Background: an optimization exercise with open tools, aiming at small area. Do not read the settings as production practice.
The RTL was checked by simulation tests, not by an equivalence proof against the original design.
Not every run is shown, and edits may drop behaviour that the tests do not exercise.

### Wiring heat map, run 1

Drawn at 1.5 px/um. 24 x 24 tiles, from dark blue (low) to red (high), scaled to the fullest tile. Values are wire area over tile area, all layers added.
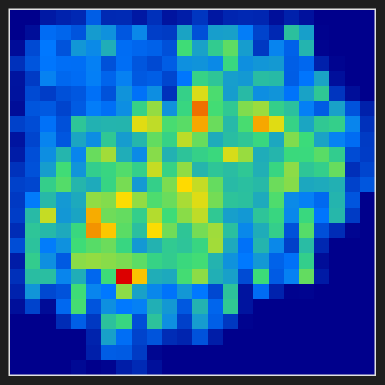
### Cell density map, run 1

Drawn at 1.5 px/um. 24 x 24 tiles, from dark blue (low) to red (high), 0 to 100% covered.
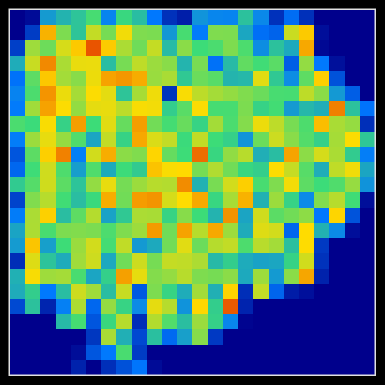
### Floorplan with the power grid, run 1

Drawn at 1.5 px/um. Pins as bars on the die edge. Tap cells in grey.
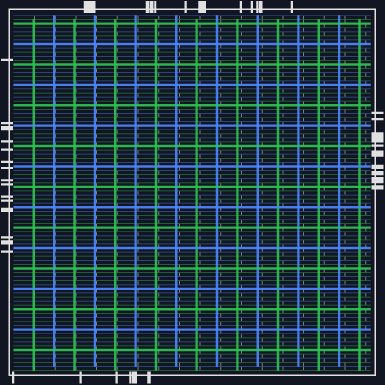
### Signal wires on met1, run 1

Drawn at 2 px/um. Supply wires on this layer in grey.
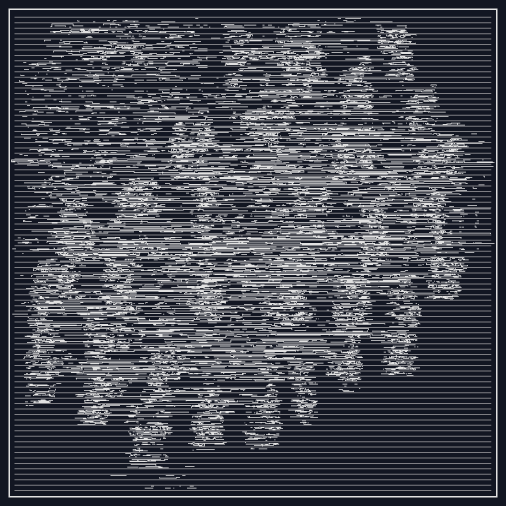
<file path="flow/run.sh">
#!/bin/bash
# synth_recipe.tcl (not shown) runs the flow's synth.tcl, then flattens the netlist and writes it again
# the make line also repeats each setting of config.mk as NAME=value (left out here)
make -C /OpenROAD-flow-scripts/flow DESIGN_CONFIG=/design/flow/config.mk WORK_HOME=/design/flow/orfs CLKGATE_MAP_FILE= SYNTH_SCRIPT=/design/flow/synth_recipe.tcl finish
</file>
<file path="flow/config.mk">
export PLATFORM = sky130hd
export DESIGN_NAME = jtcps2_decrypt
export DESIGN_NICKNAME = jtcps2_decrypt
export VERILOG_FILES = /design/flow/design.v
export SDC_FILE = /design/flow/constraint.sdc
export NUM_CORES = 4
export LEC_CHECK = 0
export CAP_MARGIN = 20
export CORE_MARGIN = 2
export CORE_UTILIZATION = 40
export SLEW_MARGIN = 20
</file>
<file path="flow/constraint.sdc">
create_clock -name core_clock -period 8.0 [get_ports {clk}]
set_input_delay 1.6000 -clock core_clock [delete_from_list [all_inputs] [get_ports {clk}]]
set_output_delay 1.6000 -clock core_clock [all_outputs]
set_load 0.01 [all_outputs]
</file>
<file path="flow/design.v">
module jtcps2_sbox(
    input  [ 7:0] din,
    input  [ 5:0] key,
    output [ 1:0] dout
);
parameter [127:0] LUT=128'd0;
parameter [ 17:0] LOC=24'd0;
parameter [  5:0] OK=6'd0;
wire [5:0] dex;
wire [5:0] addr;
generate
    genvar aux;
    for( aux=0; aux<6; aux=aux+1 ) begin : mux
        if( OK[aux] )
            assign dex[aux] = din[ LOC[ 3*(aux+1)-1:3*aux ] ];
        else
            assign dex[aux] = 0;
    end
endgenerate
assign addr = dex ^ key;
assign dout = { LUT[{addr,1'b1}], LUT[{addr,1'b0}] };
endmodule
module jtcps2_sbox_fn1_r1(
    input  [ 7:0] din,
    input  [23:0] key,
    output [ 7:0] dout
);
    jtcps2_sbox #(
        .LUT( {
        2'd3, 2'd1, 2'd0, 2'd2, 2'd3, 2'd1, 2'd3, 2'd2, 
        2'd2, 2'd2, 2'd3, 2'd2, 2'd1, 2'd2, 2'd2, 2'd1, 
        2'd0, 2'd0, 2'd1, 2'd0, 2'd0, 2'd3, 2'd1, 2'd1, 
        2'd1, 2'd3, 2'd1, 2'd3, 2'd0, 2'd0, 2'd2, 2'd2, 
        2'd2, 2'd1, 2'd1, 2'd1, 2'd2, 2'd3, 2'd3, 2'd2, 
        2'd2, 2'd2, 2'd3, 2'd1, 2'd2, 2'd1, 2'd1, 2'd1, 
        2'd2, 2'd1, 2'd3, 2'd0, 2'd3, 2'd0, 2'd2, 2'd3, 
        2'd1, 2'd1, 2'd0, 2'd1, 2'd0, 2'd2, 2'd2, 2'd0
        } ),
        .LOC( { 3'd0, 3'd0, 3'd6, 3'd5, 3'd4, 3'd3 } ),
        .OK ( 6'b00_1111 ))
    u_sbox_fn1_r1_0(
        .din ( din                  ),
        .key ( key[ 5:0 ]           ),
        .dout( { dout[6], dout[3] } )
    );
    jtcps2_sbox #(
        .LUT( {
        2'd0, 2'd0, 2'd3, 2'd2, 2'd3, 2'd1, 2'd3, 2'd2, 
        2'd2, 2'd2, 2'd3, 2'd1, 2'd1, 2'd3, 2'd2, 2'd3, 
        2'd1, 2'd2, 2'd1, 2'd0, 2'd2, 2'd1, 2'd1, 2'd1, 
        2'd1, 2'd3, 2'd3, 2'd3, 2'd2, 2'd3, 2'd1, 2'd0, 
        2'd3, 2'd3, 2'd3, 2'd0, 2'd3, 2'd2, 2'd2, 2'd1, 
        2'd2, 2'd0, 2'd0, 2'd0, 2'd3, 2'd1, 2'd3, 2'd2, 
        2'd3, 2'd2, 2'd0, 2'd0, 2'd0, 2'd1, 2'd2, 2'd1, 
        2'd1, 2'd1, 2'd1, 2'd2, 2'd2, 2'd2, 2'd0, 2'd3
        } ),
        .LOC( { 3'd0, 3'd7, 3'd4, 3'd2, 3'd1, 3'd0 } ),
        .OK ( 6'b01_1111 ))
    u_sbox_fn1_r1_1(
        .din ( din                  ),
        .key ( key[11:6 ]           ),
        .dout( { dout[7], dout[2] } )
    );
    jtcps2_sbox #(
        .LUT( {
        2'd0, 2'd0, 2'd0, 2'd2, 2'd2, 2'd0, 2'd2, 2'd1, 
        2'd1, 2'd1, 2'd3, 2'd1, 2'd3, 2'd2, 2'd1, 2'd3, 
        2'd0, 2'd1, 2'd2, 2'd0, 2'd1, 2'd0, 2'd1, 2'd2, 
        2'd0, 2'd2, 2'd0, 2'd1, 2'd2, 2'd1, 2'd3, 2'd2, 
        2'd0, 2'd1, 2'd0, 2'd0, 2'd1, 2'd0, 2'd2, 2'd0, 
        2'd2, 2'd0, 2'd3, 2'd2, 2'd1, 2'd0, 2'd1, 2'd0, 
        2'd3, 2'd2, 2'd3, 2'd3, 2'd0, 2'd2, 2'd1, 2'd3, 
        2'd2, 2'd2, 2'd0, 2'd1, 2'd1, 2'd3, 2'd0, 2'd3
        } ),
        .LOC( { 3'd7, 3'd6, 3'd3, 3'd2, 3'd1, 3'd0 } ),
        .OK ( 6'b11_1111 ))
    u_sbox_fn1_r1_2(
        .din ( din                  ),
        .key ( key[17:12]           ),
        .dout( { dout[1], dout[0] } )
    );
    jtcps2_sbox #(
        .LUT( {
        2'd3, 2'd3, 2'd1, 2'd1, 2'd0, 2'd3, 2'd0, 2'd0, 
        2'd3, 2'd3, 2'd1, 2'd2, 2'd0, 2'd2, 2'd3, 2'd3, 
        2'd0, 2'd2, 2'd3, 2'd2, 2'd2, 2'd1, 2'd1, 2'd3, 
        2'd1, 2'd0, 2'd1, 2'd0, 2'd1, 2'd0, 2'd1, 2'd2, 
        2'd2, 2'd0, 2'd0, 2'd0, 2'd3, 2'd1, 2'd0, 2'd1, 
        2'd0, 2'd1, 2'd2, 2'd3, 2'd3, 2'd1, 2'd2, 2'd2, 
        2'd1, 2'd2, 2'd3, 2'd1, 2'd2, 2'd3, 2'd2, 2'd1, 
        2'd1, 2'd2, 2'd2, 2'd0, 2'd3, 2'd0, 2'd2, 2'd3
        } ),
        .LOC( { 3'd7, 3'd6, 3'd5, 3'd3, 3'd1, 3'd0 } ),
        .OK ( 6'b11_1111 ))
    u_sbox_fn1_r1_3(
        .din ( din                  ),
        .key ( key[23:18]           ),
        .dout( { dout[5], dout[4] } )
    );
endmodule
module jtcps2_sbox_fn1_r2(
    input  [ 7:0] din,
    input  [23:0] key,
    output [ 7:0] dout
);
    jtcps2_sbox #(
        .LUT( {
        2'd0, 2'd3, 2'd1, 2'd0, 2'd2, 2'd1, 2'd2, 2'd1, 
        2'd2, 2'd2, 2'd1, 2'd0, 2'd3, 2'd1, 2'd0, 2'd3, 
        2'd2, 2'd1, 2'd2, 2'd3, 2'd1, 2'd0, 2'd3, 2'd3, 
        2'd0, 2'd2, 2'd1, 2'd0, 2'd1, 2'd2, 2'd2, 2'd0, 
        2'd2, 2'd1, 2'd3, 2'd2, 2'd2, 2'd3, 2'd2, 2'd3, 
        2'd3, 2'd3, 2'd1, 2'd3, 2'd3, 2'd0, 2'd3, 2'd1, 
        2'd3, 2'd1, 2'd2, 2'd0, 2'd1, 2'd0, 2'd3, 2'd0, 
        2'd1, 2'd3, 2'd0, 2'd3, 2'd0, 2'd2, 2'd3, 2'd3
        } ),
        .LOC( { 3'd0, 3'd6, 3'd3, 3'd2, 3'd1, 3'd0 } ),
        .OK ( 6'b01_1111 ))
    u_sbox_fn1_r2_0(
        .din ( din                  ),
        .key ( key[ 5:0 ]           ),
        .dout( { dout[6], dout[1] } )
    );
    jtcps2_sbox #(
        .LUT( {
        2'd0, 2'd2, 2'd0, 2'd3, 2'd2, 2'd3, 2'd0, 2'd2, 
        2'd3, 2'd1, 2'd2, 2'd1, 2'd3, 2'd2, 2'd1, 2'd0, 
        2'd3, 2'd0, 2'd1, 2'd2, 2'd1, 2'd2, 2'd1, 2'd2, 
        2'd3, 2'd2, 2'd0, 2'd1, 2'd0, 2'd2, 2'd2, 2'd2, 
        2'd3, 2'd1, 2'd2, 2'd3, 2'd2, 2'd1, 2'd0, 2'd1, 
        2'd0, 2'd1, 2'd2, 2'd2, 2'd1, 2'd0, 2'd3, 2'd3, 
        2'd2, 2'd3, 2'd2, 2'd0, 2'd0, 2'd2, 2'd0, 2'd1, 
        2'd1, 2'd0, 2'd3, 2'd1, 2'd2, 2'd3, 2'd2, 2'd1
        } ),
        .LOC( { 3'd0, 3'd7, 3'd6, 3'd5, 3'd4, 3'd2 } ),
        .OK ( 6'b01_1111 ))
    u_sbox_fn1_r2_1(
        .din ( din                  ),
        .key ( key[11:6 ]           ),
        .dout( { dout[7], dout[5] } )
    );
    jtcps2_sbox #(
        .LUT( {
        2'd3, 2'd1, 2'd3, 2'd2, 2'd3, 2'd0, 2'd0, 2'd2, 
        2'd2, 2'd1, 2'd1, 2'd1, 2'd2, 2'd2, 2'd2, 2'd1, 
        2'd0, 2'd0, 2'd1, 2'd1, 2'd2, 2'd3, 2'd3, 2'd1, 
        2'd0, 2'd3, 2'd1, 2'd3, 2'd0, 2'd3, 2'd1, 2'd1, 
        2'd2, 2'd2, 2'd2, 2'd3, 2'd3, 2'd3, 2'd0, 2'd1, 
        2'd3, 2'd2, 2'd2, 2'd2, 2'd1, 2'd3, 2'd1, 2'd1, 
        2'd0, 2'd0, 2'd3, 2'd1, 2'd2, 2'd2, 2'd2, 2'd0, 
        2'd1, 2'd0, 2'd1, 2'd1, 2'd2, 2'd0, 2'd1, 2'd0
        } ),
        .LOC( { 3'd7, 3'd5, 3'd4, 3'd3, 3'd2, 3'd1 } ),
        .OK ( 6'b11_1111 ))
    u_sbox_fn1_r2_2(
        .din ( din                  ),
        .key ( key[17:12]           ),
        .dout( { dout[3], dout[0] } )
    );
    jtcps2_sbox #(
        .LUT( {
        2'd3, 2'd3, 2'd2, 2'd1, 2'd0, 2'd1, 2'd3, 2'd1, 
        2'd1, 2'd1, 2'd1, 2'd0, 2'd1, 2'd0, 2'd1, 2'd0, 
        2'd3, 2'd1, 2'd1, 2'd2, 2'd2, 2'd2, 2'd1, 2'd2, 
        2'd0, 2'd2, 2'd3, 2'd0, 2'd3, 2'd3, 2'd3, 2'd1, 
        2'd0, 2'd3, 2'd0, 2'd3, 2'd0, 2'd3, 2'd0, 2'd0, 
        2'd0, 2'd1, 2'd2, 2'd1, 2'd0, 2'd3, 2'd3, 2'd1, 
        2'd1, 2'd3, 2'd0, 2'd1, 2'd1, 2'd1, 2'd2, 2'd1, 
        2'd0, 2'd2, 2'd3, 2'd3, 2'd3, 2'd0, 2'd1, 2'd2
        } ),
        .LOC( { 3'd7, 3'd6, 3'd4, 3'd3, 3'd1, 3'd0 } ),
        .OK ( 6'b11_1111 ))
    u_sbox_fn1_r2_3(
        .din ( din                  ),
        .key ( key[23:18]           ),
        .dout( { dout[4], dout[2] } )
    );
endmodule
module jtcps2_sbox_fn1_r3(
    input  [ 7:0] din,
    input  [23:0] key,
    output [ 7:0] dout
);
    jtcps2_sbox #(
        .LUT( {
        2'd3, 2'd3, 2'd3, 2'd3, 2'd3, 2'd1, 2'd3, 2'd0, 
        2'd0, 2'd0, 2'd2, 2'd0, 2'd1, 2'd0, 2'd0, 2'd2, 
        2'd3, 2'd3, 2'd1, 2'd0, 2'd2, 2'd3, 2'd1, 2'd0, 
        2'd3, 2'd3, 2'd2, 2'd1, 2'd1, 2'd0, 2'd0, 2'd3, 
        2'd3, 2'd2, 2'd0, 2'd0, 2'd0, 2'd0, 2'd0, 2'd3, 
        2'd0, 2'd1, 2'd2, 2'd2, 2'd3, 2'd2, 2'd1, 2'd0, 
        2'd2, 2'd3, 2'd0, 2'd0, 2'd0, 2'd2, 2'd0, 2'd2, 
        2'd0, 2'd1, 2'd1, 2'd3, 2'd3, 2'd0, 2'd0, 2'd0
        } ),
        .LOC( { 3'd0, 3'd7, 3'd6, 3'd5, 3'd1, 3'd0 } ),
        .OK ( 6'b01_1111 ))
    u_sbox_fn1_r3_0(
        .din ( din                  ),
        .key ( key[ 5:0 ]           ),
        .dout( { dout[5], dout[0] } )
    );
    jtcps2_sbox #(
        .LUT( {
        2'd3, 2'd1, 2'd1, 2'd1, 2'd2, 2'd0, 2'd3, 2'd1, 
        2'd3, 2'd1, 2'd2, 2'd0, 2'd3, 2'd2, 2'd2, 2'd1, 
        2'd0, 2'd1, 2'd2, 2'd0, 2'd1, 2'd3, 2'd2, 2'd3, 
        2'd0, 2'd3, 2'd3, 2'd2, 2'd1, 2'd2, 2'd0, 2'd3, 
        2'd1, 2'd2, 2'd2, 2'd1, 2'd2, 2'd0, 2'd1, 2'd0, 
        2'd0, 2'd1, 2'd1, 2'd1, 2'd3, 2'd2, 2'd0, 2'd1, 
        2'd2, 2'd0, 2'd2, 2'd3, 2'd0, 2'd3, 2'd2, 2'd2, 
        2'd0, 2'd3, 2'd2, 2'd0, 2'd3, 2'd2, 2'd3, 2'd2
        } ),
        .LOC( { 3'd0, 3'd7, 3'd6, 3'd4, 3'd3, 3'd2 } ),
        .OK ( 6'b01_1111 ))
    u_sbox_fn1_r3_1(
        .din ( din                  ),
        .key ( key[11:6 ]           ),
        .dout( { dout[7], dout[6] } )
    );
    jtcps2_sbox #(
        .LUT( {
        2'd0, 2'd0, 2'd0, 2'd2, 2'd3, 2'd0, 2'd0, 2'd0, 
        2'd0, 2'd3, 2'd2, 2'd0, 2'd0, 2'd1, 2'd1, 2'd3, 
        2'd0, 2'd3, 2'd1, 2'd0, 2'd2, 2'd1, 2'd1, 2'd3, 
        2'd2, 2'd1, 2'd0, 2'd0, 2'd2, 2'd1, 2'd1, 2'd2, 
        2'd0, 2'd3, 2'd0, 2'd0, 2'd0, 2'd2, 2'd1, 2'd3, 
        2'd2, 2'd0, 2'd0, 2'd2, 2'd0, 2'd1, 2'd3, 2'd2, 
        2'd1, 2'd0, 2'd0, 2'd2, 2'd2, 2'd2, 2'd1, 2'd2, 
        2'd2, 2'd1, 2'd3, 2'd1, 2'd1, 2'd2, 2'd0, 2'd3
        } ),
        .LOC( { 3'd6, 3'd5, 3'd4, 3'd3, 3'd2, 3'd0 } ),
        .OK ( 6'b11_1111 ))
    u_sbox_fn1_r3_2(
        .din ( din                  ),
        .key ( key[17:12]           ),
        .dout( { dout[4], dout[1] } )
    );
    jtcps2_sbox #(
        .LUT( {
        2'd0, 2'd1, 2'd1, 2'd3, 2'd0, 2'd3, 2'd2, 2'd0, 
        2'd1, 2'd3, 2'd2, 2'd2, 2'd3, 2'd3, 2'd3, 2'd0, 
        2'd0, 2'd1, 2'd2, 2'd2, 2'd2, 2'd3, 2'd2, 2'd1, 
        2'd1, 2'd2, 2'd0, 2'd3, 2'd0, 2'd3, 2'd3, 2'd1, 
        2'd2, 2'd3, 2'd3, 2'd0, 2'd1, 2'd2, 2'd2, 2'd0, 
        2'd0, 2'd1, 2'd1, 2'd3, 2'd3, 2'd0, 2'd1, 2'd1, 
        2'd1, 2'd1, 2'd1, 2'd0, 2'd1, 2'd2, 2'd3, 2'd3, 
        2'd2, 2'd3, 2'd1, 2'd2, 2'd0, 2'd0, 2'd1, 2'd0
        } ),
        .LOC( { 3'd7, 3'd5, 3'd3, 3'd2, 3'd1, 3'd0 } ),
        .OK ( 6'b11_1111 ))
    u_sbox_fn1_r3_3(
        .din ( din                  ),
        .key ( key[23:18]           ),
        .dout( { dout[3], dout[2] } )
    );
endmodule
module jtcps2_sbox_fn1_r4(
    input  [ 7:0] din,
    input  [23:0] key,
    output [ 7:0] dout
);
    jtcps2_sbox #(
        .LUT( {
        2'd0, 2'd3, 2'd3, 2'd1, 2'd0, 2'd3, 2'd1, 2'd3, 
        2'd0, 2'd3, 2'd1, 2'd2, 2'd0, 2'd0, 2'd0, 2'd2, 
        2'd2, 2'd1, 2'd0, 2'd2, 2'd3, 2'd2, 2'd1, 2'd3, 
        2'd2, 2'd3, 2'd1, 2'd2, 2'd3, 2'd0, 2'd1, 2'd0, 
        2'd2, 2'd1, 2'd0, 2'd2, 2'd3, 2'd2, 2'd3, 2'd0, 
        2'd3, 2'd2, 2'd1, 2'd2, 2'd1, 2'd0, 2'd3, 2'd3, 
        2'd2, 2'd0, 2'd2, 2'd1, 2'd0, 2'd3, 2'd2, 2'd3, 
        2'd3, 2'd1, 2'd0, 2'd1, 2'd1, 2'd1, 2'd1, 2'd1
        } ),
        .LOC( { 3'd7, 3'd5, 3'd4, 3'd3, 3'd2, 3'd1 } ),
        .OK ( 6'b11_1111 ))
    u_sbox_fn1_r4_0(
        .din ( din                  ),
        .key ( key[ 5:0 ]           ),
        .dout( { dout[4], dout[0] } )
    );
    jtcps2_sbox #(
        .LUT( {
        2'd0, 2'd1, 2'd2, 2'd2, 2'd3, 2'd3, 2'd1, 2'd0, 
        2'd0, 2'd1, 2'd1, 2'd3, 2'd1, 2'd0, 2'd3, 2'd0, 
        2'd1, 2'd0, 2'd2, 2'd0, 2'd2, 2'd0, 2'd3, 2'd0, 
        2'd3, 2'd0, 2'd3, 2'd2, 2'd0, 2'd3, 2'd1, 2'd1, 
        2'd0, 2'd0, 2'd3, 2'd3, 2'd2, 2'd2, 2'd0, 2'd1, 
        2'd0, 2'd2, 2'd0, 2'd0, 2'd1, 2'd3, 2'd2, 2'd2, 
        2'd2, 2'd1, 2'd3, 2'd0, 2'd3, 2'd1, 2'd3, 2'd3, 
        2'd2, 2'd0, 2'd1, 2'd0, 2'd0, 2'd0, 2'd0, 2'd3
        } ),
        .LOC( { 3'd6, 3'd5, 3'd3, 3'd2, 3'd1, 3'd0 } ),
        .OK ( 6'b11_1111 ))
    u_sbox_fn1_r4_1(
        .din ( din                  ),
        .key ( key[11:6 ]           ),
        .dout( { dout[3], dout[1] } )
    );
    jtcps2_sbox #(
        .LUT( {
        2'd0, 2'd3, 2'd1, 2'd1, 2'd3, 2'd3, 2'd2, 2'd1, 
        2'd3, 2'd0, 2'd3, 2'd2, 2'd1, 2'd1, 2'd1, 2'd2, 
        2'd1, 2'd0, 2'd0, 2'd2, 2'd2, 2'd0, 2'd1, 2'd1, 
        2'd2, 2'd2, 2'd2, 2'd0, 2'd3, 2'd2, 2'd0, 2'd3, 
        2'd0, 2'd1, 2'd0, 2'd0, 2'd1, 2'd0, 2'd2, 2'd3, 
        2'd2, 2'd3, 2'd3, 2'd2, 2'd2, 2'd1, 2'd0, 2'd3, 
        2'd0, 2'd3, 2'd0, 2'd0, 2'd2, 2'd3, 2'd0, 2'd2, 
        2'd1, 2'd3, 2'd1, 2'd0, 2'd2, 2'd1, 2'd1, 2'd0
        } ),
        .LOC( { 3'd7, 3'd6, 3'd5, 3'd4, 3'd2, 3'd0 } ),
        .OK ( 6'b11_1111 ))
    u_sbox_fn1_r4_2(
        .din ( din                  ),
        .key ( key[17:12]           ),
        .dout( { dout[6], dout[2] } )
    );
    jtcps2_sbox #(
        .LUT( {
        2'd0, 2'd0, 2'd3, 2'd2, 2'd1, 2'd2, 2'd2, 2'd2, 
        2'd0, 2'd0, 2'd0, 2'd3, 2'd0, 2'd0, 2'd1, 2'd3, 
        2'd0, 2'd3, 2'd2, 2'd3, 2'd2, 2'd3, 2'd3, 2'd0, 
        2'd1, 2'd1, 2'd2, 2'd1, 2'd3, 2'd1, 2'd1, 2'd1, 
        2'd3, 2'd3, 2'd1, 2'd2, 2'd0, 2'd0, 2'd2, 2'd3, 
        2'd3, 2'd2, 2'd2, 2'd0, 2'd3, 2'd3, 2'd1, 2'd0, 
        2'd2, 2'd0, 2'd2, 2'd3, 2'd1, 2'd1, 2'd2, 2'd2, 
        2'd3, 2'd0, 2'd1, 2'd0, 2'd2, 2'd2, 2'd1, 2'd0
        } ),
        .LOC( { 3'd7, 3'd6, 3'd4, 3'd3, 3'd1, 3'd0 } ),
        .OK ( 6'b11_1111 ))
    u_sbox_fn1_r4_3(
        .din ( din                  ),
        .key ( key[23:18]           ),
        .dout( { dout[7], dout[5] } )
    );
endmodule
module jtcps2_sbox_fn2_r1(
    input  [ 7:0] din,
    input  [23:0] key,
    output [ 7:0] dout
);
    jtcps2_sbox #(
        .LUT( {
        2'd1, 2'd3, 2'd1, 2'd1, 2'd3, 2'd1, 2'd2, 2'd2, 
        2'd1, 2'd1, 2'd3, 2'd0, 2'd2, 2'd0, 2'd1, 2'd1, 
        2'd2, 2'd1, 2'd0, 2'd3, 2'd2, 2'd0, 2'd3, 2'd0, 
        2'd3, 2'd3, 2'd2, 2'd2, 2'd1, 2'd0, 2'd1, 2'd0, 
        2'd0, 2'd3, 2'd1, 2'd2, 2'd0, 2'd3, 2'd2, 2'd2, 
        2'd2, 2'd0, 2'd2, 2'd0, 2'd2, 2'd1, 2'd0, 2'd2, 
        2'd1, 2'd0, 2'd2, 2'd3, 2'd1, 2'd0, 2'd1, 2'd1, 
        2'd3, 2'd0, 2'd0, 2'd3, 2'd0, 2'd2, 2'd0, 2'd2
        } ),
        .LOC( { 3'd0, 3'd7, 3'd5, 3'd4, 3'd3, 3'd0 } ),
        .OK ( 6'b01_1111 ))
    u_sbox_fn2_r1_0(
        .din ( din                  ),
        .key ( key[ 5:0 ]           ),
        .dout( { dout[7], dout[6] } )
    );
    jtcps2_sbox #(
        .LUT( {
        2'd0, 2'd3, 2'd1, 2'd1, 2'd1, 2'd3, 2'd2, 2'd2, 
        2'd3, 2'd3, 2'd3, 2'd0, 2'd2, 2'd1, 2'd1, 2'd3, 
        2'd2, 2'd1, 2'd1, 2'd0, 2'd1, 2'd0, 2'd2, 2'd2, 
        2'd2, 2'd2, 2'd2, 2'd2, 2'd3, 2'd1, 2'd3, 2'd1, 
        2'd1, 2'd1, 2'd3, 2'd3, 2'd3, 2'd1, 2'd0, 2'd2, 
        2'd2, 2'd2, 2'd2, 2'd0, 2'd2, 2'd2, 2'd3, 2'd1, 
        2'd0, 2'd0, 2'd1, 2'd1, 2'd0, 2'd2, 2'd0, 2'd3, 
        2'd1, 2'd0, 2'd2, 2'd0, 2'd3, 2'd0, 2'd1, 2'd1
        } ),
        .LOC( { 3'd0, 3'd6, 3'd4, 3'd3, 3'd2, 3'd1 } ),
        .OK ( 6'b01_1111 ))
    u_sbox_fn2_r1_1(
        .din ( din                  ),
        .key ( key[11:6 ]           ),
        .dout( { dout[5], dout[3] } )
    );
    jtcps2_sbox #(
        .LUT( {
        2'd3, 2'd1, 2'd1, 2'd3, 2'd1, 2'd2, 2'd3, 2'd1, 
        2'd0, 2'd2, 2'd3, 2'd2, 2'd0, 2'd0, 2'd0, 2'd3, 
        2'd1, 2'd0, 2'd3, 2'd2, 2'd3, 2'd2, 2'd0, 2'd0, 
        2'd0, 2'd2, 2'd0, 2'd0, 2'd1, 2'd1, 2'd0, 2'd2, 
        2'd2, 2'd0, 2'd0, 2'd0, 2'd2, 2'd1, 2'd3, 2'd2, 
        2'd1, 2'd0, 2'd0, 2'd2, 2'd1, 2'd3, 2'd2, 2'd1, 
        2'd1, 2'd2, 2'd1, 2'd0, 2'd1, 2'd2, 2'd2, 2'd1, 
        2'd3, 2'd3, 2'd3, 2'd3, 2'd2, 2'd2, 2'd0, 2'd1
        } ),
        .LOC( { 3'd7, 3'd6, 3'd5, 3'd4, 3'd2, 3'd1 } ),
        .OK ( 6'b11_1111 ))
    u_sbox_fn2_r1_2(
        .din ( din                  ),
        .key ( key[17:12]           ),
        .dout( { dout[4], dout[1] } )
    );
    jtcps2_sbox #(
        .LUT( {
        2'd0, 2'd2, 2'd2, 2'd3, 2'd1, 2'd0, 2'd3, 2'd0, 
        2'd0, 2'd0, 2'd3, 2'd1, 2'd2, 2'd1, 2'd3, 2'd3, 
        2'd2, 2'd2, 2'd2, 2'd0, 2'd1, 2'd0, 2'd0, 2'd3, 
        2'd1, 2'd2, 2'd1, 2'd0, 2'd0, 2'd0, 2'd3, 2'd2, 
        2'd1, 2'd0, 2'd3, 2'd3, 2'd0, 2'd0, 2'd0, 2'd3, 
        2'd2, 2'd0, 2'd0, 2'd1, 2'd3, 2'd0, 2'd3, 2'd2, 
        2'd1, 2'd2, 2'd3, 2'd3, 2'd1, 2'd1, 2'd2, 2'd3, 
        2'd1, 2'd3, 2'd2, 2'd3, 2'd0, 2'd3, 2'd3, 2'd1
        } ),
        .LOC( { 3'd7, 3'd6, 3'd5, 3'd3, 3'd2, 3'd0 } ),
        .OK ( 6'b11_1111 ))
    u_sbox_fn2_r1_3(
        .din ( din                  ),
        .key ( key[23:18]           ),
        .dout( { dout[2], dout[0] } )
    );
endmodule
module jtcps2_sbox_fn2_r2(
    input  [ 7:0] din,
    input  [23:0] key,
    output [ 7:0] dout
);
    jtcps2_sbox #(
        .LUT( {
        2'd0, 2'd1, 2'd1, 2'd2, 2'd1, 2'd2, 2'd1, 2'd1, 
        2'd0, 2'd0, 2'd2, 2'd0, 2'd0, 2'd3, 2'd3, 2'd0, 
        2'd2, 2'd0, 2'd1, 2'd1, 2'd1, 2'd2, 2'd1, 2'd3, 
        2'd0, 2'd3, 2'd3, 2'd1, 2'd1, 2'd2, 2'd2, 2'd2, 
        2'd3, 2'd2, 2'd0, 2'd2, 2'd2, 2'd2, 2'd1, 2'd3, 
        2'd3, 2'd2, 2'd3, 2'd2, 2'd1, 2'd0, 2'd1, 2'd1, 
        2'd3, 2'd0, 2'd3, 2'd1, 2'd1, 2'd0, 2'd0, 2'd3, 
        2'd1, 2'd3, 2'd0, 2'd3, 2'd0, 2'd3, 2'd1, 2'd3
        } ),
        .LOC( { 3'd0, 3'd0, 3'd6, 3'd4, 3'd2, 3'd0 } ),
        .OK ( 6'b00_1111 ))
    u_sbox_fn2_r2_0(
        .din ( din                  ),
        .key ( key[ 5:0 ]           ),
        .dout( { dout[6], dout[4] } )
    );
    jtcps2_sbox #(
        .LUT( {
        2'd0, 2'd2, 2'd1, 2'd0, 2'd0, 2'd3, 2'd1, 2'd1, 
        2'd3, 2'd0, 2'd3, 2'd3, 2'd2, 2'd0, 2'd1, 2'd3, 
        2'd3, 2'd2, 2'd0, 2'd2, 2'd1, 2'd2, 2'd0, 2'd2, 
        2'd1, 2'd1, 2'd0, 2'd2, 2'd1, 2'd0, 2'd3, 2'd2, 
        2'd0, 2'd1, 2'd0, 2'd2, 2'd2, 2'd1, 2'd2, 2'd3, 
        2'd3, 2'd3, 2'd1, 2'd2, 2'd2, 2'd1, 2'd3, 2'd0, 
        2'd3, 2'd2, 2'd0, 2'd2, 2'd1, 2'd1, 2'd1, 2'd3, 
        2'd2, 2'd1, 2'd2, 2'd3, 2'd3, 2'd0, 2'd3, 2'd0
        } ),
        .LOC( { 3'd7, 3'd6, 3'd5, 3'd4, 3'd3, 3'd1 } ),
        .OK ( 6'b11_1111 ))
    u_sbox_fn2_r2_1(
        .din ( din                  ),
        .key ( key[11:6 ]           ),
        .dout( { dout[3], dout[0] } )
    );
    jtcps2_sbox #(
        .LUT( {
        2'd1, 2'd2, 2'd0, 2'd1, 2'd2, 2'd3, 2'd2, 2'd1, 
        2'd2, 2'd2, 2'd0, 2'd2, 2'd2, 2'd3, 2'd0, 2'd3, 
        2'd3, 2'd0, 2'd3, 2'd2, 2'd1, 2'd0, 2'd2, 2'd1, 
        2'd1, 2'd1, 2'd0, 2'd1, 2'd2, 2'd2, 2'd3, 2'd3, 
        2'd1, 2'd3, 2'd2, 2'd1, 2'd1, 2'd0, 2'd0, 2'd3, 
        2'd0, 2'd1, 2'd1, 2'd2, 2'd3, 2'd2, 2'd2, 2'd1, 
        2'd3, 2'd0, 2'd1, 2'd1, 2'd2, 2'd2, 2'd2, 2'd1, 
        2'd0, 2'd1, 2'd2, 2'd3, 2'd1, 2'd2, 2'd0, 2'd0
        } ),
        .LOC( { 3'd7, 3'd5, 3'd4, 3'd3, 3'd1, 3'd0 } ),
        .OK ( 6'b11_1111 ))
    u_sbox_fn2_r2_2(
        .din ( din                  ),
        .key ( key[17:12]           ),
        .dout( { dout[7], dout[1] } )
    );
    jtcps2_sbox #(
        .LUT( {
        2'd0, 2'd2, 2'd3, 2'd2, 2'd2, 2'd1, 2'd0, 2'd0, 
        2'd3, 2'd1, 2'd0, 2'd1, 2'd0, 2'd1, 2'd1, 2'd1, 
        2'd1, 2'd3, 2'd2, 2'd3, 2'd0, 2'd2, 2'd3, 2'd0, 
        2'd0, 2'd0, 2'd1, 2'd1, 2'd3, 2'd3, 2'd3, 2'd2, 
        2'd2, 2'd1, 2'd2, 2'd2, 2'd0, 2'd0, 2'd2, 2'd2, 
        2'd1, 2'd3, 2'd2, 2'd1, 2'd3, 2'd2, 2'd3, 2'd3, 
        2'd0, 2'd3, 2'd2, 2'd3, 2'd0, 2'd2, 2'd3, 2'd1, 
        2'd0, 2'd2, 2'd2, 2'd0, 2'd2, 2'd1, 2'd2, 2'd0
        } ),
        .LOC( { 3'd7, 3'd6, 3'd5, 3'd3, 3'd2, 3'd1 } ),
        .OK ( 6'b11_1111 ))
    u_sbox_fn2_r2_3(
        .din ( din                  ),
        .key ( key[23:18]           ),
        .dout( { dout[5], dout[2] } )
    );
endmodule
module jtcps2_sbox_fn2_r3(
    input  [ 7:0] din,
    input  [23:0] key,
    output [ 7:0] dout
);
    jtcps2_sbox #(
        .LUT( {
        2'd1, 2'd3, 2'd3, 2'd2, 2'd0, 2'd1, 2'd2, 2'd1, 
        2'd0, 2'd3, 2'd3, 2'd3, 2'd0, 2'd0, 2'd0, 2'd0, 
        2'd0, 2'd2, 2'd3, 2'd3, 2'd3, 2'd2, 2'd2, 2'd0, 
        2'd2, 2'd2, 2'd3, 2'd1, 2'd1, 2'd2, 2'd1, 2'd1, 
        2'd2, 2'd1, 2'd2, 2'd3, 2'd2, 2'd0, 2'd1, 2'd1, 
        2'd0, 2'd0, 2'd1, 2'd3, 2'd3, 2'd0, 2'd2, 2'd0, 
        2'd1, 2'd0, 2'd0, 2'd3, 2'd3, 2'd1, 2'd2, 2'd2, 
        2'd3, 2'd1, 2'd3, 2'd2, 2'd1, 2'd2, 2'd1, 2'd2
        } ),
        .LOC( { 3'd0, 3'd0, 3'd6, 3'd4, 3'd3, 3'd2 } ),
        .OK ( 6'b00_1111 ))
    u_sbox_fn2_r3_0(
        .din ( din                  ),
        .key ( key[ 5:0 ]           ),
        .dout( { dout[5], dout[3] } )
    );
    jtcps2_sbox #(
        .LUT( {
        2'd0, 2'd0, 2'd3, 2'd2, 2'd2, 2'd2, 2'd0, 2'd1, 
        2'd3, 2'd3, 2'd0, 2'd2, 2'd3, 2'd1, 2'd3, 2'd1, 
        2'd0, 2'd0, 2'd2, 2'd0, 2'd0, 2'd1, 2'd0, 2'd2, 
        2'd2, 2'd0, 2'd0, 2'd1, 2'd2, 2'd0, 2'd0, 2'd3, 
        2'd2, 2'd1, 2'd1, 2'd0, 2'd2, 2'd3, 2'd2, 2'd2, 
        2'd3, 2'd2, 2'd1, 2'd0, 2'd1, 2'd3, 2'd1, 2'd3, 
        2'd0, 2'd3, 2'd0, 2'd1, 2'd1, 2'd1, 2'd0, 2'd2, 
        2'd0, 2'd3, 2'd0, 2'd1, 2'd3, 2'd3, 2'd2, 2'd3
        } ),
        .LOC( { 3'd0, 3'd7, 3'd5, 3'd3, 3'd1, 3'd0 } ),
        .OK ( 6'b01_1111 ))
    u_sbox_fn2_r3_1(
        .din ( din                  ),
        .key ( key[11:6 ]           ),
        .dout( { dout[2], dout[0] } )
    );
    jtcps2_sbox #(
        .LUT( {
        2'd1, 2'd3, 2'd3, 2'd0, 2'd1, 2'd2, 2'd0, 2'd2, 
        2'd0, 2'd3, 2'd1, 2'd3, 2'd2, 2'd2, 2'd2, 2'd3, 
        2'd1, 2'd2, 2'd3, 2'd2, 2'd0, 2'd3, 2'd1, 2'd0, 
        2'd2, 2'd1, 2'd0, 2'd0, 2'd2, 2'd2, 2'd2, 2'd1, 
        2'd2, 2'd0, 2'd0, 2'd0, 2'd1, 2'd2, 2'd2, 2'd3, 
        2'd3, 2'd0, 2'd3, 2'd0, 2'd3, 2'd1, 2'd3, 2'd2, 
        2'd2, 2'd3, 2'd2, 2'd1, 2'd3, 2'd1, 2'd0, 2'd0, 
        2'd0, 2'd3, 2'd3, 2'd2, 2'd0, 2'd1, 2'd2, 2'd2
        } ),
        .LOC( { 3'd7, 3'd5, 3'd3, 3'd2, 3'd1, 3'd0 } ),
        .OK ( 6'b11_1111 ))
    u_sbox_fn2_r3_2(
        .din ( din                  ),
        .key ( key[17:12]           ),
        .dout( { dout[6], dout[1] } )
    );
    jtcps2_sbox #(
        .LUT( {
        2'd1, 2'd1, 2'd2, 2'd2, 2'd0, 2'd3, 2'd2, 2'd0, 
        2'd3, 2'd3, 2'd2, 2'd2, 2'd0, 2'd2, 2'd2, 2'd3, 
        2'd2, 2'd3, 2'd2, 2'd2, 2'd0, 2'd0, 2'd1, 2'd2, 
        2'd1, 2'd1, 2'd1, 2'd2, 2'd0, 2'd1, 2'd3, 2'd3, 
        2'd2, 2'd1, 2'd1, 2'd1, 2'd3, 2'd3, 2'd1, 2'd0, 
        2'd2, 2'd1, 2'd1, 2'd2, 2'd1, 2'd1, 2'd1, 2'd0, 
        2'd0, 2'd2, 2'd2, 2'd1, 2'd1, 2'd0, 2'd1, 2'd3, 
        2'd3, 2'd1, 2'd2, 2'd0, 2'd2, 2'd3, 2'd2, 2'd1
        } ),
        .LOC( { 3'd7, 3'd6, 3'd5, 3'd4, 3'd2, 3'd0 } ),
        .OK ( 6'b11_1111 ))
    u_sbox_fn2_r3_3(
        .din ( din                  ),
        .key ( key[23:18]           ),
        .dout( { dout[7], dout[4] } )
    );
endmodule
module jtcps2_sbox_fn2_r4(
    input  [ 7:0] din,
    input  [23:0] key,
    output [ 7:0] dout
);
    jtcps2_sbox #(
        .LUT( {
        2'd0, 2'd1, 2'd1, 2'd3, 2'd3, 2'd1, 2'd1, 2'd1, 
        2'd3, 2'd3, 2'd0, 2'd2, 2'd1, 2'd0, 2'd1, 2'd1, 
        2'd1, 2'd3, 2'd2, 2'd1, 2'd1, 2'd0, 2'd0, 2'd2, 
        2'd3, 2'd1, 2'd3, 2'd2, 2'd0, 2'd2, 2'd0, 2'd3, 
        2'd1, 2'd0, 2'd2, 2'd3, 2'd2, 2'd2, 2'd3, 2'd3, 
        2'd2, 2'd0, 2'd3, 2'd2, 2'd0, 2'd2, 2'd1, 2'd0, 
        2'd2, 2'd0, 2'd1, 2'd0, 2'd2, 2'd1, 2'd1, 2'd1, 
        2'd3, 2'd3, 2'd1, 2'd2, 2'd1, 2'd1, 2'd0, 2'd2
        } ),
        .LOC( { 3'd0, 3'd7, 3'd6, 3'd3, 3'd1, 3'd0 } ),
        .OK ( 6'b01_1111 ))
    u_sbox_fn2_r4_0(
        .din ( din                  ),
        .key ( key[ 5:0 ]           ),
        .dout( { dout[3], dout[0] } )
    );
    jtcps2_sbox #(
        .LUT( {
        2'd2, 2'd0, 2'd1, 2'd2, 2'd3, 2'd1, 2'd2, 2'd3, 
        2'd2, 2'd3, 2'd3, 2'd0, 2'd2, 2'd1, 2'd0, 2'd0, 
        2'd0, 2'd3, 2'd1, 2'd0, 2'd1, 2'd0, 2'd3, 2'd3, 
        2'd3, 2'd1, 2'd3, 2'd2, 2'd2, 2'd1, 2'd2, 2'd2, 
        2'd3, 2'd3, 2'd2, 2'd3, 2'd2, 2'd0, 2'd1, 2'd2, 
        2'd0, 2'd1, 2'd2, 2'd0, 2'd1, 2'd0, 2'd1, 2'd1, 
        2'd0, 2'd1, 2'd0, 2'd1, 2'd2, 2'd2, 2'd2, 2'd0, 
        2'd1, 2'd3, 2'd3, 2'd0, 2'd1, 2'd2, 2'd2, 2'd1
        } ),
        .LOC( { 3'd6, 3'd5, 3'd4, 3'd2, 3'd1, 3'd0 } ),
        .OK ( 6'b11_1111 ))
    u_sbox_fn2_r4_1(
        .din ( din                  ),
        .key ( key[11:6 ]           ),
        .dout( { dout[7], dout[4] } )
    );
    jtcps2_sbox #(
        .LUT( {
        2'd3, 2'd1, 2'd1, 2'd2, 2'd3, 2'd0, 2'd0, 2'd1, 
        2'd2, 2'd3, 2'd2, 2'd1, 2'd2, 2'd1, 2'd0, 2'd0, 
        2'd3, 2'd1, 2'd0, 2'd1, 2'd0, 2'd2, 2'd3, 2'd3, 
        2'd1, 2'd1, 2'd3, 2'd0, 2'd0, 2'd1, 2'd3, 2'd0, 
        2'd2, 2'd1, 2'd2, 2'd0, 2'd1, 2'd2, 2'd2, 2'd3, 
        2'd1, 2'd2, 2'd2, 2'd2, 2'd1, 2'd0, 2'd1, 2'd3, 
        2'd2, 2'd3, 2'd0, 2'd0, 2'd1, 2'd1, 2'd2, 2'd0, 
        2'd0, 2'd3, 2'd2, 2'd3, 2'd1, 2'd2, 2'd3, 2'd2
        } ),
        .LOC( { 3'd7, 3'd5, 3'd4, 3'd3, 3'd2, 3'd0 } ),
        .OK ( 6'b11_1111 ))
    u_sbox_fn2_r4_2(
        .din ( din                  ),
        .key ( key[17:12]           ),
        .dout( { dout[2], dout[1] } )
    );
    jtcps2_sbox #(
        .LUT( {
        2'd1, 2'd2, 2'd3, 2'd1, 2'd0, 2'd0, 2'd3, 2'd2, 
        2'd3, 2'd1, 2'd2, 2'd3, 2'd2, 2'd0, 2'd3, 2'd0, 
        2'd2, 2'd3, 2'd1, 2'd1, 2'd3, 2'd0, 2'd1, 2'd0, 
        2'd3, 2'd3, 2'd1, 2'd2, 2'd2, 2'd0, 2'd3, 2'd1, 
        2'd0, 2'd3, 2'd0, 2'd2, 2'd3, 2'd2, 2'd2, 2'd3, 
        2'd0, 2'd2, 2'd0, 2'd1, 2'd2, 2'd3, 2'd0, 2'd1, 
        2'd3, 2'd0, 2'd0, 2'd2, 2'd1, 2'd1, 2'd3, 2'd3, 
        2'd1, 2'd2, 2'd2, 2'd2, 2'd3, 2'd0, 2'd0, 2'd2
        } ),
        .LOC( { 3'd7, 3'd6, 3'd5, 3'd4, 3'd3, 3'd2 } ),
        .OK ( 6'b11_1111 ))
    u_sbox_fn2_r4_3(
        .din ( din                  ),
        .key ( key[23:18]           ),
        .dout( { dout[6], dout[5] } )
    );
endmodule
module jtcps2_fn1(
    input             clk,
    input      [15:0] din,
    input      [63:0] key,
    output reg [15:0] dout
);
reg  [95:0] full_keys;
reg  [23:0] key1, key2, key3, key4;
wire [ 7:0] pre_r1, pre_r2, pre_r3, pre_r4;
wire [ 7:0] r0, r1, r2, r3, r4,
            l0, l1, l2, l3, l4;
wire [15:0] pre_out;
reg  [ 7:0] latch_r3;
assign r1 = pre_r1 ^ l0;
assign r2 = pre_r2 ^ l1;
assign r3 = latch_r3 ^ l2;
assign r4 = pre_r4 ^ l3;
assign pre_out = { l4, r4 };
assign l0 = { din[12], din[11], din[ 9], din[8], din[5], din[3], din[1], din[ 0] };
assign r0 = { din[14], din[15], din[13], din[2], din[7], din[6], din[4], din[10] };
assign l1 = r0;
assign l2 = r1;
assign l3 = r2;
assign l4 = r3;
always @(posedge clk) begin
    {
    dout[14], dout[15], dout[13], dout[ 2],
    dout[ 7], dout[ 6], dout[ 4], dout[10],
    dout[12], dout[11], dout[ 9], dout[ 8],
    dout[ 5], dout[ 3], dout[ 1], dout[ 0]
    } <= pre_out;
    latch_r3 <= pre_r3;
end
always @(*) begin
    full_keys = {
        key[17], key[44], key[28], key[52], key[31], key[ 2], key[14], key[23],
        key[40], key[45], key[42], key[26], key[ 7], key[22], key[63], key[24],
        key[ 9], key[54], key[57], key[51], key[56], key[62], key[61], key[59],
        key[ 2], key[48], key[29], key[62], key[11], key[13], key[25], key[38],
        key[51], key[45], key[ 4], key[ 5], key[46], key[16], key[44], key[50],
        key[ 1], key[63], key[15], key[ 8], key[18], key[35], key[33], key[27],
        key[60], key[59], key[54], key[55], key[ 8], key[20], key[53], key[57],
        key[37], key[46], key[47], key[18], key[25], key[52], key[41], key[21],
        key[14], key[43], key[42], key[ 6], key[35], key[32], key[13], key[48],
        key[21], key[61], key[12], key[34], key[ 6], key[43], key[39], key[27],
        key[19], key[23], key[41], key[10], key[53], key[ 5], key[16], key[ 3],
        key[30], key[22], key[31], key[ 0], key[36], key[49], key[58], key[33]
    };
    full_keys[5:4  ] = full_keys[5:4  ] ^ full_keys[2:1 ];
    full_keys[ 11  ] = full_keys[11   ] ^ full_keys[8   ];
    full_keys[24+5 ] = full_keys[24+5 ] ^ full_keys[24  ];
    full_keys[24+11] = full_keys[24+11] ^ full_keys[24+8];
    full_keys[48+5 ] = full_keys[48+5 ] ^ full_keys[48+1];
    full_keys[48+11] = full_keys[48+11] ^ full_keys[48+8];
    {key4, key3, key2, key1 } = full_keys;
end
jtcps2_sbox_fn1_r1 u_r1(
    .din    (   r0      ),
    .key    ( key1      ),
    .dout   ( pre_r1    )
);
jtcps2_sbox_fn1_r2 u_r2(
    .din    (   r1      ),
    .key    ( key2      ),
    .dout   ( pre_r2    )
);
jtcps2_sbox_fn1_r3 u_r3(
    .din    (   r2      ),
    .key    ( key3      ),
    .dout   ( pre_r3    )
);
jtcps2_sbox_fn1_r4 u_r4(
    .din    (   r3      ),
    .key    ( key4      ),
    .dout   ( pre_r4    )
);
endmodule
module jtcps2_fn2(
    input          clk,
    input   [15:0] din,
    input   [15:0] key,
    input   [63:0] master_key,
    output  [15:0] dout
);
reg  [63:0] kext, kpre;
reg  [95:0] full_keys;
reg  [23:0] key1, key2, key3, key4;
wire [ 7:0] pre_r1, pre_r2, pre_r3, pre_r4;
wire [ 7:0] r0, r1, r2, r3, r4,
            l0, l1, l2, l3, l4;
wire [15:0] pre_out;
reg  [ 7:0] latch_r3;
assign r1 = pre_r1 ^ l0;
assign r2 = pre_r2 ^ l1;
assign r3 = latch_r3 ^ l2;
assign r4 = pre_r4 ^ l3;
assign pre_out = { l4, r4 };
assign l0 = { din[11], din[12], din[15], din[8], din[10], din[9], din[5], din[3] };
assign r0 = { din[ 7], din[14], din[ 4], din[1], din[13], din[2], din[0], din[6] };
assign l1 = r0;
assign l2 = r1;
assign l3 = r2;
assign l4 = r3;
assign {
    dout[ 7], dout[14], dout[ 4], dout[ 1],
    dout[13], dout[ 2], dout[ 0], dout[ 6],
    dout[11], dout[12], dout[15], dout[ 8],
    dout[10], dout[ 9], dout[ 5], dout[ 3]
} = pre_out;
always @(posedge clk) begin
    latch_r3 <= pre_r3;
end
always @(*) begin
    kpre = {
        key[ 3], key[13], key[ 6], key[ 8], key[ 9], key[ 0], key[15], key[ 1],
        key[10], key[ 2], key[ 5], key[ 4], key[ 7], key[12], key[11], key[14],
        key[ 3], key[14], key[ 5], key[13], key[ 8], key[15], key[ 7], key[11],
        key[ 1], key[12], key[ 9], key[ 6], key[ 0], key[ 2], key[10], key[ 4],
        key[ 3], key[15], key[ 0], key[ 8], key[10], key[ 6], key[ 1], key[ 4],
        key[14], key[ 9], key[11], key[13], key[ 2], key[ 7], key[12], key[ 5],
        key[11], key[13], key[ 7], key[12], key[ 2], key[ 3], key[ 8], key[ 1],
        key[ 6], key[15], key[ 0], key[ 4], key[ 9], key[14], key[10], key[ 5]
    };
    kext = kpre ^ master_key;
    full_keys = {
        kext[26], kext[ 8], kext[28], kext[23], kext[52], kext[55], kext[33], kext[21],
        kext[ 2], kext[44], kext[45], kext[51], kext[49], kext[14], kext[59], kext[ 3],
        kext[35], kext[50], kext[ 0], kext[10], kext[48], kext[53], kext[30], kext[12],
        kext[32], kext[59], kext[60], kext[48], kext[62], kext[56], kext[16], kext[33],
        kext[63], kext[11], kext[36], kext[24], kext[27], kext[26], kext[41], kext[31],
        kext[57], kext[49], kext[30], kext[12], kext[39], kext[29], kext[37], kext[46],
        kext[19], kext[ 2], kext[ 7], kext[22], kext[42], kext[15], kext[ 4], kext[ 5],
        kext[57], kext[55], kext[38], kext[47], kext[25], kext[17], kext[61], kext[56],
        kext[ 3], kext[31], kext[40], kext[54], kext[62], kext[16], kext[23], kext[63],
        kext[19], kext[39], kext[43], kext[11], kext[ 6], kext[15], kext[60], kext[20],
        kext[ 1], kext[18], kext[58], kext[29], kext[ 7], kext[28], kext[13], kext[47],
        kext[61], kext[38], kext[54], kext[44], kext[24], kext[32], kext[ 9], kext[34]
    };
    full_keys[  5  ] = full_keys[5    ] ^ full_keys[0   ];
    full_keys[ 11  ] = full_keys[11   ] ^ full_keys[6   ];
    full_keys[24+5 ] = full_keys[24+5 ] ^ full_keys[24  ];
    full_keys[24+4 ] = full_keys[24+4 ] ^ full_keys[24+1];
    full_keys[48+5 ] = full_keys[48+5 ] ^ full_keys[48+2];
    full_keys[48+4 ] = full_keys[48+4 ] ^ full_keys[48+3];
    full_keys[48+11] = full_keys[48+11] ^ full_keys[48+7];
    full_keys[72+5 ] = full_keys[72+5 ] ^ full_keys[72+1];
    {key4, key3, key2, key1 } = full_keys;
end
jtcps2_sbox_fn2_r1 u_r1(
    .din    (   r0      ),
    .key    ( key1      ),
    .dout   ( pre_r1    )
);
jtcps2_sbox_fn2_r2 u_r2(
    .din    (   r1      ),
    .key    ( key2      ),
    .dout   ( pre_r2    )
);
jtcps2_sbox_fn2_r3 u_r3(
    .din    (   r2      ),
    .key    ( key3      ),
    .dout   ( pre_r3    )
);
jtcps2_sbox_fn2_r4 u_r4(
    .din    (   r3      ),
    .key    ( key4      ),
    .dout   ( pre_r4    )
);
endmodule
module jtcps2_keyload(
    input             clk,
    input             rst,
    input      [ 7:0] din,
    input             din_we,
    output     [15:0] addr_rng,
    output     [63:0] key,
    output            dec_en
);
reg          last_din_we;
wire [159:0] cfg;
reg  [159:0] raw;
reg          dec_en_reg;
always @(posedge clk, posedge rst) begin
    if( rst ) begin
        last_din_we <= 0;
        raw <= 160'd0;
        dec_en_reg <= 0;
    end else begin
        last_din_we <= din_we;
        if( din_we && !last_din_we ) begin
            raw <= { din, raw[159:8] };
        end
        dec_en_reg <= (addr_rng[15:0] != ~16'h0);
    end
end
assign dec_en   = dec_en_reg;
assign key      = cfg[63:0];
assign addr_rng = cfg[159:144];
assign cfg={
raw[ 10], raw[ 11], raw[ 12], raw[ 13], raw[ 14], raw[ 15], raw[  0], raw[  1],
raw[  2], raw[  3], raw[  4], raw[  5], raw[  6], raw[  7], raw[152], raw[153],
raw[ 26], raw[ 27], raw[ 28], raw[ 29], raw[ 30], raw[ 31], raw[ 16], raw[ 17],
raw[ 18], raw[ 19], raw[ 20], raw[ 21], raw[ 22], raw[ 23], raw[  8], raw[  9],
raw[ 42], raw[ 43], raw[ 44], raw[ 45], raw[ 46], raw[ 47], raw[ 32], raw[ 33],
raw[ 34], raw[ 35], raw[ 36], raw[ 37], raw[ 38], raw[ 39], raw[ 24], raw[ 25],
raw[ 58], raw[ 59], raw[ 60], raw[ 61], raw[ 62], raw[ 63], raw[ 48], raw[ 49],
raw[ 50], raw[ 51], raw[ 52], raw[ 53], raw[ 54], raw[ 55], raw[ 40], raw[ 41],
raw[ 74], raw[ 75], raw[ 76], raw[ 77], raw[ 78], raw[ 79], raw[ 64], raw[ 65],
raw[ 66], raw[ 67], raw[ 68], raw[ 69], raw[ 70], raw[ 71], raw[ 56], raw[ 57],
raw[ 90], raw[ 91], raw[ 92], raw[ 93], raw[ 94], raw[ 95], raw[ 80], raw[ 81],
raw[ 82], raw[ 83], raw[ 84], raw[ 85], raw[ 86], raw[ 87], raw[ 72], raw[ 73],
raw[122], raw[123], raw[124], raw[125], raw[126], raw[127], raw[112], raw[113],
raw[114], raw[115], raw[116], raw[117], raw[118], raw[119], raw[104], raw[105],
raw[106], raw[107], raw[108], raw[109], raw[110], raw[111], raw[ 96], raw[ 97],
raw[ 98], raw[ 99], raw[100], raw[101], raw[102], raw[103], raw[ 88], raw[ 89],
raw[154], raw[155], raw[156], raw[157], raw[158], raw[159], raw[144], raw[145],
raw[146], raw[147], raw[148], raw[149], raw[150], raw[151], raw[136], raw[137],
raw[138], raw[139], raw[140], raw[141], raw[142], raw[143], raw[128], raw[129],
raw[130], raw[131], raw[132], raw[133], raw[134], raw[135], raw[120], raw[121]
};
endmodule
module jtcps2_dec_ctrl(
    input             clk,
    input             rom_ok,
    output            rom_ok_out,
    input      [15:0] range,
    input      [23:1] addr,
    input      [ 2:0] fc,
    input             en,
    input      [15:0] din,
    input      [15:0] dec,
    output reg [15:0] dout
);
reg en_latch;
reg [1:0] ok_sh;
assign rom_ok_out = ok_sh[0];
wire op_fetch = fc[1:0]==2'b10;
always @(posedge clk) begin
    en_latch <= op_fetch && en && (addr[14+:10] <= range[9:0]);
    ok_sh    <= { ok_sh[0], rom_ok };
    dout     <= en_latch ? dec : din;
end
endmodule
module jtcps2_decrypt(
    input             rst,
    input             clk,
    input      [ 7:0] prog_din,
    input             prog_we,
    input      [ 2:0] fc,
    output            dec_en,
    input             rom_ok,
    output            rom_ok_out,
    input      [23:1] addr,
    input      [15:0] din,
    output     [15:0] dout
);
wire [63:0] master_key;
wire [15:0] addr_rng, dec_data, addr_key;
jtcps2_keyload u_keyload(
    .rst       ( rst           ),
    .clk       ( clk           ),
    .din       ( prog_din      ),
    .din_we    ( prog_we       ),
    .addr_rng  ( addr_rng      ),
    .key       ( master_key    ),
    .dec_en    ( dec_en        )
);
jtcps2_fn1 u_fn1(
    .clk       ( clk           ),
    .din       ( addr[16:1]    ),
    .key       ( master_key    ),
    .dout      ( addr_key      )
);
jtcps2_fn2 u_fn2(
    .clk       ( clk           ),
    .din       ( din           ),
    .master_key( master_key    ),
    .key       ( addr_key      ),
    .dout      ( dec_data      )
);
jtcps2_dec_ctrl u_ctrl(
    .clk       ( clk           ),
    .rom_ok    ( rom_ok        ),
    .rom_ok_out( rom_ok_out    ),
    .fc        ( fc            ),
    .en        ( dec_en        ),
    .addr      ( addr          ),
    .range     ( addr_rng      ),
    .din       ( din           ),
    .dec       ( dec_data      ),
    .dout      ( dout          )
);
endmodule
</file>
==> impl.org, run 1 <==
** Run status
- The flow ran to the end and the layout has no timing, DRC or antenna violations.

** Floorplanning
- Width of the chip :: 243 um
- Tap cell instance count :: 756
- Row cnt :: 87

** Drt
- Via count :: 18826
- After detailed routing, the number of remaining DRC violations is 0.
- Detailed routing placed a total of about 32000 um of wire on met2.

** STA
- Worst clock skew :: 21.9 ps
- Setup repair after global routing left no endpoint under its margin.
- Shortest period the worst path allows :: 7250 ps
- Worst path setup slack after routing :: roughly 750 ps

** Setup path
- Startpoint Class :: input port
- Worst EP required :: about 8400 ps
- Arrival time of data at the critical path endpoint :: 7690 ps

** CTS
- Buffers added to address setup during post-CTS repair amount to 0.
- Clock root buffer :: clkbuf_16
- TritonCTS clock tree :: done

** Placement
- Area after detailed placement :: 25000 um^2
- Pre-CTS worst setup slack :: between 200 and 250 ps
- Total placed cells including tap cells :: 3270
- Input/output buffers :: 70

** Synthesis
- Fraction of the mapped netlist area in compound gates :: 0.170
- Counting flops and latches in the post-synthesis netlist gives 212.
- Yosys mapped the design onto 103 distinct sky130hd cell types.
- Proportion of synthesized area in mux cells :: 0.151
- During synthesis, Yosys emitted a total of 4 warnings.
- Post-Syn Area per Cell :: 9.38 um^2
- Area share of the leading cell type in the synthesized netlist :: 0.177
- Net count of the mapped netlist :: 2690

** Final layout
- The finished cells cover around 26000 um^2.
- In the final layout, the multi-input gates occupy 16700 um^2.
- The library cells used most frequently in the layout, excluding fill and tap cells, are xnor2_1, ha_1, mux2_2, dfrtp_1, nand2_1.
- The plain and repair buffers instantiated in the layout total 211.
- Counting the fill cells in the layout gives 5441.
- The design has 212 sequential cells.
- Final Non-Filler Cells :: 3319
- Footprint of the flip-flops and latches :: 5050 um^2
- By area, multi-input combinational cells come first.

** GRT
- For met1 alone, demand over resource in global routing was 0.300.
- The number of global-route vias before repair is 18461.
- Global-route congestion overflow total :: 0
- Fraction of met3 tracks used by global routing :: 0.0301
Notes on 'Wiring heat map' above:
The mean over all tiles is 0.18. The fullest tile reaches 0.68. 15% of the tiles are over half the peak.

Notes on 'Cell density map' above:
The densest ninth of the die: centre. 18% of the tiles are nearly empty. 8.0% of the tiles are over 75% full. The mean over all tiles is 42%. The emptiest ninth of the die: south-east.

Notes on 'Floorplan with the power grid' above:
Key: VDD = blue; VSS = green
88 met1 rails follow the rows. The core has 87 rows.

Notes on 'Signal wires on met1' above:
The longest straight run is 67.2 um. The wires run mostly horizontal. 2493 nets have wire on it. The layer holds 44% of the routed length.

run 1: critical path, stage by stage:
cell and delay, ps:
clkdlybuf4s50_1 690, xnor2_1 180, xnor2_1 450, inv_1 190, ha_1 230, or3_1 370, a31oi_1 230, a21oi_2 110
xnor2_1 380, xnor2_1 190, buf_4 180, ha_1 200, or2_2 320, mux2_2 260, a221oi_1 300, a32o_2 240
xnor2_4 150, xor2_2 210, inv_2 60, ha_1 190, o21ai_0 150, o21ai_0 110, mux2_2 260, mux4_2 430
run 1: worst paths after layout:
path / start / to / slack [ps] / cells after the start
worst max-delay path: din[2] / u_fn2.latch_r3[0]$_DFF_P_ / 750 / 24
worst min-delay path: u_keyload.raw[8]$_DFFE_PP0P_ / u_keyload.raw[0]$_DFFE_PP0P_ / 490 / 2
worst max register to register: u_keyload.raw[96]$_DFFE_PP0P_ / u_fn1.latch_r3[3]$_DFF_P_ / 1720 / 23
worst min register to register: u_keyload.raw[8]$_DFFE_PP0P_ / u_keyload.raw[0]$_DFFE_PP0P_ / 490 / 2
max in group asynchronous: rst / u_keyload.raw[133]$_DFFE_PP0P_ / 5470 / 3
min in group asynchronous: rst / u_keyload.raw[155]$_DFFE_PP0P_ / 1430 / 2
### Supply voltage drop heat map, run 1

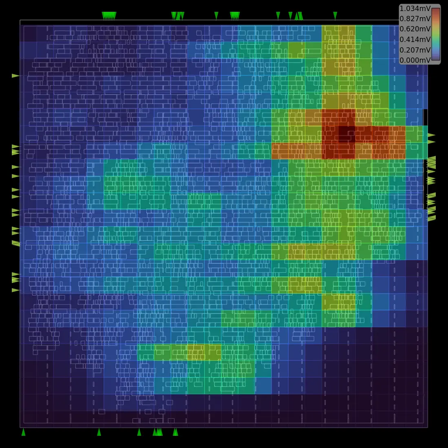

==> run 2: changes to the inputs <==
==> flow/flow/run.sh (new file) <==
#!/bin/bash
# Standard ORFS layout, but without yosys's half/full-adder extraction and with the ABC area script.
bash standard.sh ADDER_MAP_FILE= ABC_AREA=1 finish > standard.log 2>&1
==> flow/standard.sh (new file) <==
#!/bin/bash
# synth_recipe.tcl (not shown) runs the flow's synth.tcl, then flattens the netlist and writes it again
# the make line also repeats each setting of config.mk as NAME=value (left out here)
make -C /OpenROAD-flow-scripts/flow DESIGN_CONFIG=/design/flow/config.mk WORK_HOME=/design/flow/orfs CLKGATE_MAP_FILE= SYNTH_SCRIPT=/design/flow/synth_recipe.tcl "${@:-finish}"
removed: flow/run.sh
### Supply voltage drop heat map, run 2

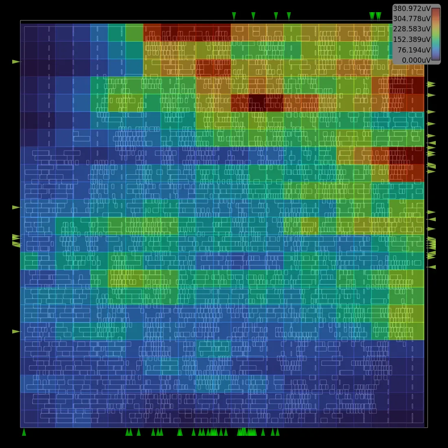

### Signal wires on met1, run 2

Drawn at 2 px/um. Supply wires on this layer in grey.
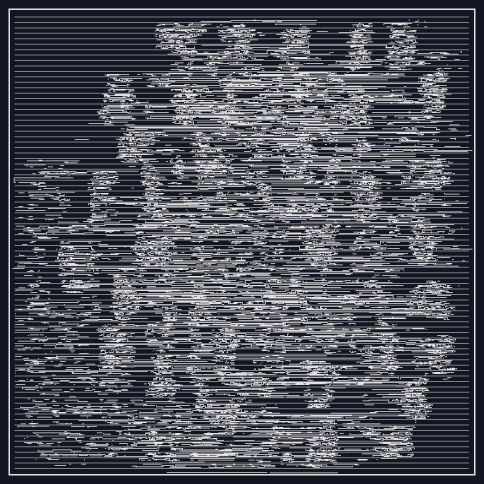
The layer holds 44% of the routed length. The wires run mostly horizontal. The layer carries 32.5 mm of wire. The longest straight run is 75.0 um. 3044 nets have wire on it.

### Floorplan with the power grid, run 2

Drawn at 1.5 px/um. Pins as bars on the die edge. Tap cells in grey.
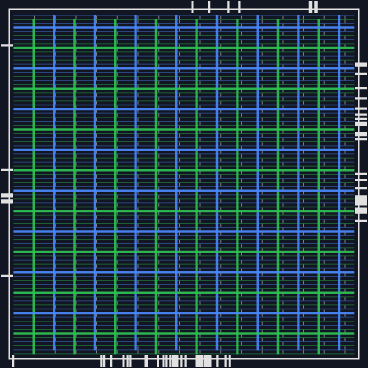
Key: VSS = green; VDD = blue
84 met1 rails follow the rows. 680 tap cells.

### Wiring heat map, run 2

Drawn at 1.5 px/um. 23 x 23 tiles, from dark blue (low) to red (high), scaled to the fullest tile. Values are wire area over tile area, all layers added.
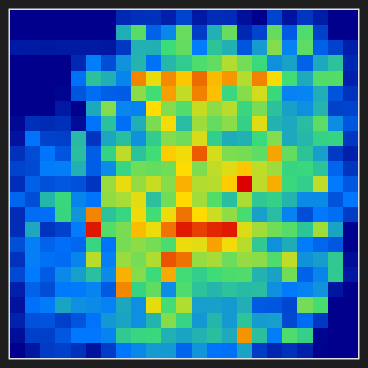
The fullest tile reaches 0.63. The emptiest ninth of the die: north-west. The mean over all tiles is 0.23. 30% of the tiles are over half the peak.

==> impl.org, run 2 <==
** Placement
- Area after detailed placement :: 22000 um^2 (-12%)
- The number of input and output port buffers inserted is 70 (unchanged).

** GRT
- The total congestion overflow after global routing was 0 (unchanged).
- The met1 capacity usage during global routing is 0.364 (+0.0635).
- The met3 track demand over resource in global routing was 0.0661 (+0.0360).
- The initial antenna violation count came to 2.
- The number of global-route vias before repair came to 19316 (+4.6%).

** Synthesis
- Number of warnings issued by yosys :: 4 (unchanged)
- Share of async-settable or async-resettable flops after synthesis :: 0.764
- Area share of the leading cell type in the synthesized netlist :: 0.195 (+0.0176)
- Cell variety after synth :: 60 (-42%)
- The net count after synthesis is 3198 (+19%).
- Post-Syn Area per Cell :: 6.61 um^2 (-30%)

** CTS
- TritonCTS built the clock tree.
- Bufs on Longest Clock Path :: 3
- CTS placed an instance of clkbuf_16 at the clock tree root.

** Drt
- Via count :: 21159 (+12%)
- The residual DRC count came to 0 (unchanged).
- Final routed wirelength across all metal layers :: 73300 um

** Run status
- The run finished with no timing, DRC or antenna violations.

** Final layout
- Leaving out fill and tap cells, the most frequent cells in the layout are nand2_1, nand3_1, inv_1, dfrtp_1, nor2_1.
- Post-route cell area :: 23000 um^2 (-11%)
- The area growth from synthesis to layout is 10.7%.
- Fraction of layout instances using a drive strength above 1 :: 0.160
- Number of fillers in the final layout :: 5229 (-3.9%)
- The largest registers in the layout are u_keyload.raw (160), u_ctrl.dout (16), u_fn1.dout (16).
- In the final design database the tool counted 3231 nets.
- The number of antenna diodes in the final layout is 0.
- Ranked by flip-flop count, first place goes to u_keyload.raw.

** STA
- Shortest period the worst path allows :: 5810 ps (-1450 ps)
- Worst clock skew :: 47.9 ps (+26.1 ps)
- RSZ-0062 raised after global routing :: false

** Setup path
- STA classifies the critical path startpoint as an input port.
- The critical path starts at addr[16].
- The most critical setup path has its endpoint at u_fn1.latch_r3[1]$_DFF_P_.
- Logic depth of the worst setup path including buffers :: 28 (+17%)
- The cell family contributing the most delay on the critical path is simple AND/OR/NAND/NOR gates.
- Among all stages on the critical path, the largest delay is contributed by clkdlybuf4s50_1.
- Buffer and inverter count on the worst path :: 4 (unchanged)
- R2r endpoint :: u_fn1.latch_r3[1]$_DFF_P_
- Reg2Reg Setup Slack :: 3270 ps (+1550 ps)
- Arrival time of data at the critical path endpoint :: 6320 ps (-1370 ps)
- The most numerous cell type found on the critical path is nand2_1.
- Reg2Reg Depth :: 27 (+17%)
- In this run the worst path has a maximum fanout of 11.
- Startpoint-to-endpoint class of the critical path :: in2reg
- Worst reg2reg startpoint :: u_keyload.raw[101]$_DFFE_PP0P_
- The highest cell delay on the worst timing path was 780 ps (+90 ps).
- The required arrival time at the worst endpoint came to 8510 ps (+70 ps).

** Floorplanning
- The count of standard-cell rows came to 83 (-4.6%).
- Area of the die :: 53800 um^2
- The horizontal die dimension came to 232 um (-4.5%).

** Hold path
- The path class of the tightest hold or removal check is reg2reg.
- Endpoint with the worst hold slack :: u_keyload.raw[91]$_DFFE_PP0P_
- The worst hold path begins at u_keyload.raw[91]$_DFFE_PP0P_.
- The worst hold path depth came to 2 (unchanged).
-- run 2: per-stage QoR --
step,worst slack [ps],cells
after CTS,2310,3879
final,2190,3879
after global placement,1630,3827
after floorplan,2020,3144
after detailed placement,1680,3827
after global routing,1670,3879
-- run 2: area by class of cell --
cell class              count  area (um^2)  area share
clock buffers              36          781      0.0339
clock inverters            16          184     0.00799
inverters                 318         1210      0.0526
multi-input cells        2541        14200       0.616
flip-flops and latches    212         5050       0.220
well taps                 680          851      0.0370
repair buffers             76          746      0.0324
-- run 2: layer usage --
metal  share of wire  up-vias  wire [um]
li1                -    10288          -
met1            0.44     9900      32500
met2            0.43      817      31300
met3           0.085      154       6200
met4           0.045        0       3290
met5               0        -          0
-- run 2: kinds of logic after synthesis --
| family | synth area share |
|---|---|
| mux | 0.0433 |
| flops | 0.243 |
| xor+xnor | 0.117 |
| simple gates | 0.418 |
| compound gates | 0.102 |
| buf+inv | 0.0755 |
### Cell density map, run 2

Drawn at 1.5 px/um. 23 x 23 tiles, from dark blue (low) to red (high), 0 to 100% covered.
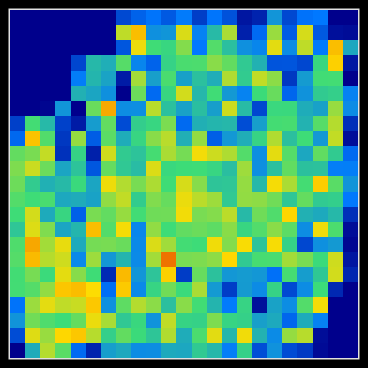

--- run 3: outline of the changes from run 2 ---
flow/design.v: 939 -> 1759 lines; modules unchanged: 5
  cps2_box0: new, 46 lines
  cps2_box1: new, 45 lines
  cps2_box2: new, 47 lines
  cps2_box3: new, 39 lines
  cps2_box4: new, 38 lines
  cps2_box5: new, 41 lines
  cps2_box6: new, 35 lines
  cps2_box7: new, 38 lines
  cps2_box8: new, 44 lines
  cps2_box9: new, 40 lines
  cps2_box10: new, 42 lines
  cps2_box11: new, 41 lines
  cps2_box12: new, 40 lines
  cps2_box13: new, 44 lines
  cps2_box14: new, 46 lines
  cps2_box15: new, 47 lines
  cps2_box16: new, 43 lines
  cps2_box17: new, 42 lines
  cps2_box18: new, 40 lines
  cps2_box19: new, 39 lines
  cps2_box20: new, 45 lines
  cps2_box21: new, 33 lines
  cps2_box22: new, 46 lines
  cps2_box23: new, 39 lines
  cps2_box24: new, 39 lines
  cps2_box25: new, 37 lines
  cps2_box26: new, 44 lines
  cps2_box27: new, 35 lines
  cps2_box28: new, 40 lines
  cps2_box29: new, 39 lines
  and 10 more new or edited modules
  removed: jtcps2_sbox
==> module cps2_box6 as of run 3 <==
module cps2_box6(input [5:0] x, output [1:0] y);
wire n00, n01, n02, n03, n04, n05, n06, n07, n08, n09, n10, n11, n12, n13, n14, n15, n16, n17, n18, n19, n20, n21, n22, n23, n24, n25, n26, n27, n28, n29;
assign n29 = ~x[3];
assign n00 = ~((x[1] | x[2]) & (n29));
assign n01 = ~(x[0] | x[1]);
assign n02 = ~n01;
assign n03 = ~(n02 & x[3]);
assign n04 = ~((n03 & n00) | (x[1]));
assign n05 = ~((x[5] | n04) & (x[4]));
assign n06 = ~x[1];
assign n07 = ~x[0];
assign n08 = ~(x[3] | n07);
assign n09 = ~x[2];
assign n10 = ~x[5];
assign n11 = ~(n09 & n10);
assign n12 = ~((n08 & n06) | (x[4]) | (n11));
assign n13 = ~(n06 | n09 | n08);
assign n14 = ~((x[0] & x[1] & x[5]) | (n13) | (n12));
assign n15 = ~(n14 & n05);
assign n16 = ~((x[0] & x[1]) | (n09));
assign n17 = ~((x[3] | n01 | n16) & (x[5]));
assign n18 = ~((x[1] | x[2]) & (x[0]));
assign n19 = ~((n06 | n09) & (n18));
assign n20 = ~((n19 & x[4]) | (n29));
assign y[0] = ~((n17 | n20) & (n15));
assign n21 = ~((n02 & n18) | (n29));
assign n22 = ~(n06 | n08);
assign n23 = ~((n11 | n22) & (n21 | n17));
assign n24 = ~(x[0] | x[5]);
assign n25 = ~((n11 & x[0]) | (n00) | (n24));
assign n26 = ~((n06 & n10) | (n09));
assign n27 = ~(n26 | n03);
assign n28 = ~(x[4] | n25 | n27);
assign y[1] = ~((n23 & x[4]) | (n28));
endmodule
==> module cps2_box11 as of run 3 <==
module cps2_box11(input [5:0] x, output [1:0] y);
wire n00, n01, n02, n03, n04, n05, n06, n07, n08, n09, n10, n11, n12, n13, n14, n15, n16, n17, n18, n19, n20, n21, n22, n23, n24, n25, n26, n27, n28, n29, n30, n31, n32, n33, n34, n35;
assign n35 = ~x[0];
assign n00 = ~(x[1] | x[3]);
assign n01 = ~n00;
assign n02 = ~x[4];
assign n03 = ~x[1];
assign n04 = ~(n35 | n03);
assign n05 = ~(n00 | n04);
assign n06 = ~((x[2] & n01) | (n02) | (n05));
assign n07 = ~x[2];
assign n08 = ~(x[0] | x[1]);
assign n09 = ~(n07 | n08 | n04);
assign n10 = ~x[5];
assign n11 = ~(x[2] | x[1]);
assign n12 = ~x[3];
assign n13 = ~(x[4] | n12);
assign n14 = ~((x[0] | n11) & (n13));
assign n15 = ~(n14 & n10);
assign n16 = ~(n03 | n12);
assign n17 = ~n16;
assign n18 = ~((n07 | n00) & (n02));
assign n19 = ~((n17 & n18) | (x[0]));
assign n20 = ~(n00 | n16);
assign n21 = ~(n20 & x[4]);
assign n22 = ~(n04 & x[2]);
assign n23 = ~((x[3] | n22) & (n11 | n21) & (x[5]));
assign n24 = ~((n09 | n15 | n06) & (n19 | n23));
assign y[0] = ~((x[2] | n35 | n01) & (n24));
assign n25 = ~(n22 & x[0]);
assign n26 = ~(n25 & x[4] & n20);
assign n27 = ~(n07 | n12);
assign n28 = ~(x[2] | x[3]);
assign n29 = ~((n02 | n00) & (n28 | n27));
assign n30 = ~((n20 | n25) & (n10) & (n29) & (n26));
assign n31 = ~(x[3] | n02);
assign n32 = ~(n35 | n11 | n13 | n31);
assign n33 = ~((n07 & n08) | (n27 & x[1]));
assign n34 = ~(n33 & x[5] & n22);
assign y[1] = ~((n32 | n34) & (n30));
endmodule
==> module jtcps2_sbox_fn1_r4 as of run 3 <==
module jtcps2_sbox_fn1_r4(input [7:0] din, input [23:0] key, output [7:0] dout);
wire [1:0] y12;
cps2_box12 u_box12(.x({ din[7] ^ key[5], din[5] ^ key[4], din[4] ^ key[3], din[3] ^ key[2], din[2] ^ key[1], din[1] ^ key[0] }), .y(y12));
assign dout[4] = y12[1];
assign dout[0] = y12[0];
wire [1:0] y13;
cps2_box13 u_box13(.x({ din[6] ^ key[11], din[5] ^ key[10], din[3] ^ key[9], din[2] ^ key[8], din[1] ^ key[7], din[0] ^ key[6] }), .y(y13));
assign dout[3] = y13[1];
assign dout[1] = y13[0];
wire [1:0] y14;
cps2_box14 u_box14(.x({ din[7] ^ key[17], din[6] ^ key[16], din[5] ^ key[15], din[4] ^ key[14], din[2] ^ key[13], din[0] ^ key[12] }), .y(y14));
assign dout[6] = y14[1];
assign dout[2] = y14[0];
wire [1:0] y15;
cps2_box15 u_box15(.x({ din[7] ^ key[23], din[6] ^ key[22], din[4] ^ key[21], din[3] ^ key[20], din[1] ^ key[19], din[0] ^ key[18] }), .y(y15));
assign dout[7] = y15[1];
assign dout[5] = y15[0];
endmodule
==> module cps2_box15 as of run 3 <==
module cps2_box15(input [5:0] x, output [1:0] y);
wire n00, n01, n02, n03, n04, n05, n06, n07, n08, n09, n10, n11, n12, n13, n14, n15, n16, n17, n18, n19, n20, n21, n22, n23, n24, n25, n26, n27, n28, n29, n30, n31, n32, n33, n34, n35, n36, n37, n38, n39, n40, n41;
assign n41 = ~x[4];
assign n00 = ~x[0];
assign n01 = ~x[2];
assign n02 = ~(n00 | n01);
assign n03 = ~(x[1] | n02);
assign n04 = ~(x[3] | n03);
assign n05 = ~(x[1] | n01);
assign n06 = ~n05;
assign n07 = ~x[1];
assign n08 = ~(x[2] | n07);
assign n09 = ~n08;
assign n10 = ~(n09 & n00);
assign n11 = ~(n10 & n06);
assign n12 = ~((n07 | n02) & (x[3]));
assign n13 = ~((x[3] | n03 | n11) & (n41) & (n12));
assign n14 = ~(n00 | n06);
assign n15 = ~(n09 & x[3]);
assign n16 = ~((n15 | n14) & (x[4]));
assign n17 = ~((n04 | n16) & (n13));
assign n18 = ~(x[0] | x[1]);
assign n19 = ~(n18 & n01);
assign n20 = ~n19;
assign n21 = ~x[3];
assign n22 = ~(n21 | n02);
assign n23 = ~n22;
assign n24 = ~(n00 | n09);
assign n25 = ~(n20 | n24 | n23);
assign n26 = ~n25;
assign n27 = ~(n17 & x[5] & n26);
assign n28 = ~((n05 | n10) & (n22));
assign n29 = ~((n11 & n21) | (x[5]));
assign n30 = ~((n29 & n28) | (n41));
assign n31 = ~(x[3] | n14);
assign n32 = ~((n31 | n25) & (x[5]));
assign n33 = ~x[5];
assign n34 = ~((n00 | n08) & (n28));
assign n35 = ~((n00 | n15) & (n33) & (n34));
assign y[0] = ~((n41 & n32 & n35) | (n27 & n30));
assign n36 = ~((x[0] | x[2]) & (x[1]) & (x[3]));
assign n37 = ~((x[3] | n18) & (x[4]) & (n36));
assign n38 = ~(n14 | n24);
assign n39 = ~(n26 & n38);
assign n40 = ~((n39 & n41) | (n33));
assign y[1] = ~((n33 & n17) | (n40 & n37));
endmodule
==> module cps2_box4 as of run 3 <==
module cps2_box4(input [5:0] x, output [1:0] y);
wire n00, n01, n02, n03, n04, n05, n06, n07, n08, n09, n10, n11, n12, n13, n14, n15, n16, n17, n18, n19, n20, n21, n22, n23, n24, n25, n26, n27, n28, n29, n30, n31, n32;
assign n32 = ~x[0];
assign n00 = ~x[3];
assign n01 = ~x[1];
assign n02 = ~((x[2] | n01) & (x[5]));
assign n03 = ~x[2];
assign n04 = ~(n32 | n03);
assign n05 = ~((n02 & n32) | (n00) | (n04));
assign n06 = ~x[4];
assign n07 = ~(x[1] & x[2]);
assign n08 = ~((x[5] | n07) & (n06));
assign n09 = ~(n08 | n05);
assign n10 = ~(x[3] | x[5]);
assign n11 = ~n10;
assign n12 = ~(n11 & x[0]);
assign n13 = ~((x[1] & x[3]) | (x[0]));
assign n14 = ~((x[2] | n10) & (n13));
assign n15 = ~(n04 & n01);
assign n16 = ~(n15 & x[4]);
assign n17 = ~((n12 & n14) | (n16));
assign n18 = ~((n01 | x[2]) & (n15));
assign n19 = ~(n18 & x[0] & n00 & x[5]);
assign y[0] = ~((n11 | n18) & (n17 | n09) & (n19));
assign n20 = ~x[5];
assign n21 = ~(x[1] | x[3]);
assign n22 = ~((n20 | n21) & (n11));
assign n23 = ~((x[2] | n06) & (n22));
assign n24 = ~(~n22 & x[4] & n07);
assign n25 = ~((n04 & x[3]) | (n01));
assign n26 = ~(x[4] | n13);
assign n27 = ~(n25 & n26);
assign n28 = ~(x[2] & x[4] & x[5]);
assign n29 = ~((x[4] & x[5]) | (x[2]));
assign n30 = ~(n21 & x[0]);
assign n31 = ~((n28 | n25) & (n29 | n30) & (n27));
assign y[1] = ~((n24 & n32 & n23) | (n31));
endmodule
==> module cps2_box0 as of run 3 <==
module cps2_box0(input [5:0] x, output [1:0] y);
wire n00, n01, n02, n03, n04, n05, n06, n07, n08, n09, n10, n11, n12, n13, n14, n15, n16, n17, n18, n19, n20, n21, n22, n23, n24, n25, n26, n27, n28, n29, n30, n31, n32, n33, n34, n35, n36, n37, n38, n39, n40;
assign n40 = ~x[0];
assign n00 = ~(x[1] | n40);
assign n01 = ~x[3];
assign n02 = ~(x[1] & x[0]);
assign n03 = ~x[2];
assign n04 = ~x[1];
assign n05 = ~(x[0] | n04);
assign n06 = ~(n00 | n05);
assign n07 = ~(n03 | n06);
assign n08 = ~n07;
assign n09 = ~(n08 & n01 & n02);
assign n10 = ~(n02 & x[2] & x[3]);
assign n11 = ~(n09 & x[4] & n10);
assign n12 = ~(n05 | n07);
assign n13 = ~(n01 | n12);
assign n14 = ~(n00 | n13 | n11);
assign n15 = ~x[5];
assign n16 = ~(n06 & n03);
assign n17 = ~n16;
assign n18 = ~(n07 | n17);
assign n19 = ~(n01 & x[2]);
assign n20 = ~((n00 | n19) & (n01 | n18));
assign n21 = ~((x[4] | n20) & (n15));
assign n22 = ~(x[0] | n03);
assign n23 = ~n22;
assign n24 = ~(n23 & n01);
assign n25 = ~((n03 & x[0]) | (x[1]));
assign n26 = ~((n01 | n25) & (n24 | n18) & (x[4]));
assign n27 = ~x[4];
assign n28 = ~(n23 & x[3] & n02);
assign n29 = ~(n28 & n27 & n19);
assign n30 = ~(n26 & x[5] & n29);
assign y[0] = ~((n14 | n21) & (n30));
assign n31 = ~(n01 | n05 | n22);
assign n32 = ~(x[2] | x[3] | n06);
assign n33 = ~((n31 | n32) & (n27));
assign n34 = ~(n01 | n05);
assign n35 = ~((n03 & n04) | (n24));
assign n36 = ~(n10 & n27);
assign n37 = ~(n34 | n36 | n35);
assign n38 = ~((n01 & n17) | (n27) | (n13));
assign n39 = ~(n15 | n37 | n38);
assign y[1] = ~((n15 & n11 & n33) | (n39));
endmodule
==> module cps2_box26 as of run 3 <==
module cps2_box26(input [5:0] x, output [1:0] y);
wire n00, n01, n02, n03, n04, n05, n06, n07, n08, n09, n10, n11, n12, n13, n14, n15, n16, n17, n18, n19, n20, n21, n22, n23, n24, n25, n26, n27, n28, n29, n30, n31, n32, n33, n34, n35, n36, n37, n38;
assign n38 = ~x[0];
assign n00 = ~(n38 & x[2]);
assign n01 = ~x[3];
assign n02 = ~(x[1] | x[0]);
assign n03 = ~n02;
assign n04 = ~(n03 & n00);
assign n05 = ~x[2];
assign n06 = ~x[1];
assign n07 = ~(n06 | n38);
assign n08 = ~((n07 & n05) | (n01));
assign n09 = ~n08;
assign n10 = ~(n04 | n09);
assign n11 = ~n07;
assign n12 = ~((x[2] | x[1]) & (n11));
assign n13 = ~((x[2] | x[0]) & (n02 | n12));
assign n14 = ~((n13 & n01 & n04) | (n10));
assign n15 = ~((x[2] | x[1]) & (n38));
assign n16 = ~x[4];
assign n17 = ~((n02 | n12) & (n01));
assign n18 = ~(n17 & n16);
assign n19 = ~((n08 & n15) | (n18));
assign n20 = ~((n14 & x[4] & n00) | (n19));
assign n21 = ~(n14 & n16);
assign n22 = ~x[5];
assign n23 = ~(n05 | n07);
assign n24 = ~((n02 | n23) & (n01));
assign n25 = ~n24;
assign n26 = ~((n11 & n05) | (n01));
assign n27 = ~((n03 & n26) | (n25));
assign n28 = ~((n27 & x[4]) | (n22));
assign n29 = ~(n28 & n21);
assign y[0] = ~((x[5] | n20) & (n29));
assign n30 = ~((n06 & n01) | (x[4]));
assign n31 = ~((n05 | n07) & (n08));
assign n32 = ~(n15 & n01);
assign n33 = ((n31 & x[4] & n32) | (n27 & n30));
assign n34 = ~((n01 & x[2] & x[0]) | (n16));
assign n35 = ~((n01 | n13) & (n34));
assign n36 = ~((n12 & x[3]) | (x[4]));
assign n37 = ~((n36 & n24) | (n22));
assign y[1] = ~((n35 & n37) | (n33 & n22));
endmodule
==> module cps2_box29 as of run 3 <==
module cps2_box29(input [5:0] x, output [1:0] y);
wire n00, n01, n02, n03, n04, n05, n06, n07, n08, n09, n10, n11, n12, n13, n14, n15, n16, n17, n18, n19, n20, n21, n22, n23, n24, n25, n26, n27, n28, n29, n30, n31, n32, n33;
assign n33 = ~x[2];
assign n00 = ~x[5];
assign n01 = ~x[0];
assign n02 = ~x[1];
assign n03 = ~(n02 & x[5]);
assign n04 = ~((n03 & x[4]) | (n01));
assign n05 = ~((x[4] | n00) & (n04));
assign n06 = ~((n00 & x[0]) | (~x[3]));
assign n07 = ~(x[3] | x[5] | n01);
assign n08 = ~(x[5] | n07);
assign n09 = ((x[1] | n06) & (n08));
assign n10 = ~(n01 & x[1]);
assign n11 = ~(x[4] | n10);
assign n12 = ~((n09 & n05) | (n11));
assign n13 = ~(x[3] | n00);
assign n14 = ~n13;
assign n15 = ~(n10 | n14);
assign n16 = ~(n00 & x[1]);
assign n17 = ~((n16 & n33) | (n01));
assign n18 = ~((x[3] | x[4]) & (n03));
assign n19 = ~((n17 & n18) | (n15));
assign n20 = ~(n12 & n33 & n05 & n14);
assign y[0] = ~((n33 | n12) & (n19) & (n20));
assign n21 = ~(n02 | n00);
assign n22 = ~n21;
assign n23 = ~x[4];
assign n24 = ~((n22 & n23) | (n04));
assign n25 = ~(x[2] | x[4]);
assign n26 = ~((n01 & x[4]) | (n25));
assign n27 = ~((n22 | n26) & (n33 | n24));
assign n28 = ~(n23 | n06 | n21 | n17);
assign n29 = ~((n02 | n13) & (n01) & (n23) & (n03));
assign n30 = ~(x[2] | x[0] | n23);
assign n31 = ~((n07 | n30) & (x[1]));
assign n32 = ~(n29 & n31);
assign y[1] = ~((n27 & x[3]) | (n28) | (n32));
endmodule
### Cell density map, run 3

Drawn at 1.5 px/um. 23 x 23 tiles, from dark blue (low) to red (high), 0 to 100% covered.
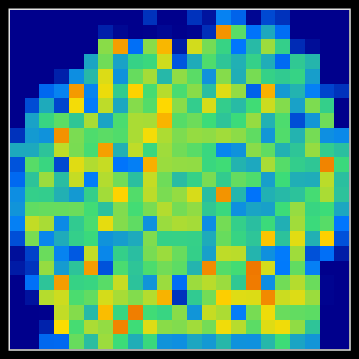
15% of the tiles are nearly empty. The emptiest ninth of the die: north-west. 5.1% of the tiles are over 75% full. The mean over all tiles is 41%. The fullest tile reaches 86%.

### Floorplan with the power grid, run 3

Drawn at 1.5 px/um. Pins as bars on the die edge. Tap cells in grey.
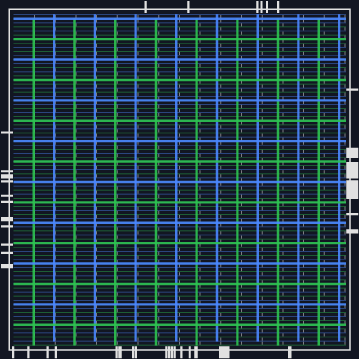
Key: VSS = green; VDD = blue
The core has 81 rows. 16 straps on met5. 16 straps on met4. 72 signal pins sit on the boundary. 82 met1 rails follow the rows.

==> impl.org, run 3 <==
** Run status
- The flow ran to the end and the layout has no timing, DRC or antenna violations.

** STA
- Setup repair after global routing left no endpoint under its margin.
- Worst clock skew :: 16.8 ps (-31.1 ps)
- The final critical-path required period came to 5640 ps (-165 ps).

** CTS
- Bufs on Longest Clock Path :: 3 (unchanged)
- TritonCTS clock tree :: done

** Synthesis
- The xor/xnor cell area share of the yosys netlist is 0.106 (-0.0113).
- The total of warnings raised by yosys came to 4 (unchanged).
- Simple-gate area share of the yosys netlist :: 0.402 (-0.0164)
- Fraction of the mapped netlist area in adder cells :: 0 (unchanged)
- The share of synthesized registers carrying an async set or reset was 0.764 (unchanged).
- Post-Syn Area per Cell :: 6.49 um^2 (-1.9%)

** GRT
- The initial antenna violation count is 0 (-2).
- The met3 track demand over resource in global routing is 0.0362 (-0.0299).

** Hold path
- Type of the most critical hold path :: reg2reg

** Final layout
- Fraction of layout instances using a drive strength above 1 :: 0.144 (-0.0159)
- Relative to the synthesized area, the layout overhead comes to 10.9%.
- Commonest cells after routing, fill and taps aside :: nand2_1, nand3_1, inv_1, nor2_1, dfrtp_1
- The number of antenna cells inserted came to 0 (unchanged).
- The post-route non-filler standard cell count was 3757 (-3.1%).

** Drt
- Amount of wire on met2 after detailed routing :: 30000 um (-4.2%)

** Setup path
- Arrival time of data at the critical path endpoint :: 6010 ps (-310 ps)
- Worst reg2reg startpoint :: u_keyload.raw[151]$_DFFE_PP0P_
- The critical path is of the in2reg type.
- The critical path starts at din[2].
- The setup slack on the worst flop-to-flop path came to 3620 ps (+350 ps).
- R2r endpoint :: u_ctrl.dout[10]$_DFF_P_

** Placement
- The number of input and output port buffers inserted is 70 (unchanged).
- The placed instance count came to 3709 (-3.1%).
- The post-placement setup slack came to 1890 ps (+206 ps).
### Placement view, run 3

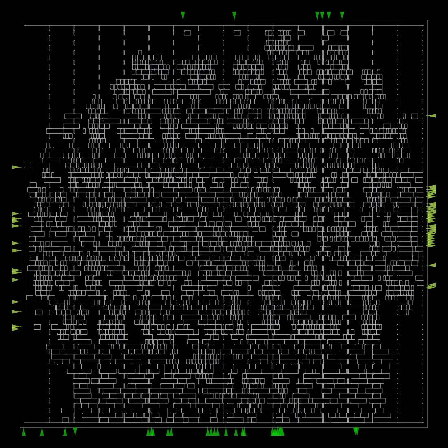
row cnt: 81
tap cell instance count: 664
post-route core utilization: 0.448
number of fillers in the final layout: 5003
final sequential cell count: 212

### Signal wires on met1, run 3

Drawn at 2 px/um. Supply wires on this layer in grey.
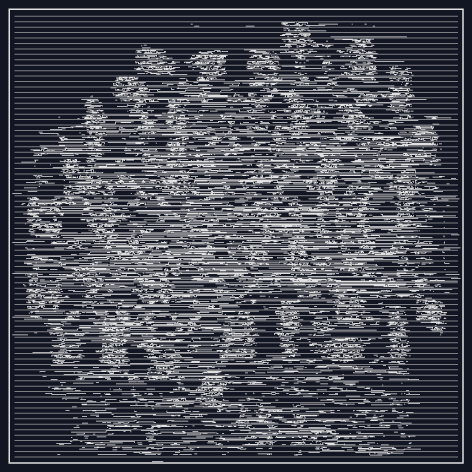
final routed wirelength across all metal layers: 66700 um
via count: 20172
met1 Use GR: 0.338

-- run 3: changes by cell type in the layout (fill, tap and decap cells not counted), sizes merged, moves of 8 or more --
| cell | delta |
|---|---|
| a21oi | -17 |
| inv | +52 |
| nand2 | -43 |
| nand3 | -134 |
| nand4 | +33 |
| nor2 | +47 |
| o211ai | -8 |
| o21ai | -12 |
| xnor2 | -13 |
| xor2 | -11 |
-- run 3: final cells by class --
class | count | area (um^2) | share of cell area
clock buffer | 33 | 728 | 0.0333
clock inverter | 15 | 228 | 0.0104
inverter | 368 | 1400 | 0.0638
multi-input combinational | 2392 | 12900 | 0.591
sequential | 212 | 5050 | 0.231
tap | 664 | 831 | 0.0380
timing repair buffer | 73 | 723 | 0.0330
-- run 3: worst max-delay path: stages --
cell	delay, ps
clkdlybuf4s50_1	860
inv_2	250
nand2_2	120
nand3_1	80
nand2_2	160
inv_2	60
nand2_1	80
nand2_1	60
nand2_1	60
nand2_1	60
nand2_2	100
nand4_2	110
nand2_1	100
nand2_1	60
nand2_2	140
xor2_2	490
xnor2_1	320
nand2_1	190
xor2_2	190
nand2_1	100
nand2_1	80
o21ai_0	160
nand2_1	70
nand3b_1	110
nand3_1	70
nand3_1	110
o21ai_0	200

-- what the ideal ports hide --
In the flow no input, the clock included, has a driving cell. The finished layouts below were timed again as built, in two steps. Step 1 sets driving cells, clkbuf_16 on the clock port and buf_2 on the other inputs (assumed; they add their load-dependent delay and slew). Step 2 adds t to the input delays and takes it off the output delays; t is the mean of the earliest and latest rising clock arrival at the registers after step 1. Input paths then give back, and output paths get back, about the clock's delay inside the block. a / b / c = no drivers / after step 1 / after step 2; a / b = the first two.
run | t, ns | setup WS [ns] | worst slew at a driven data input, ns
run 1 | 0.615 | 0.746 / 0.776 / 0.161 | 0.04
run 2 | 0.649 | 2.195 / 2.227 / 1.578 | 0.07
run 3 | 0.603 | 2.360 / 2.372 / 1.770 | 0.04
After both steps every run listed still meets setup and hold. The setup slack of run 2, which loses most, moves by +0.032 ns with the drivers and by -0.617 ns with both steps.
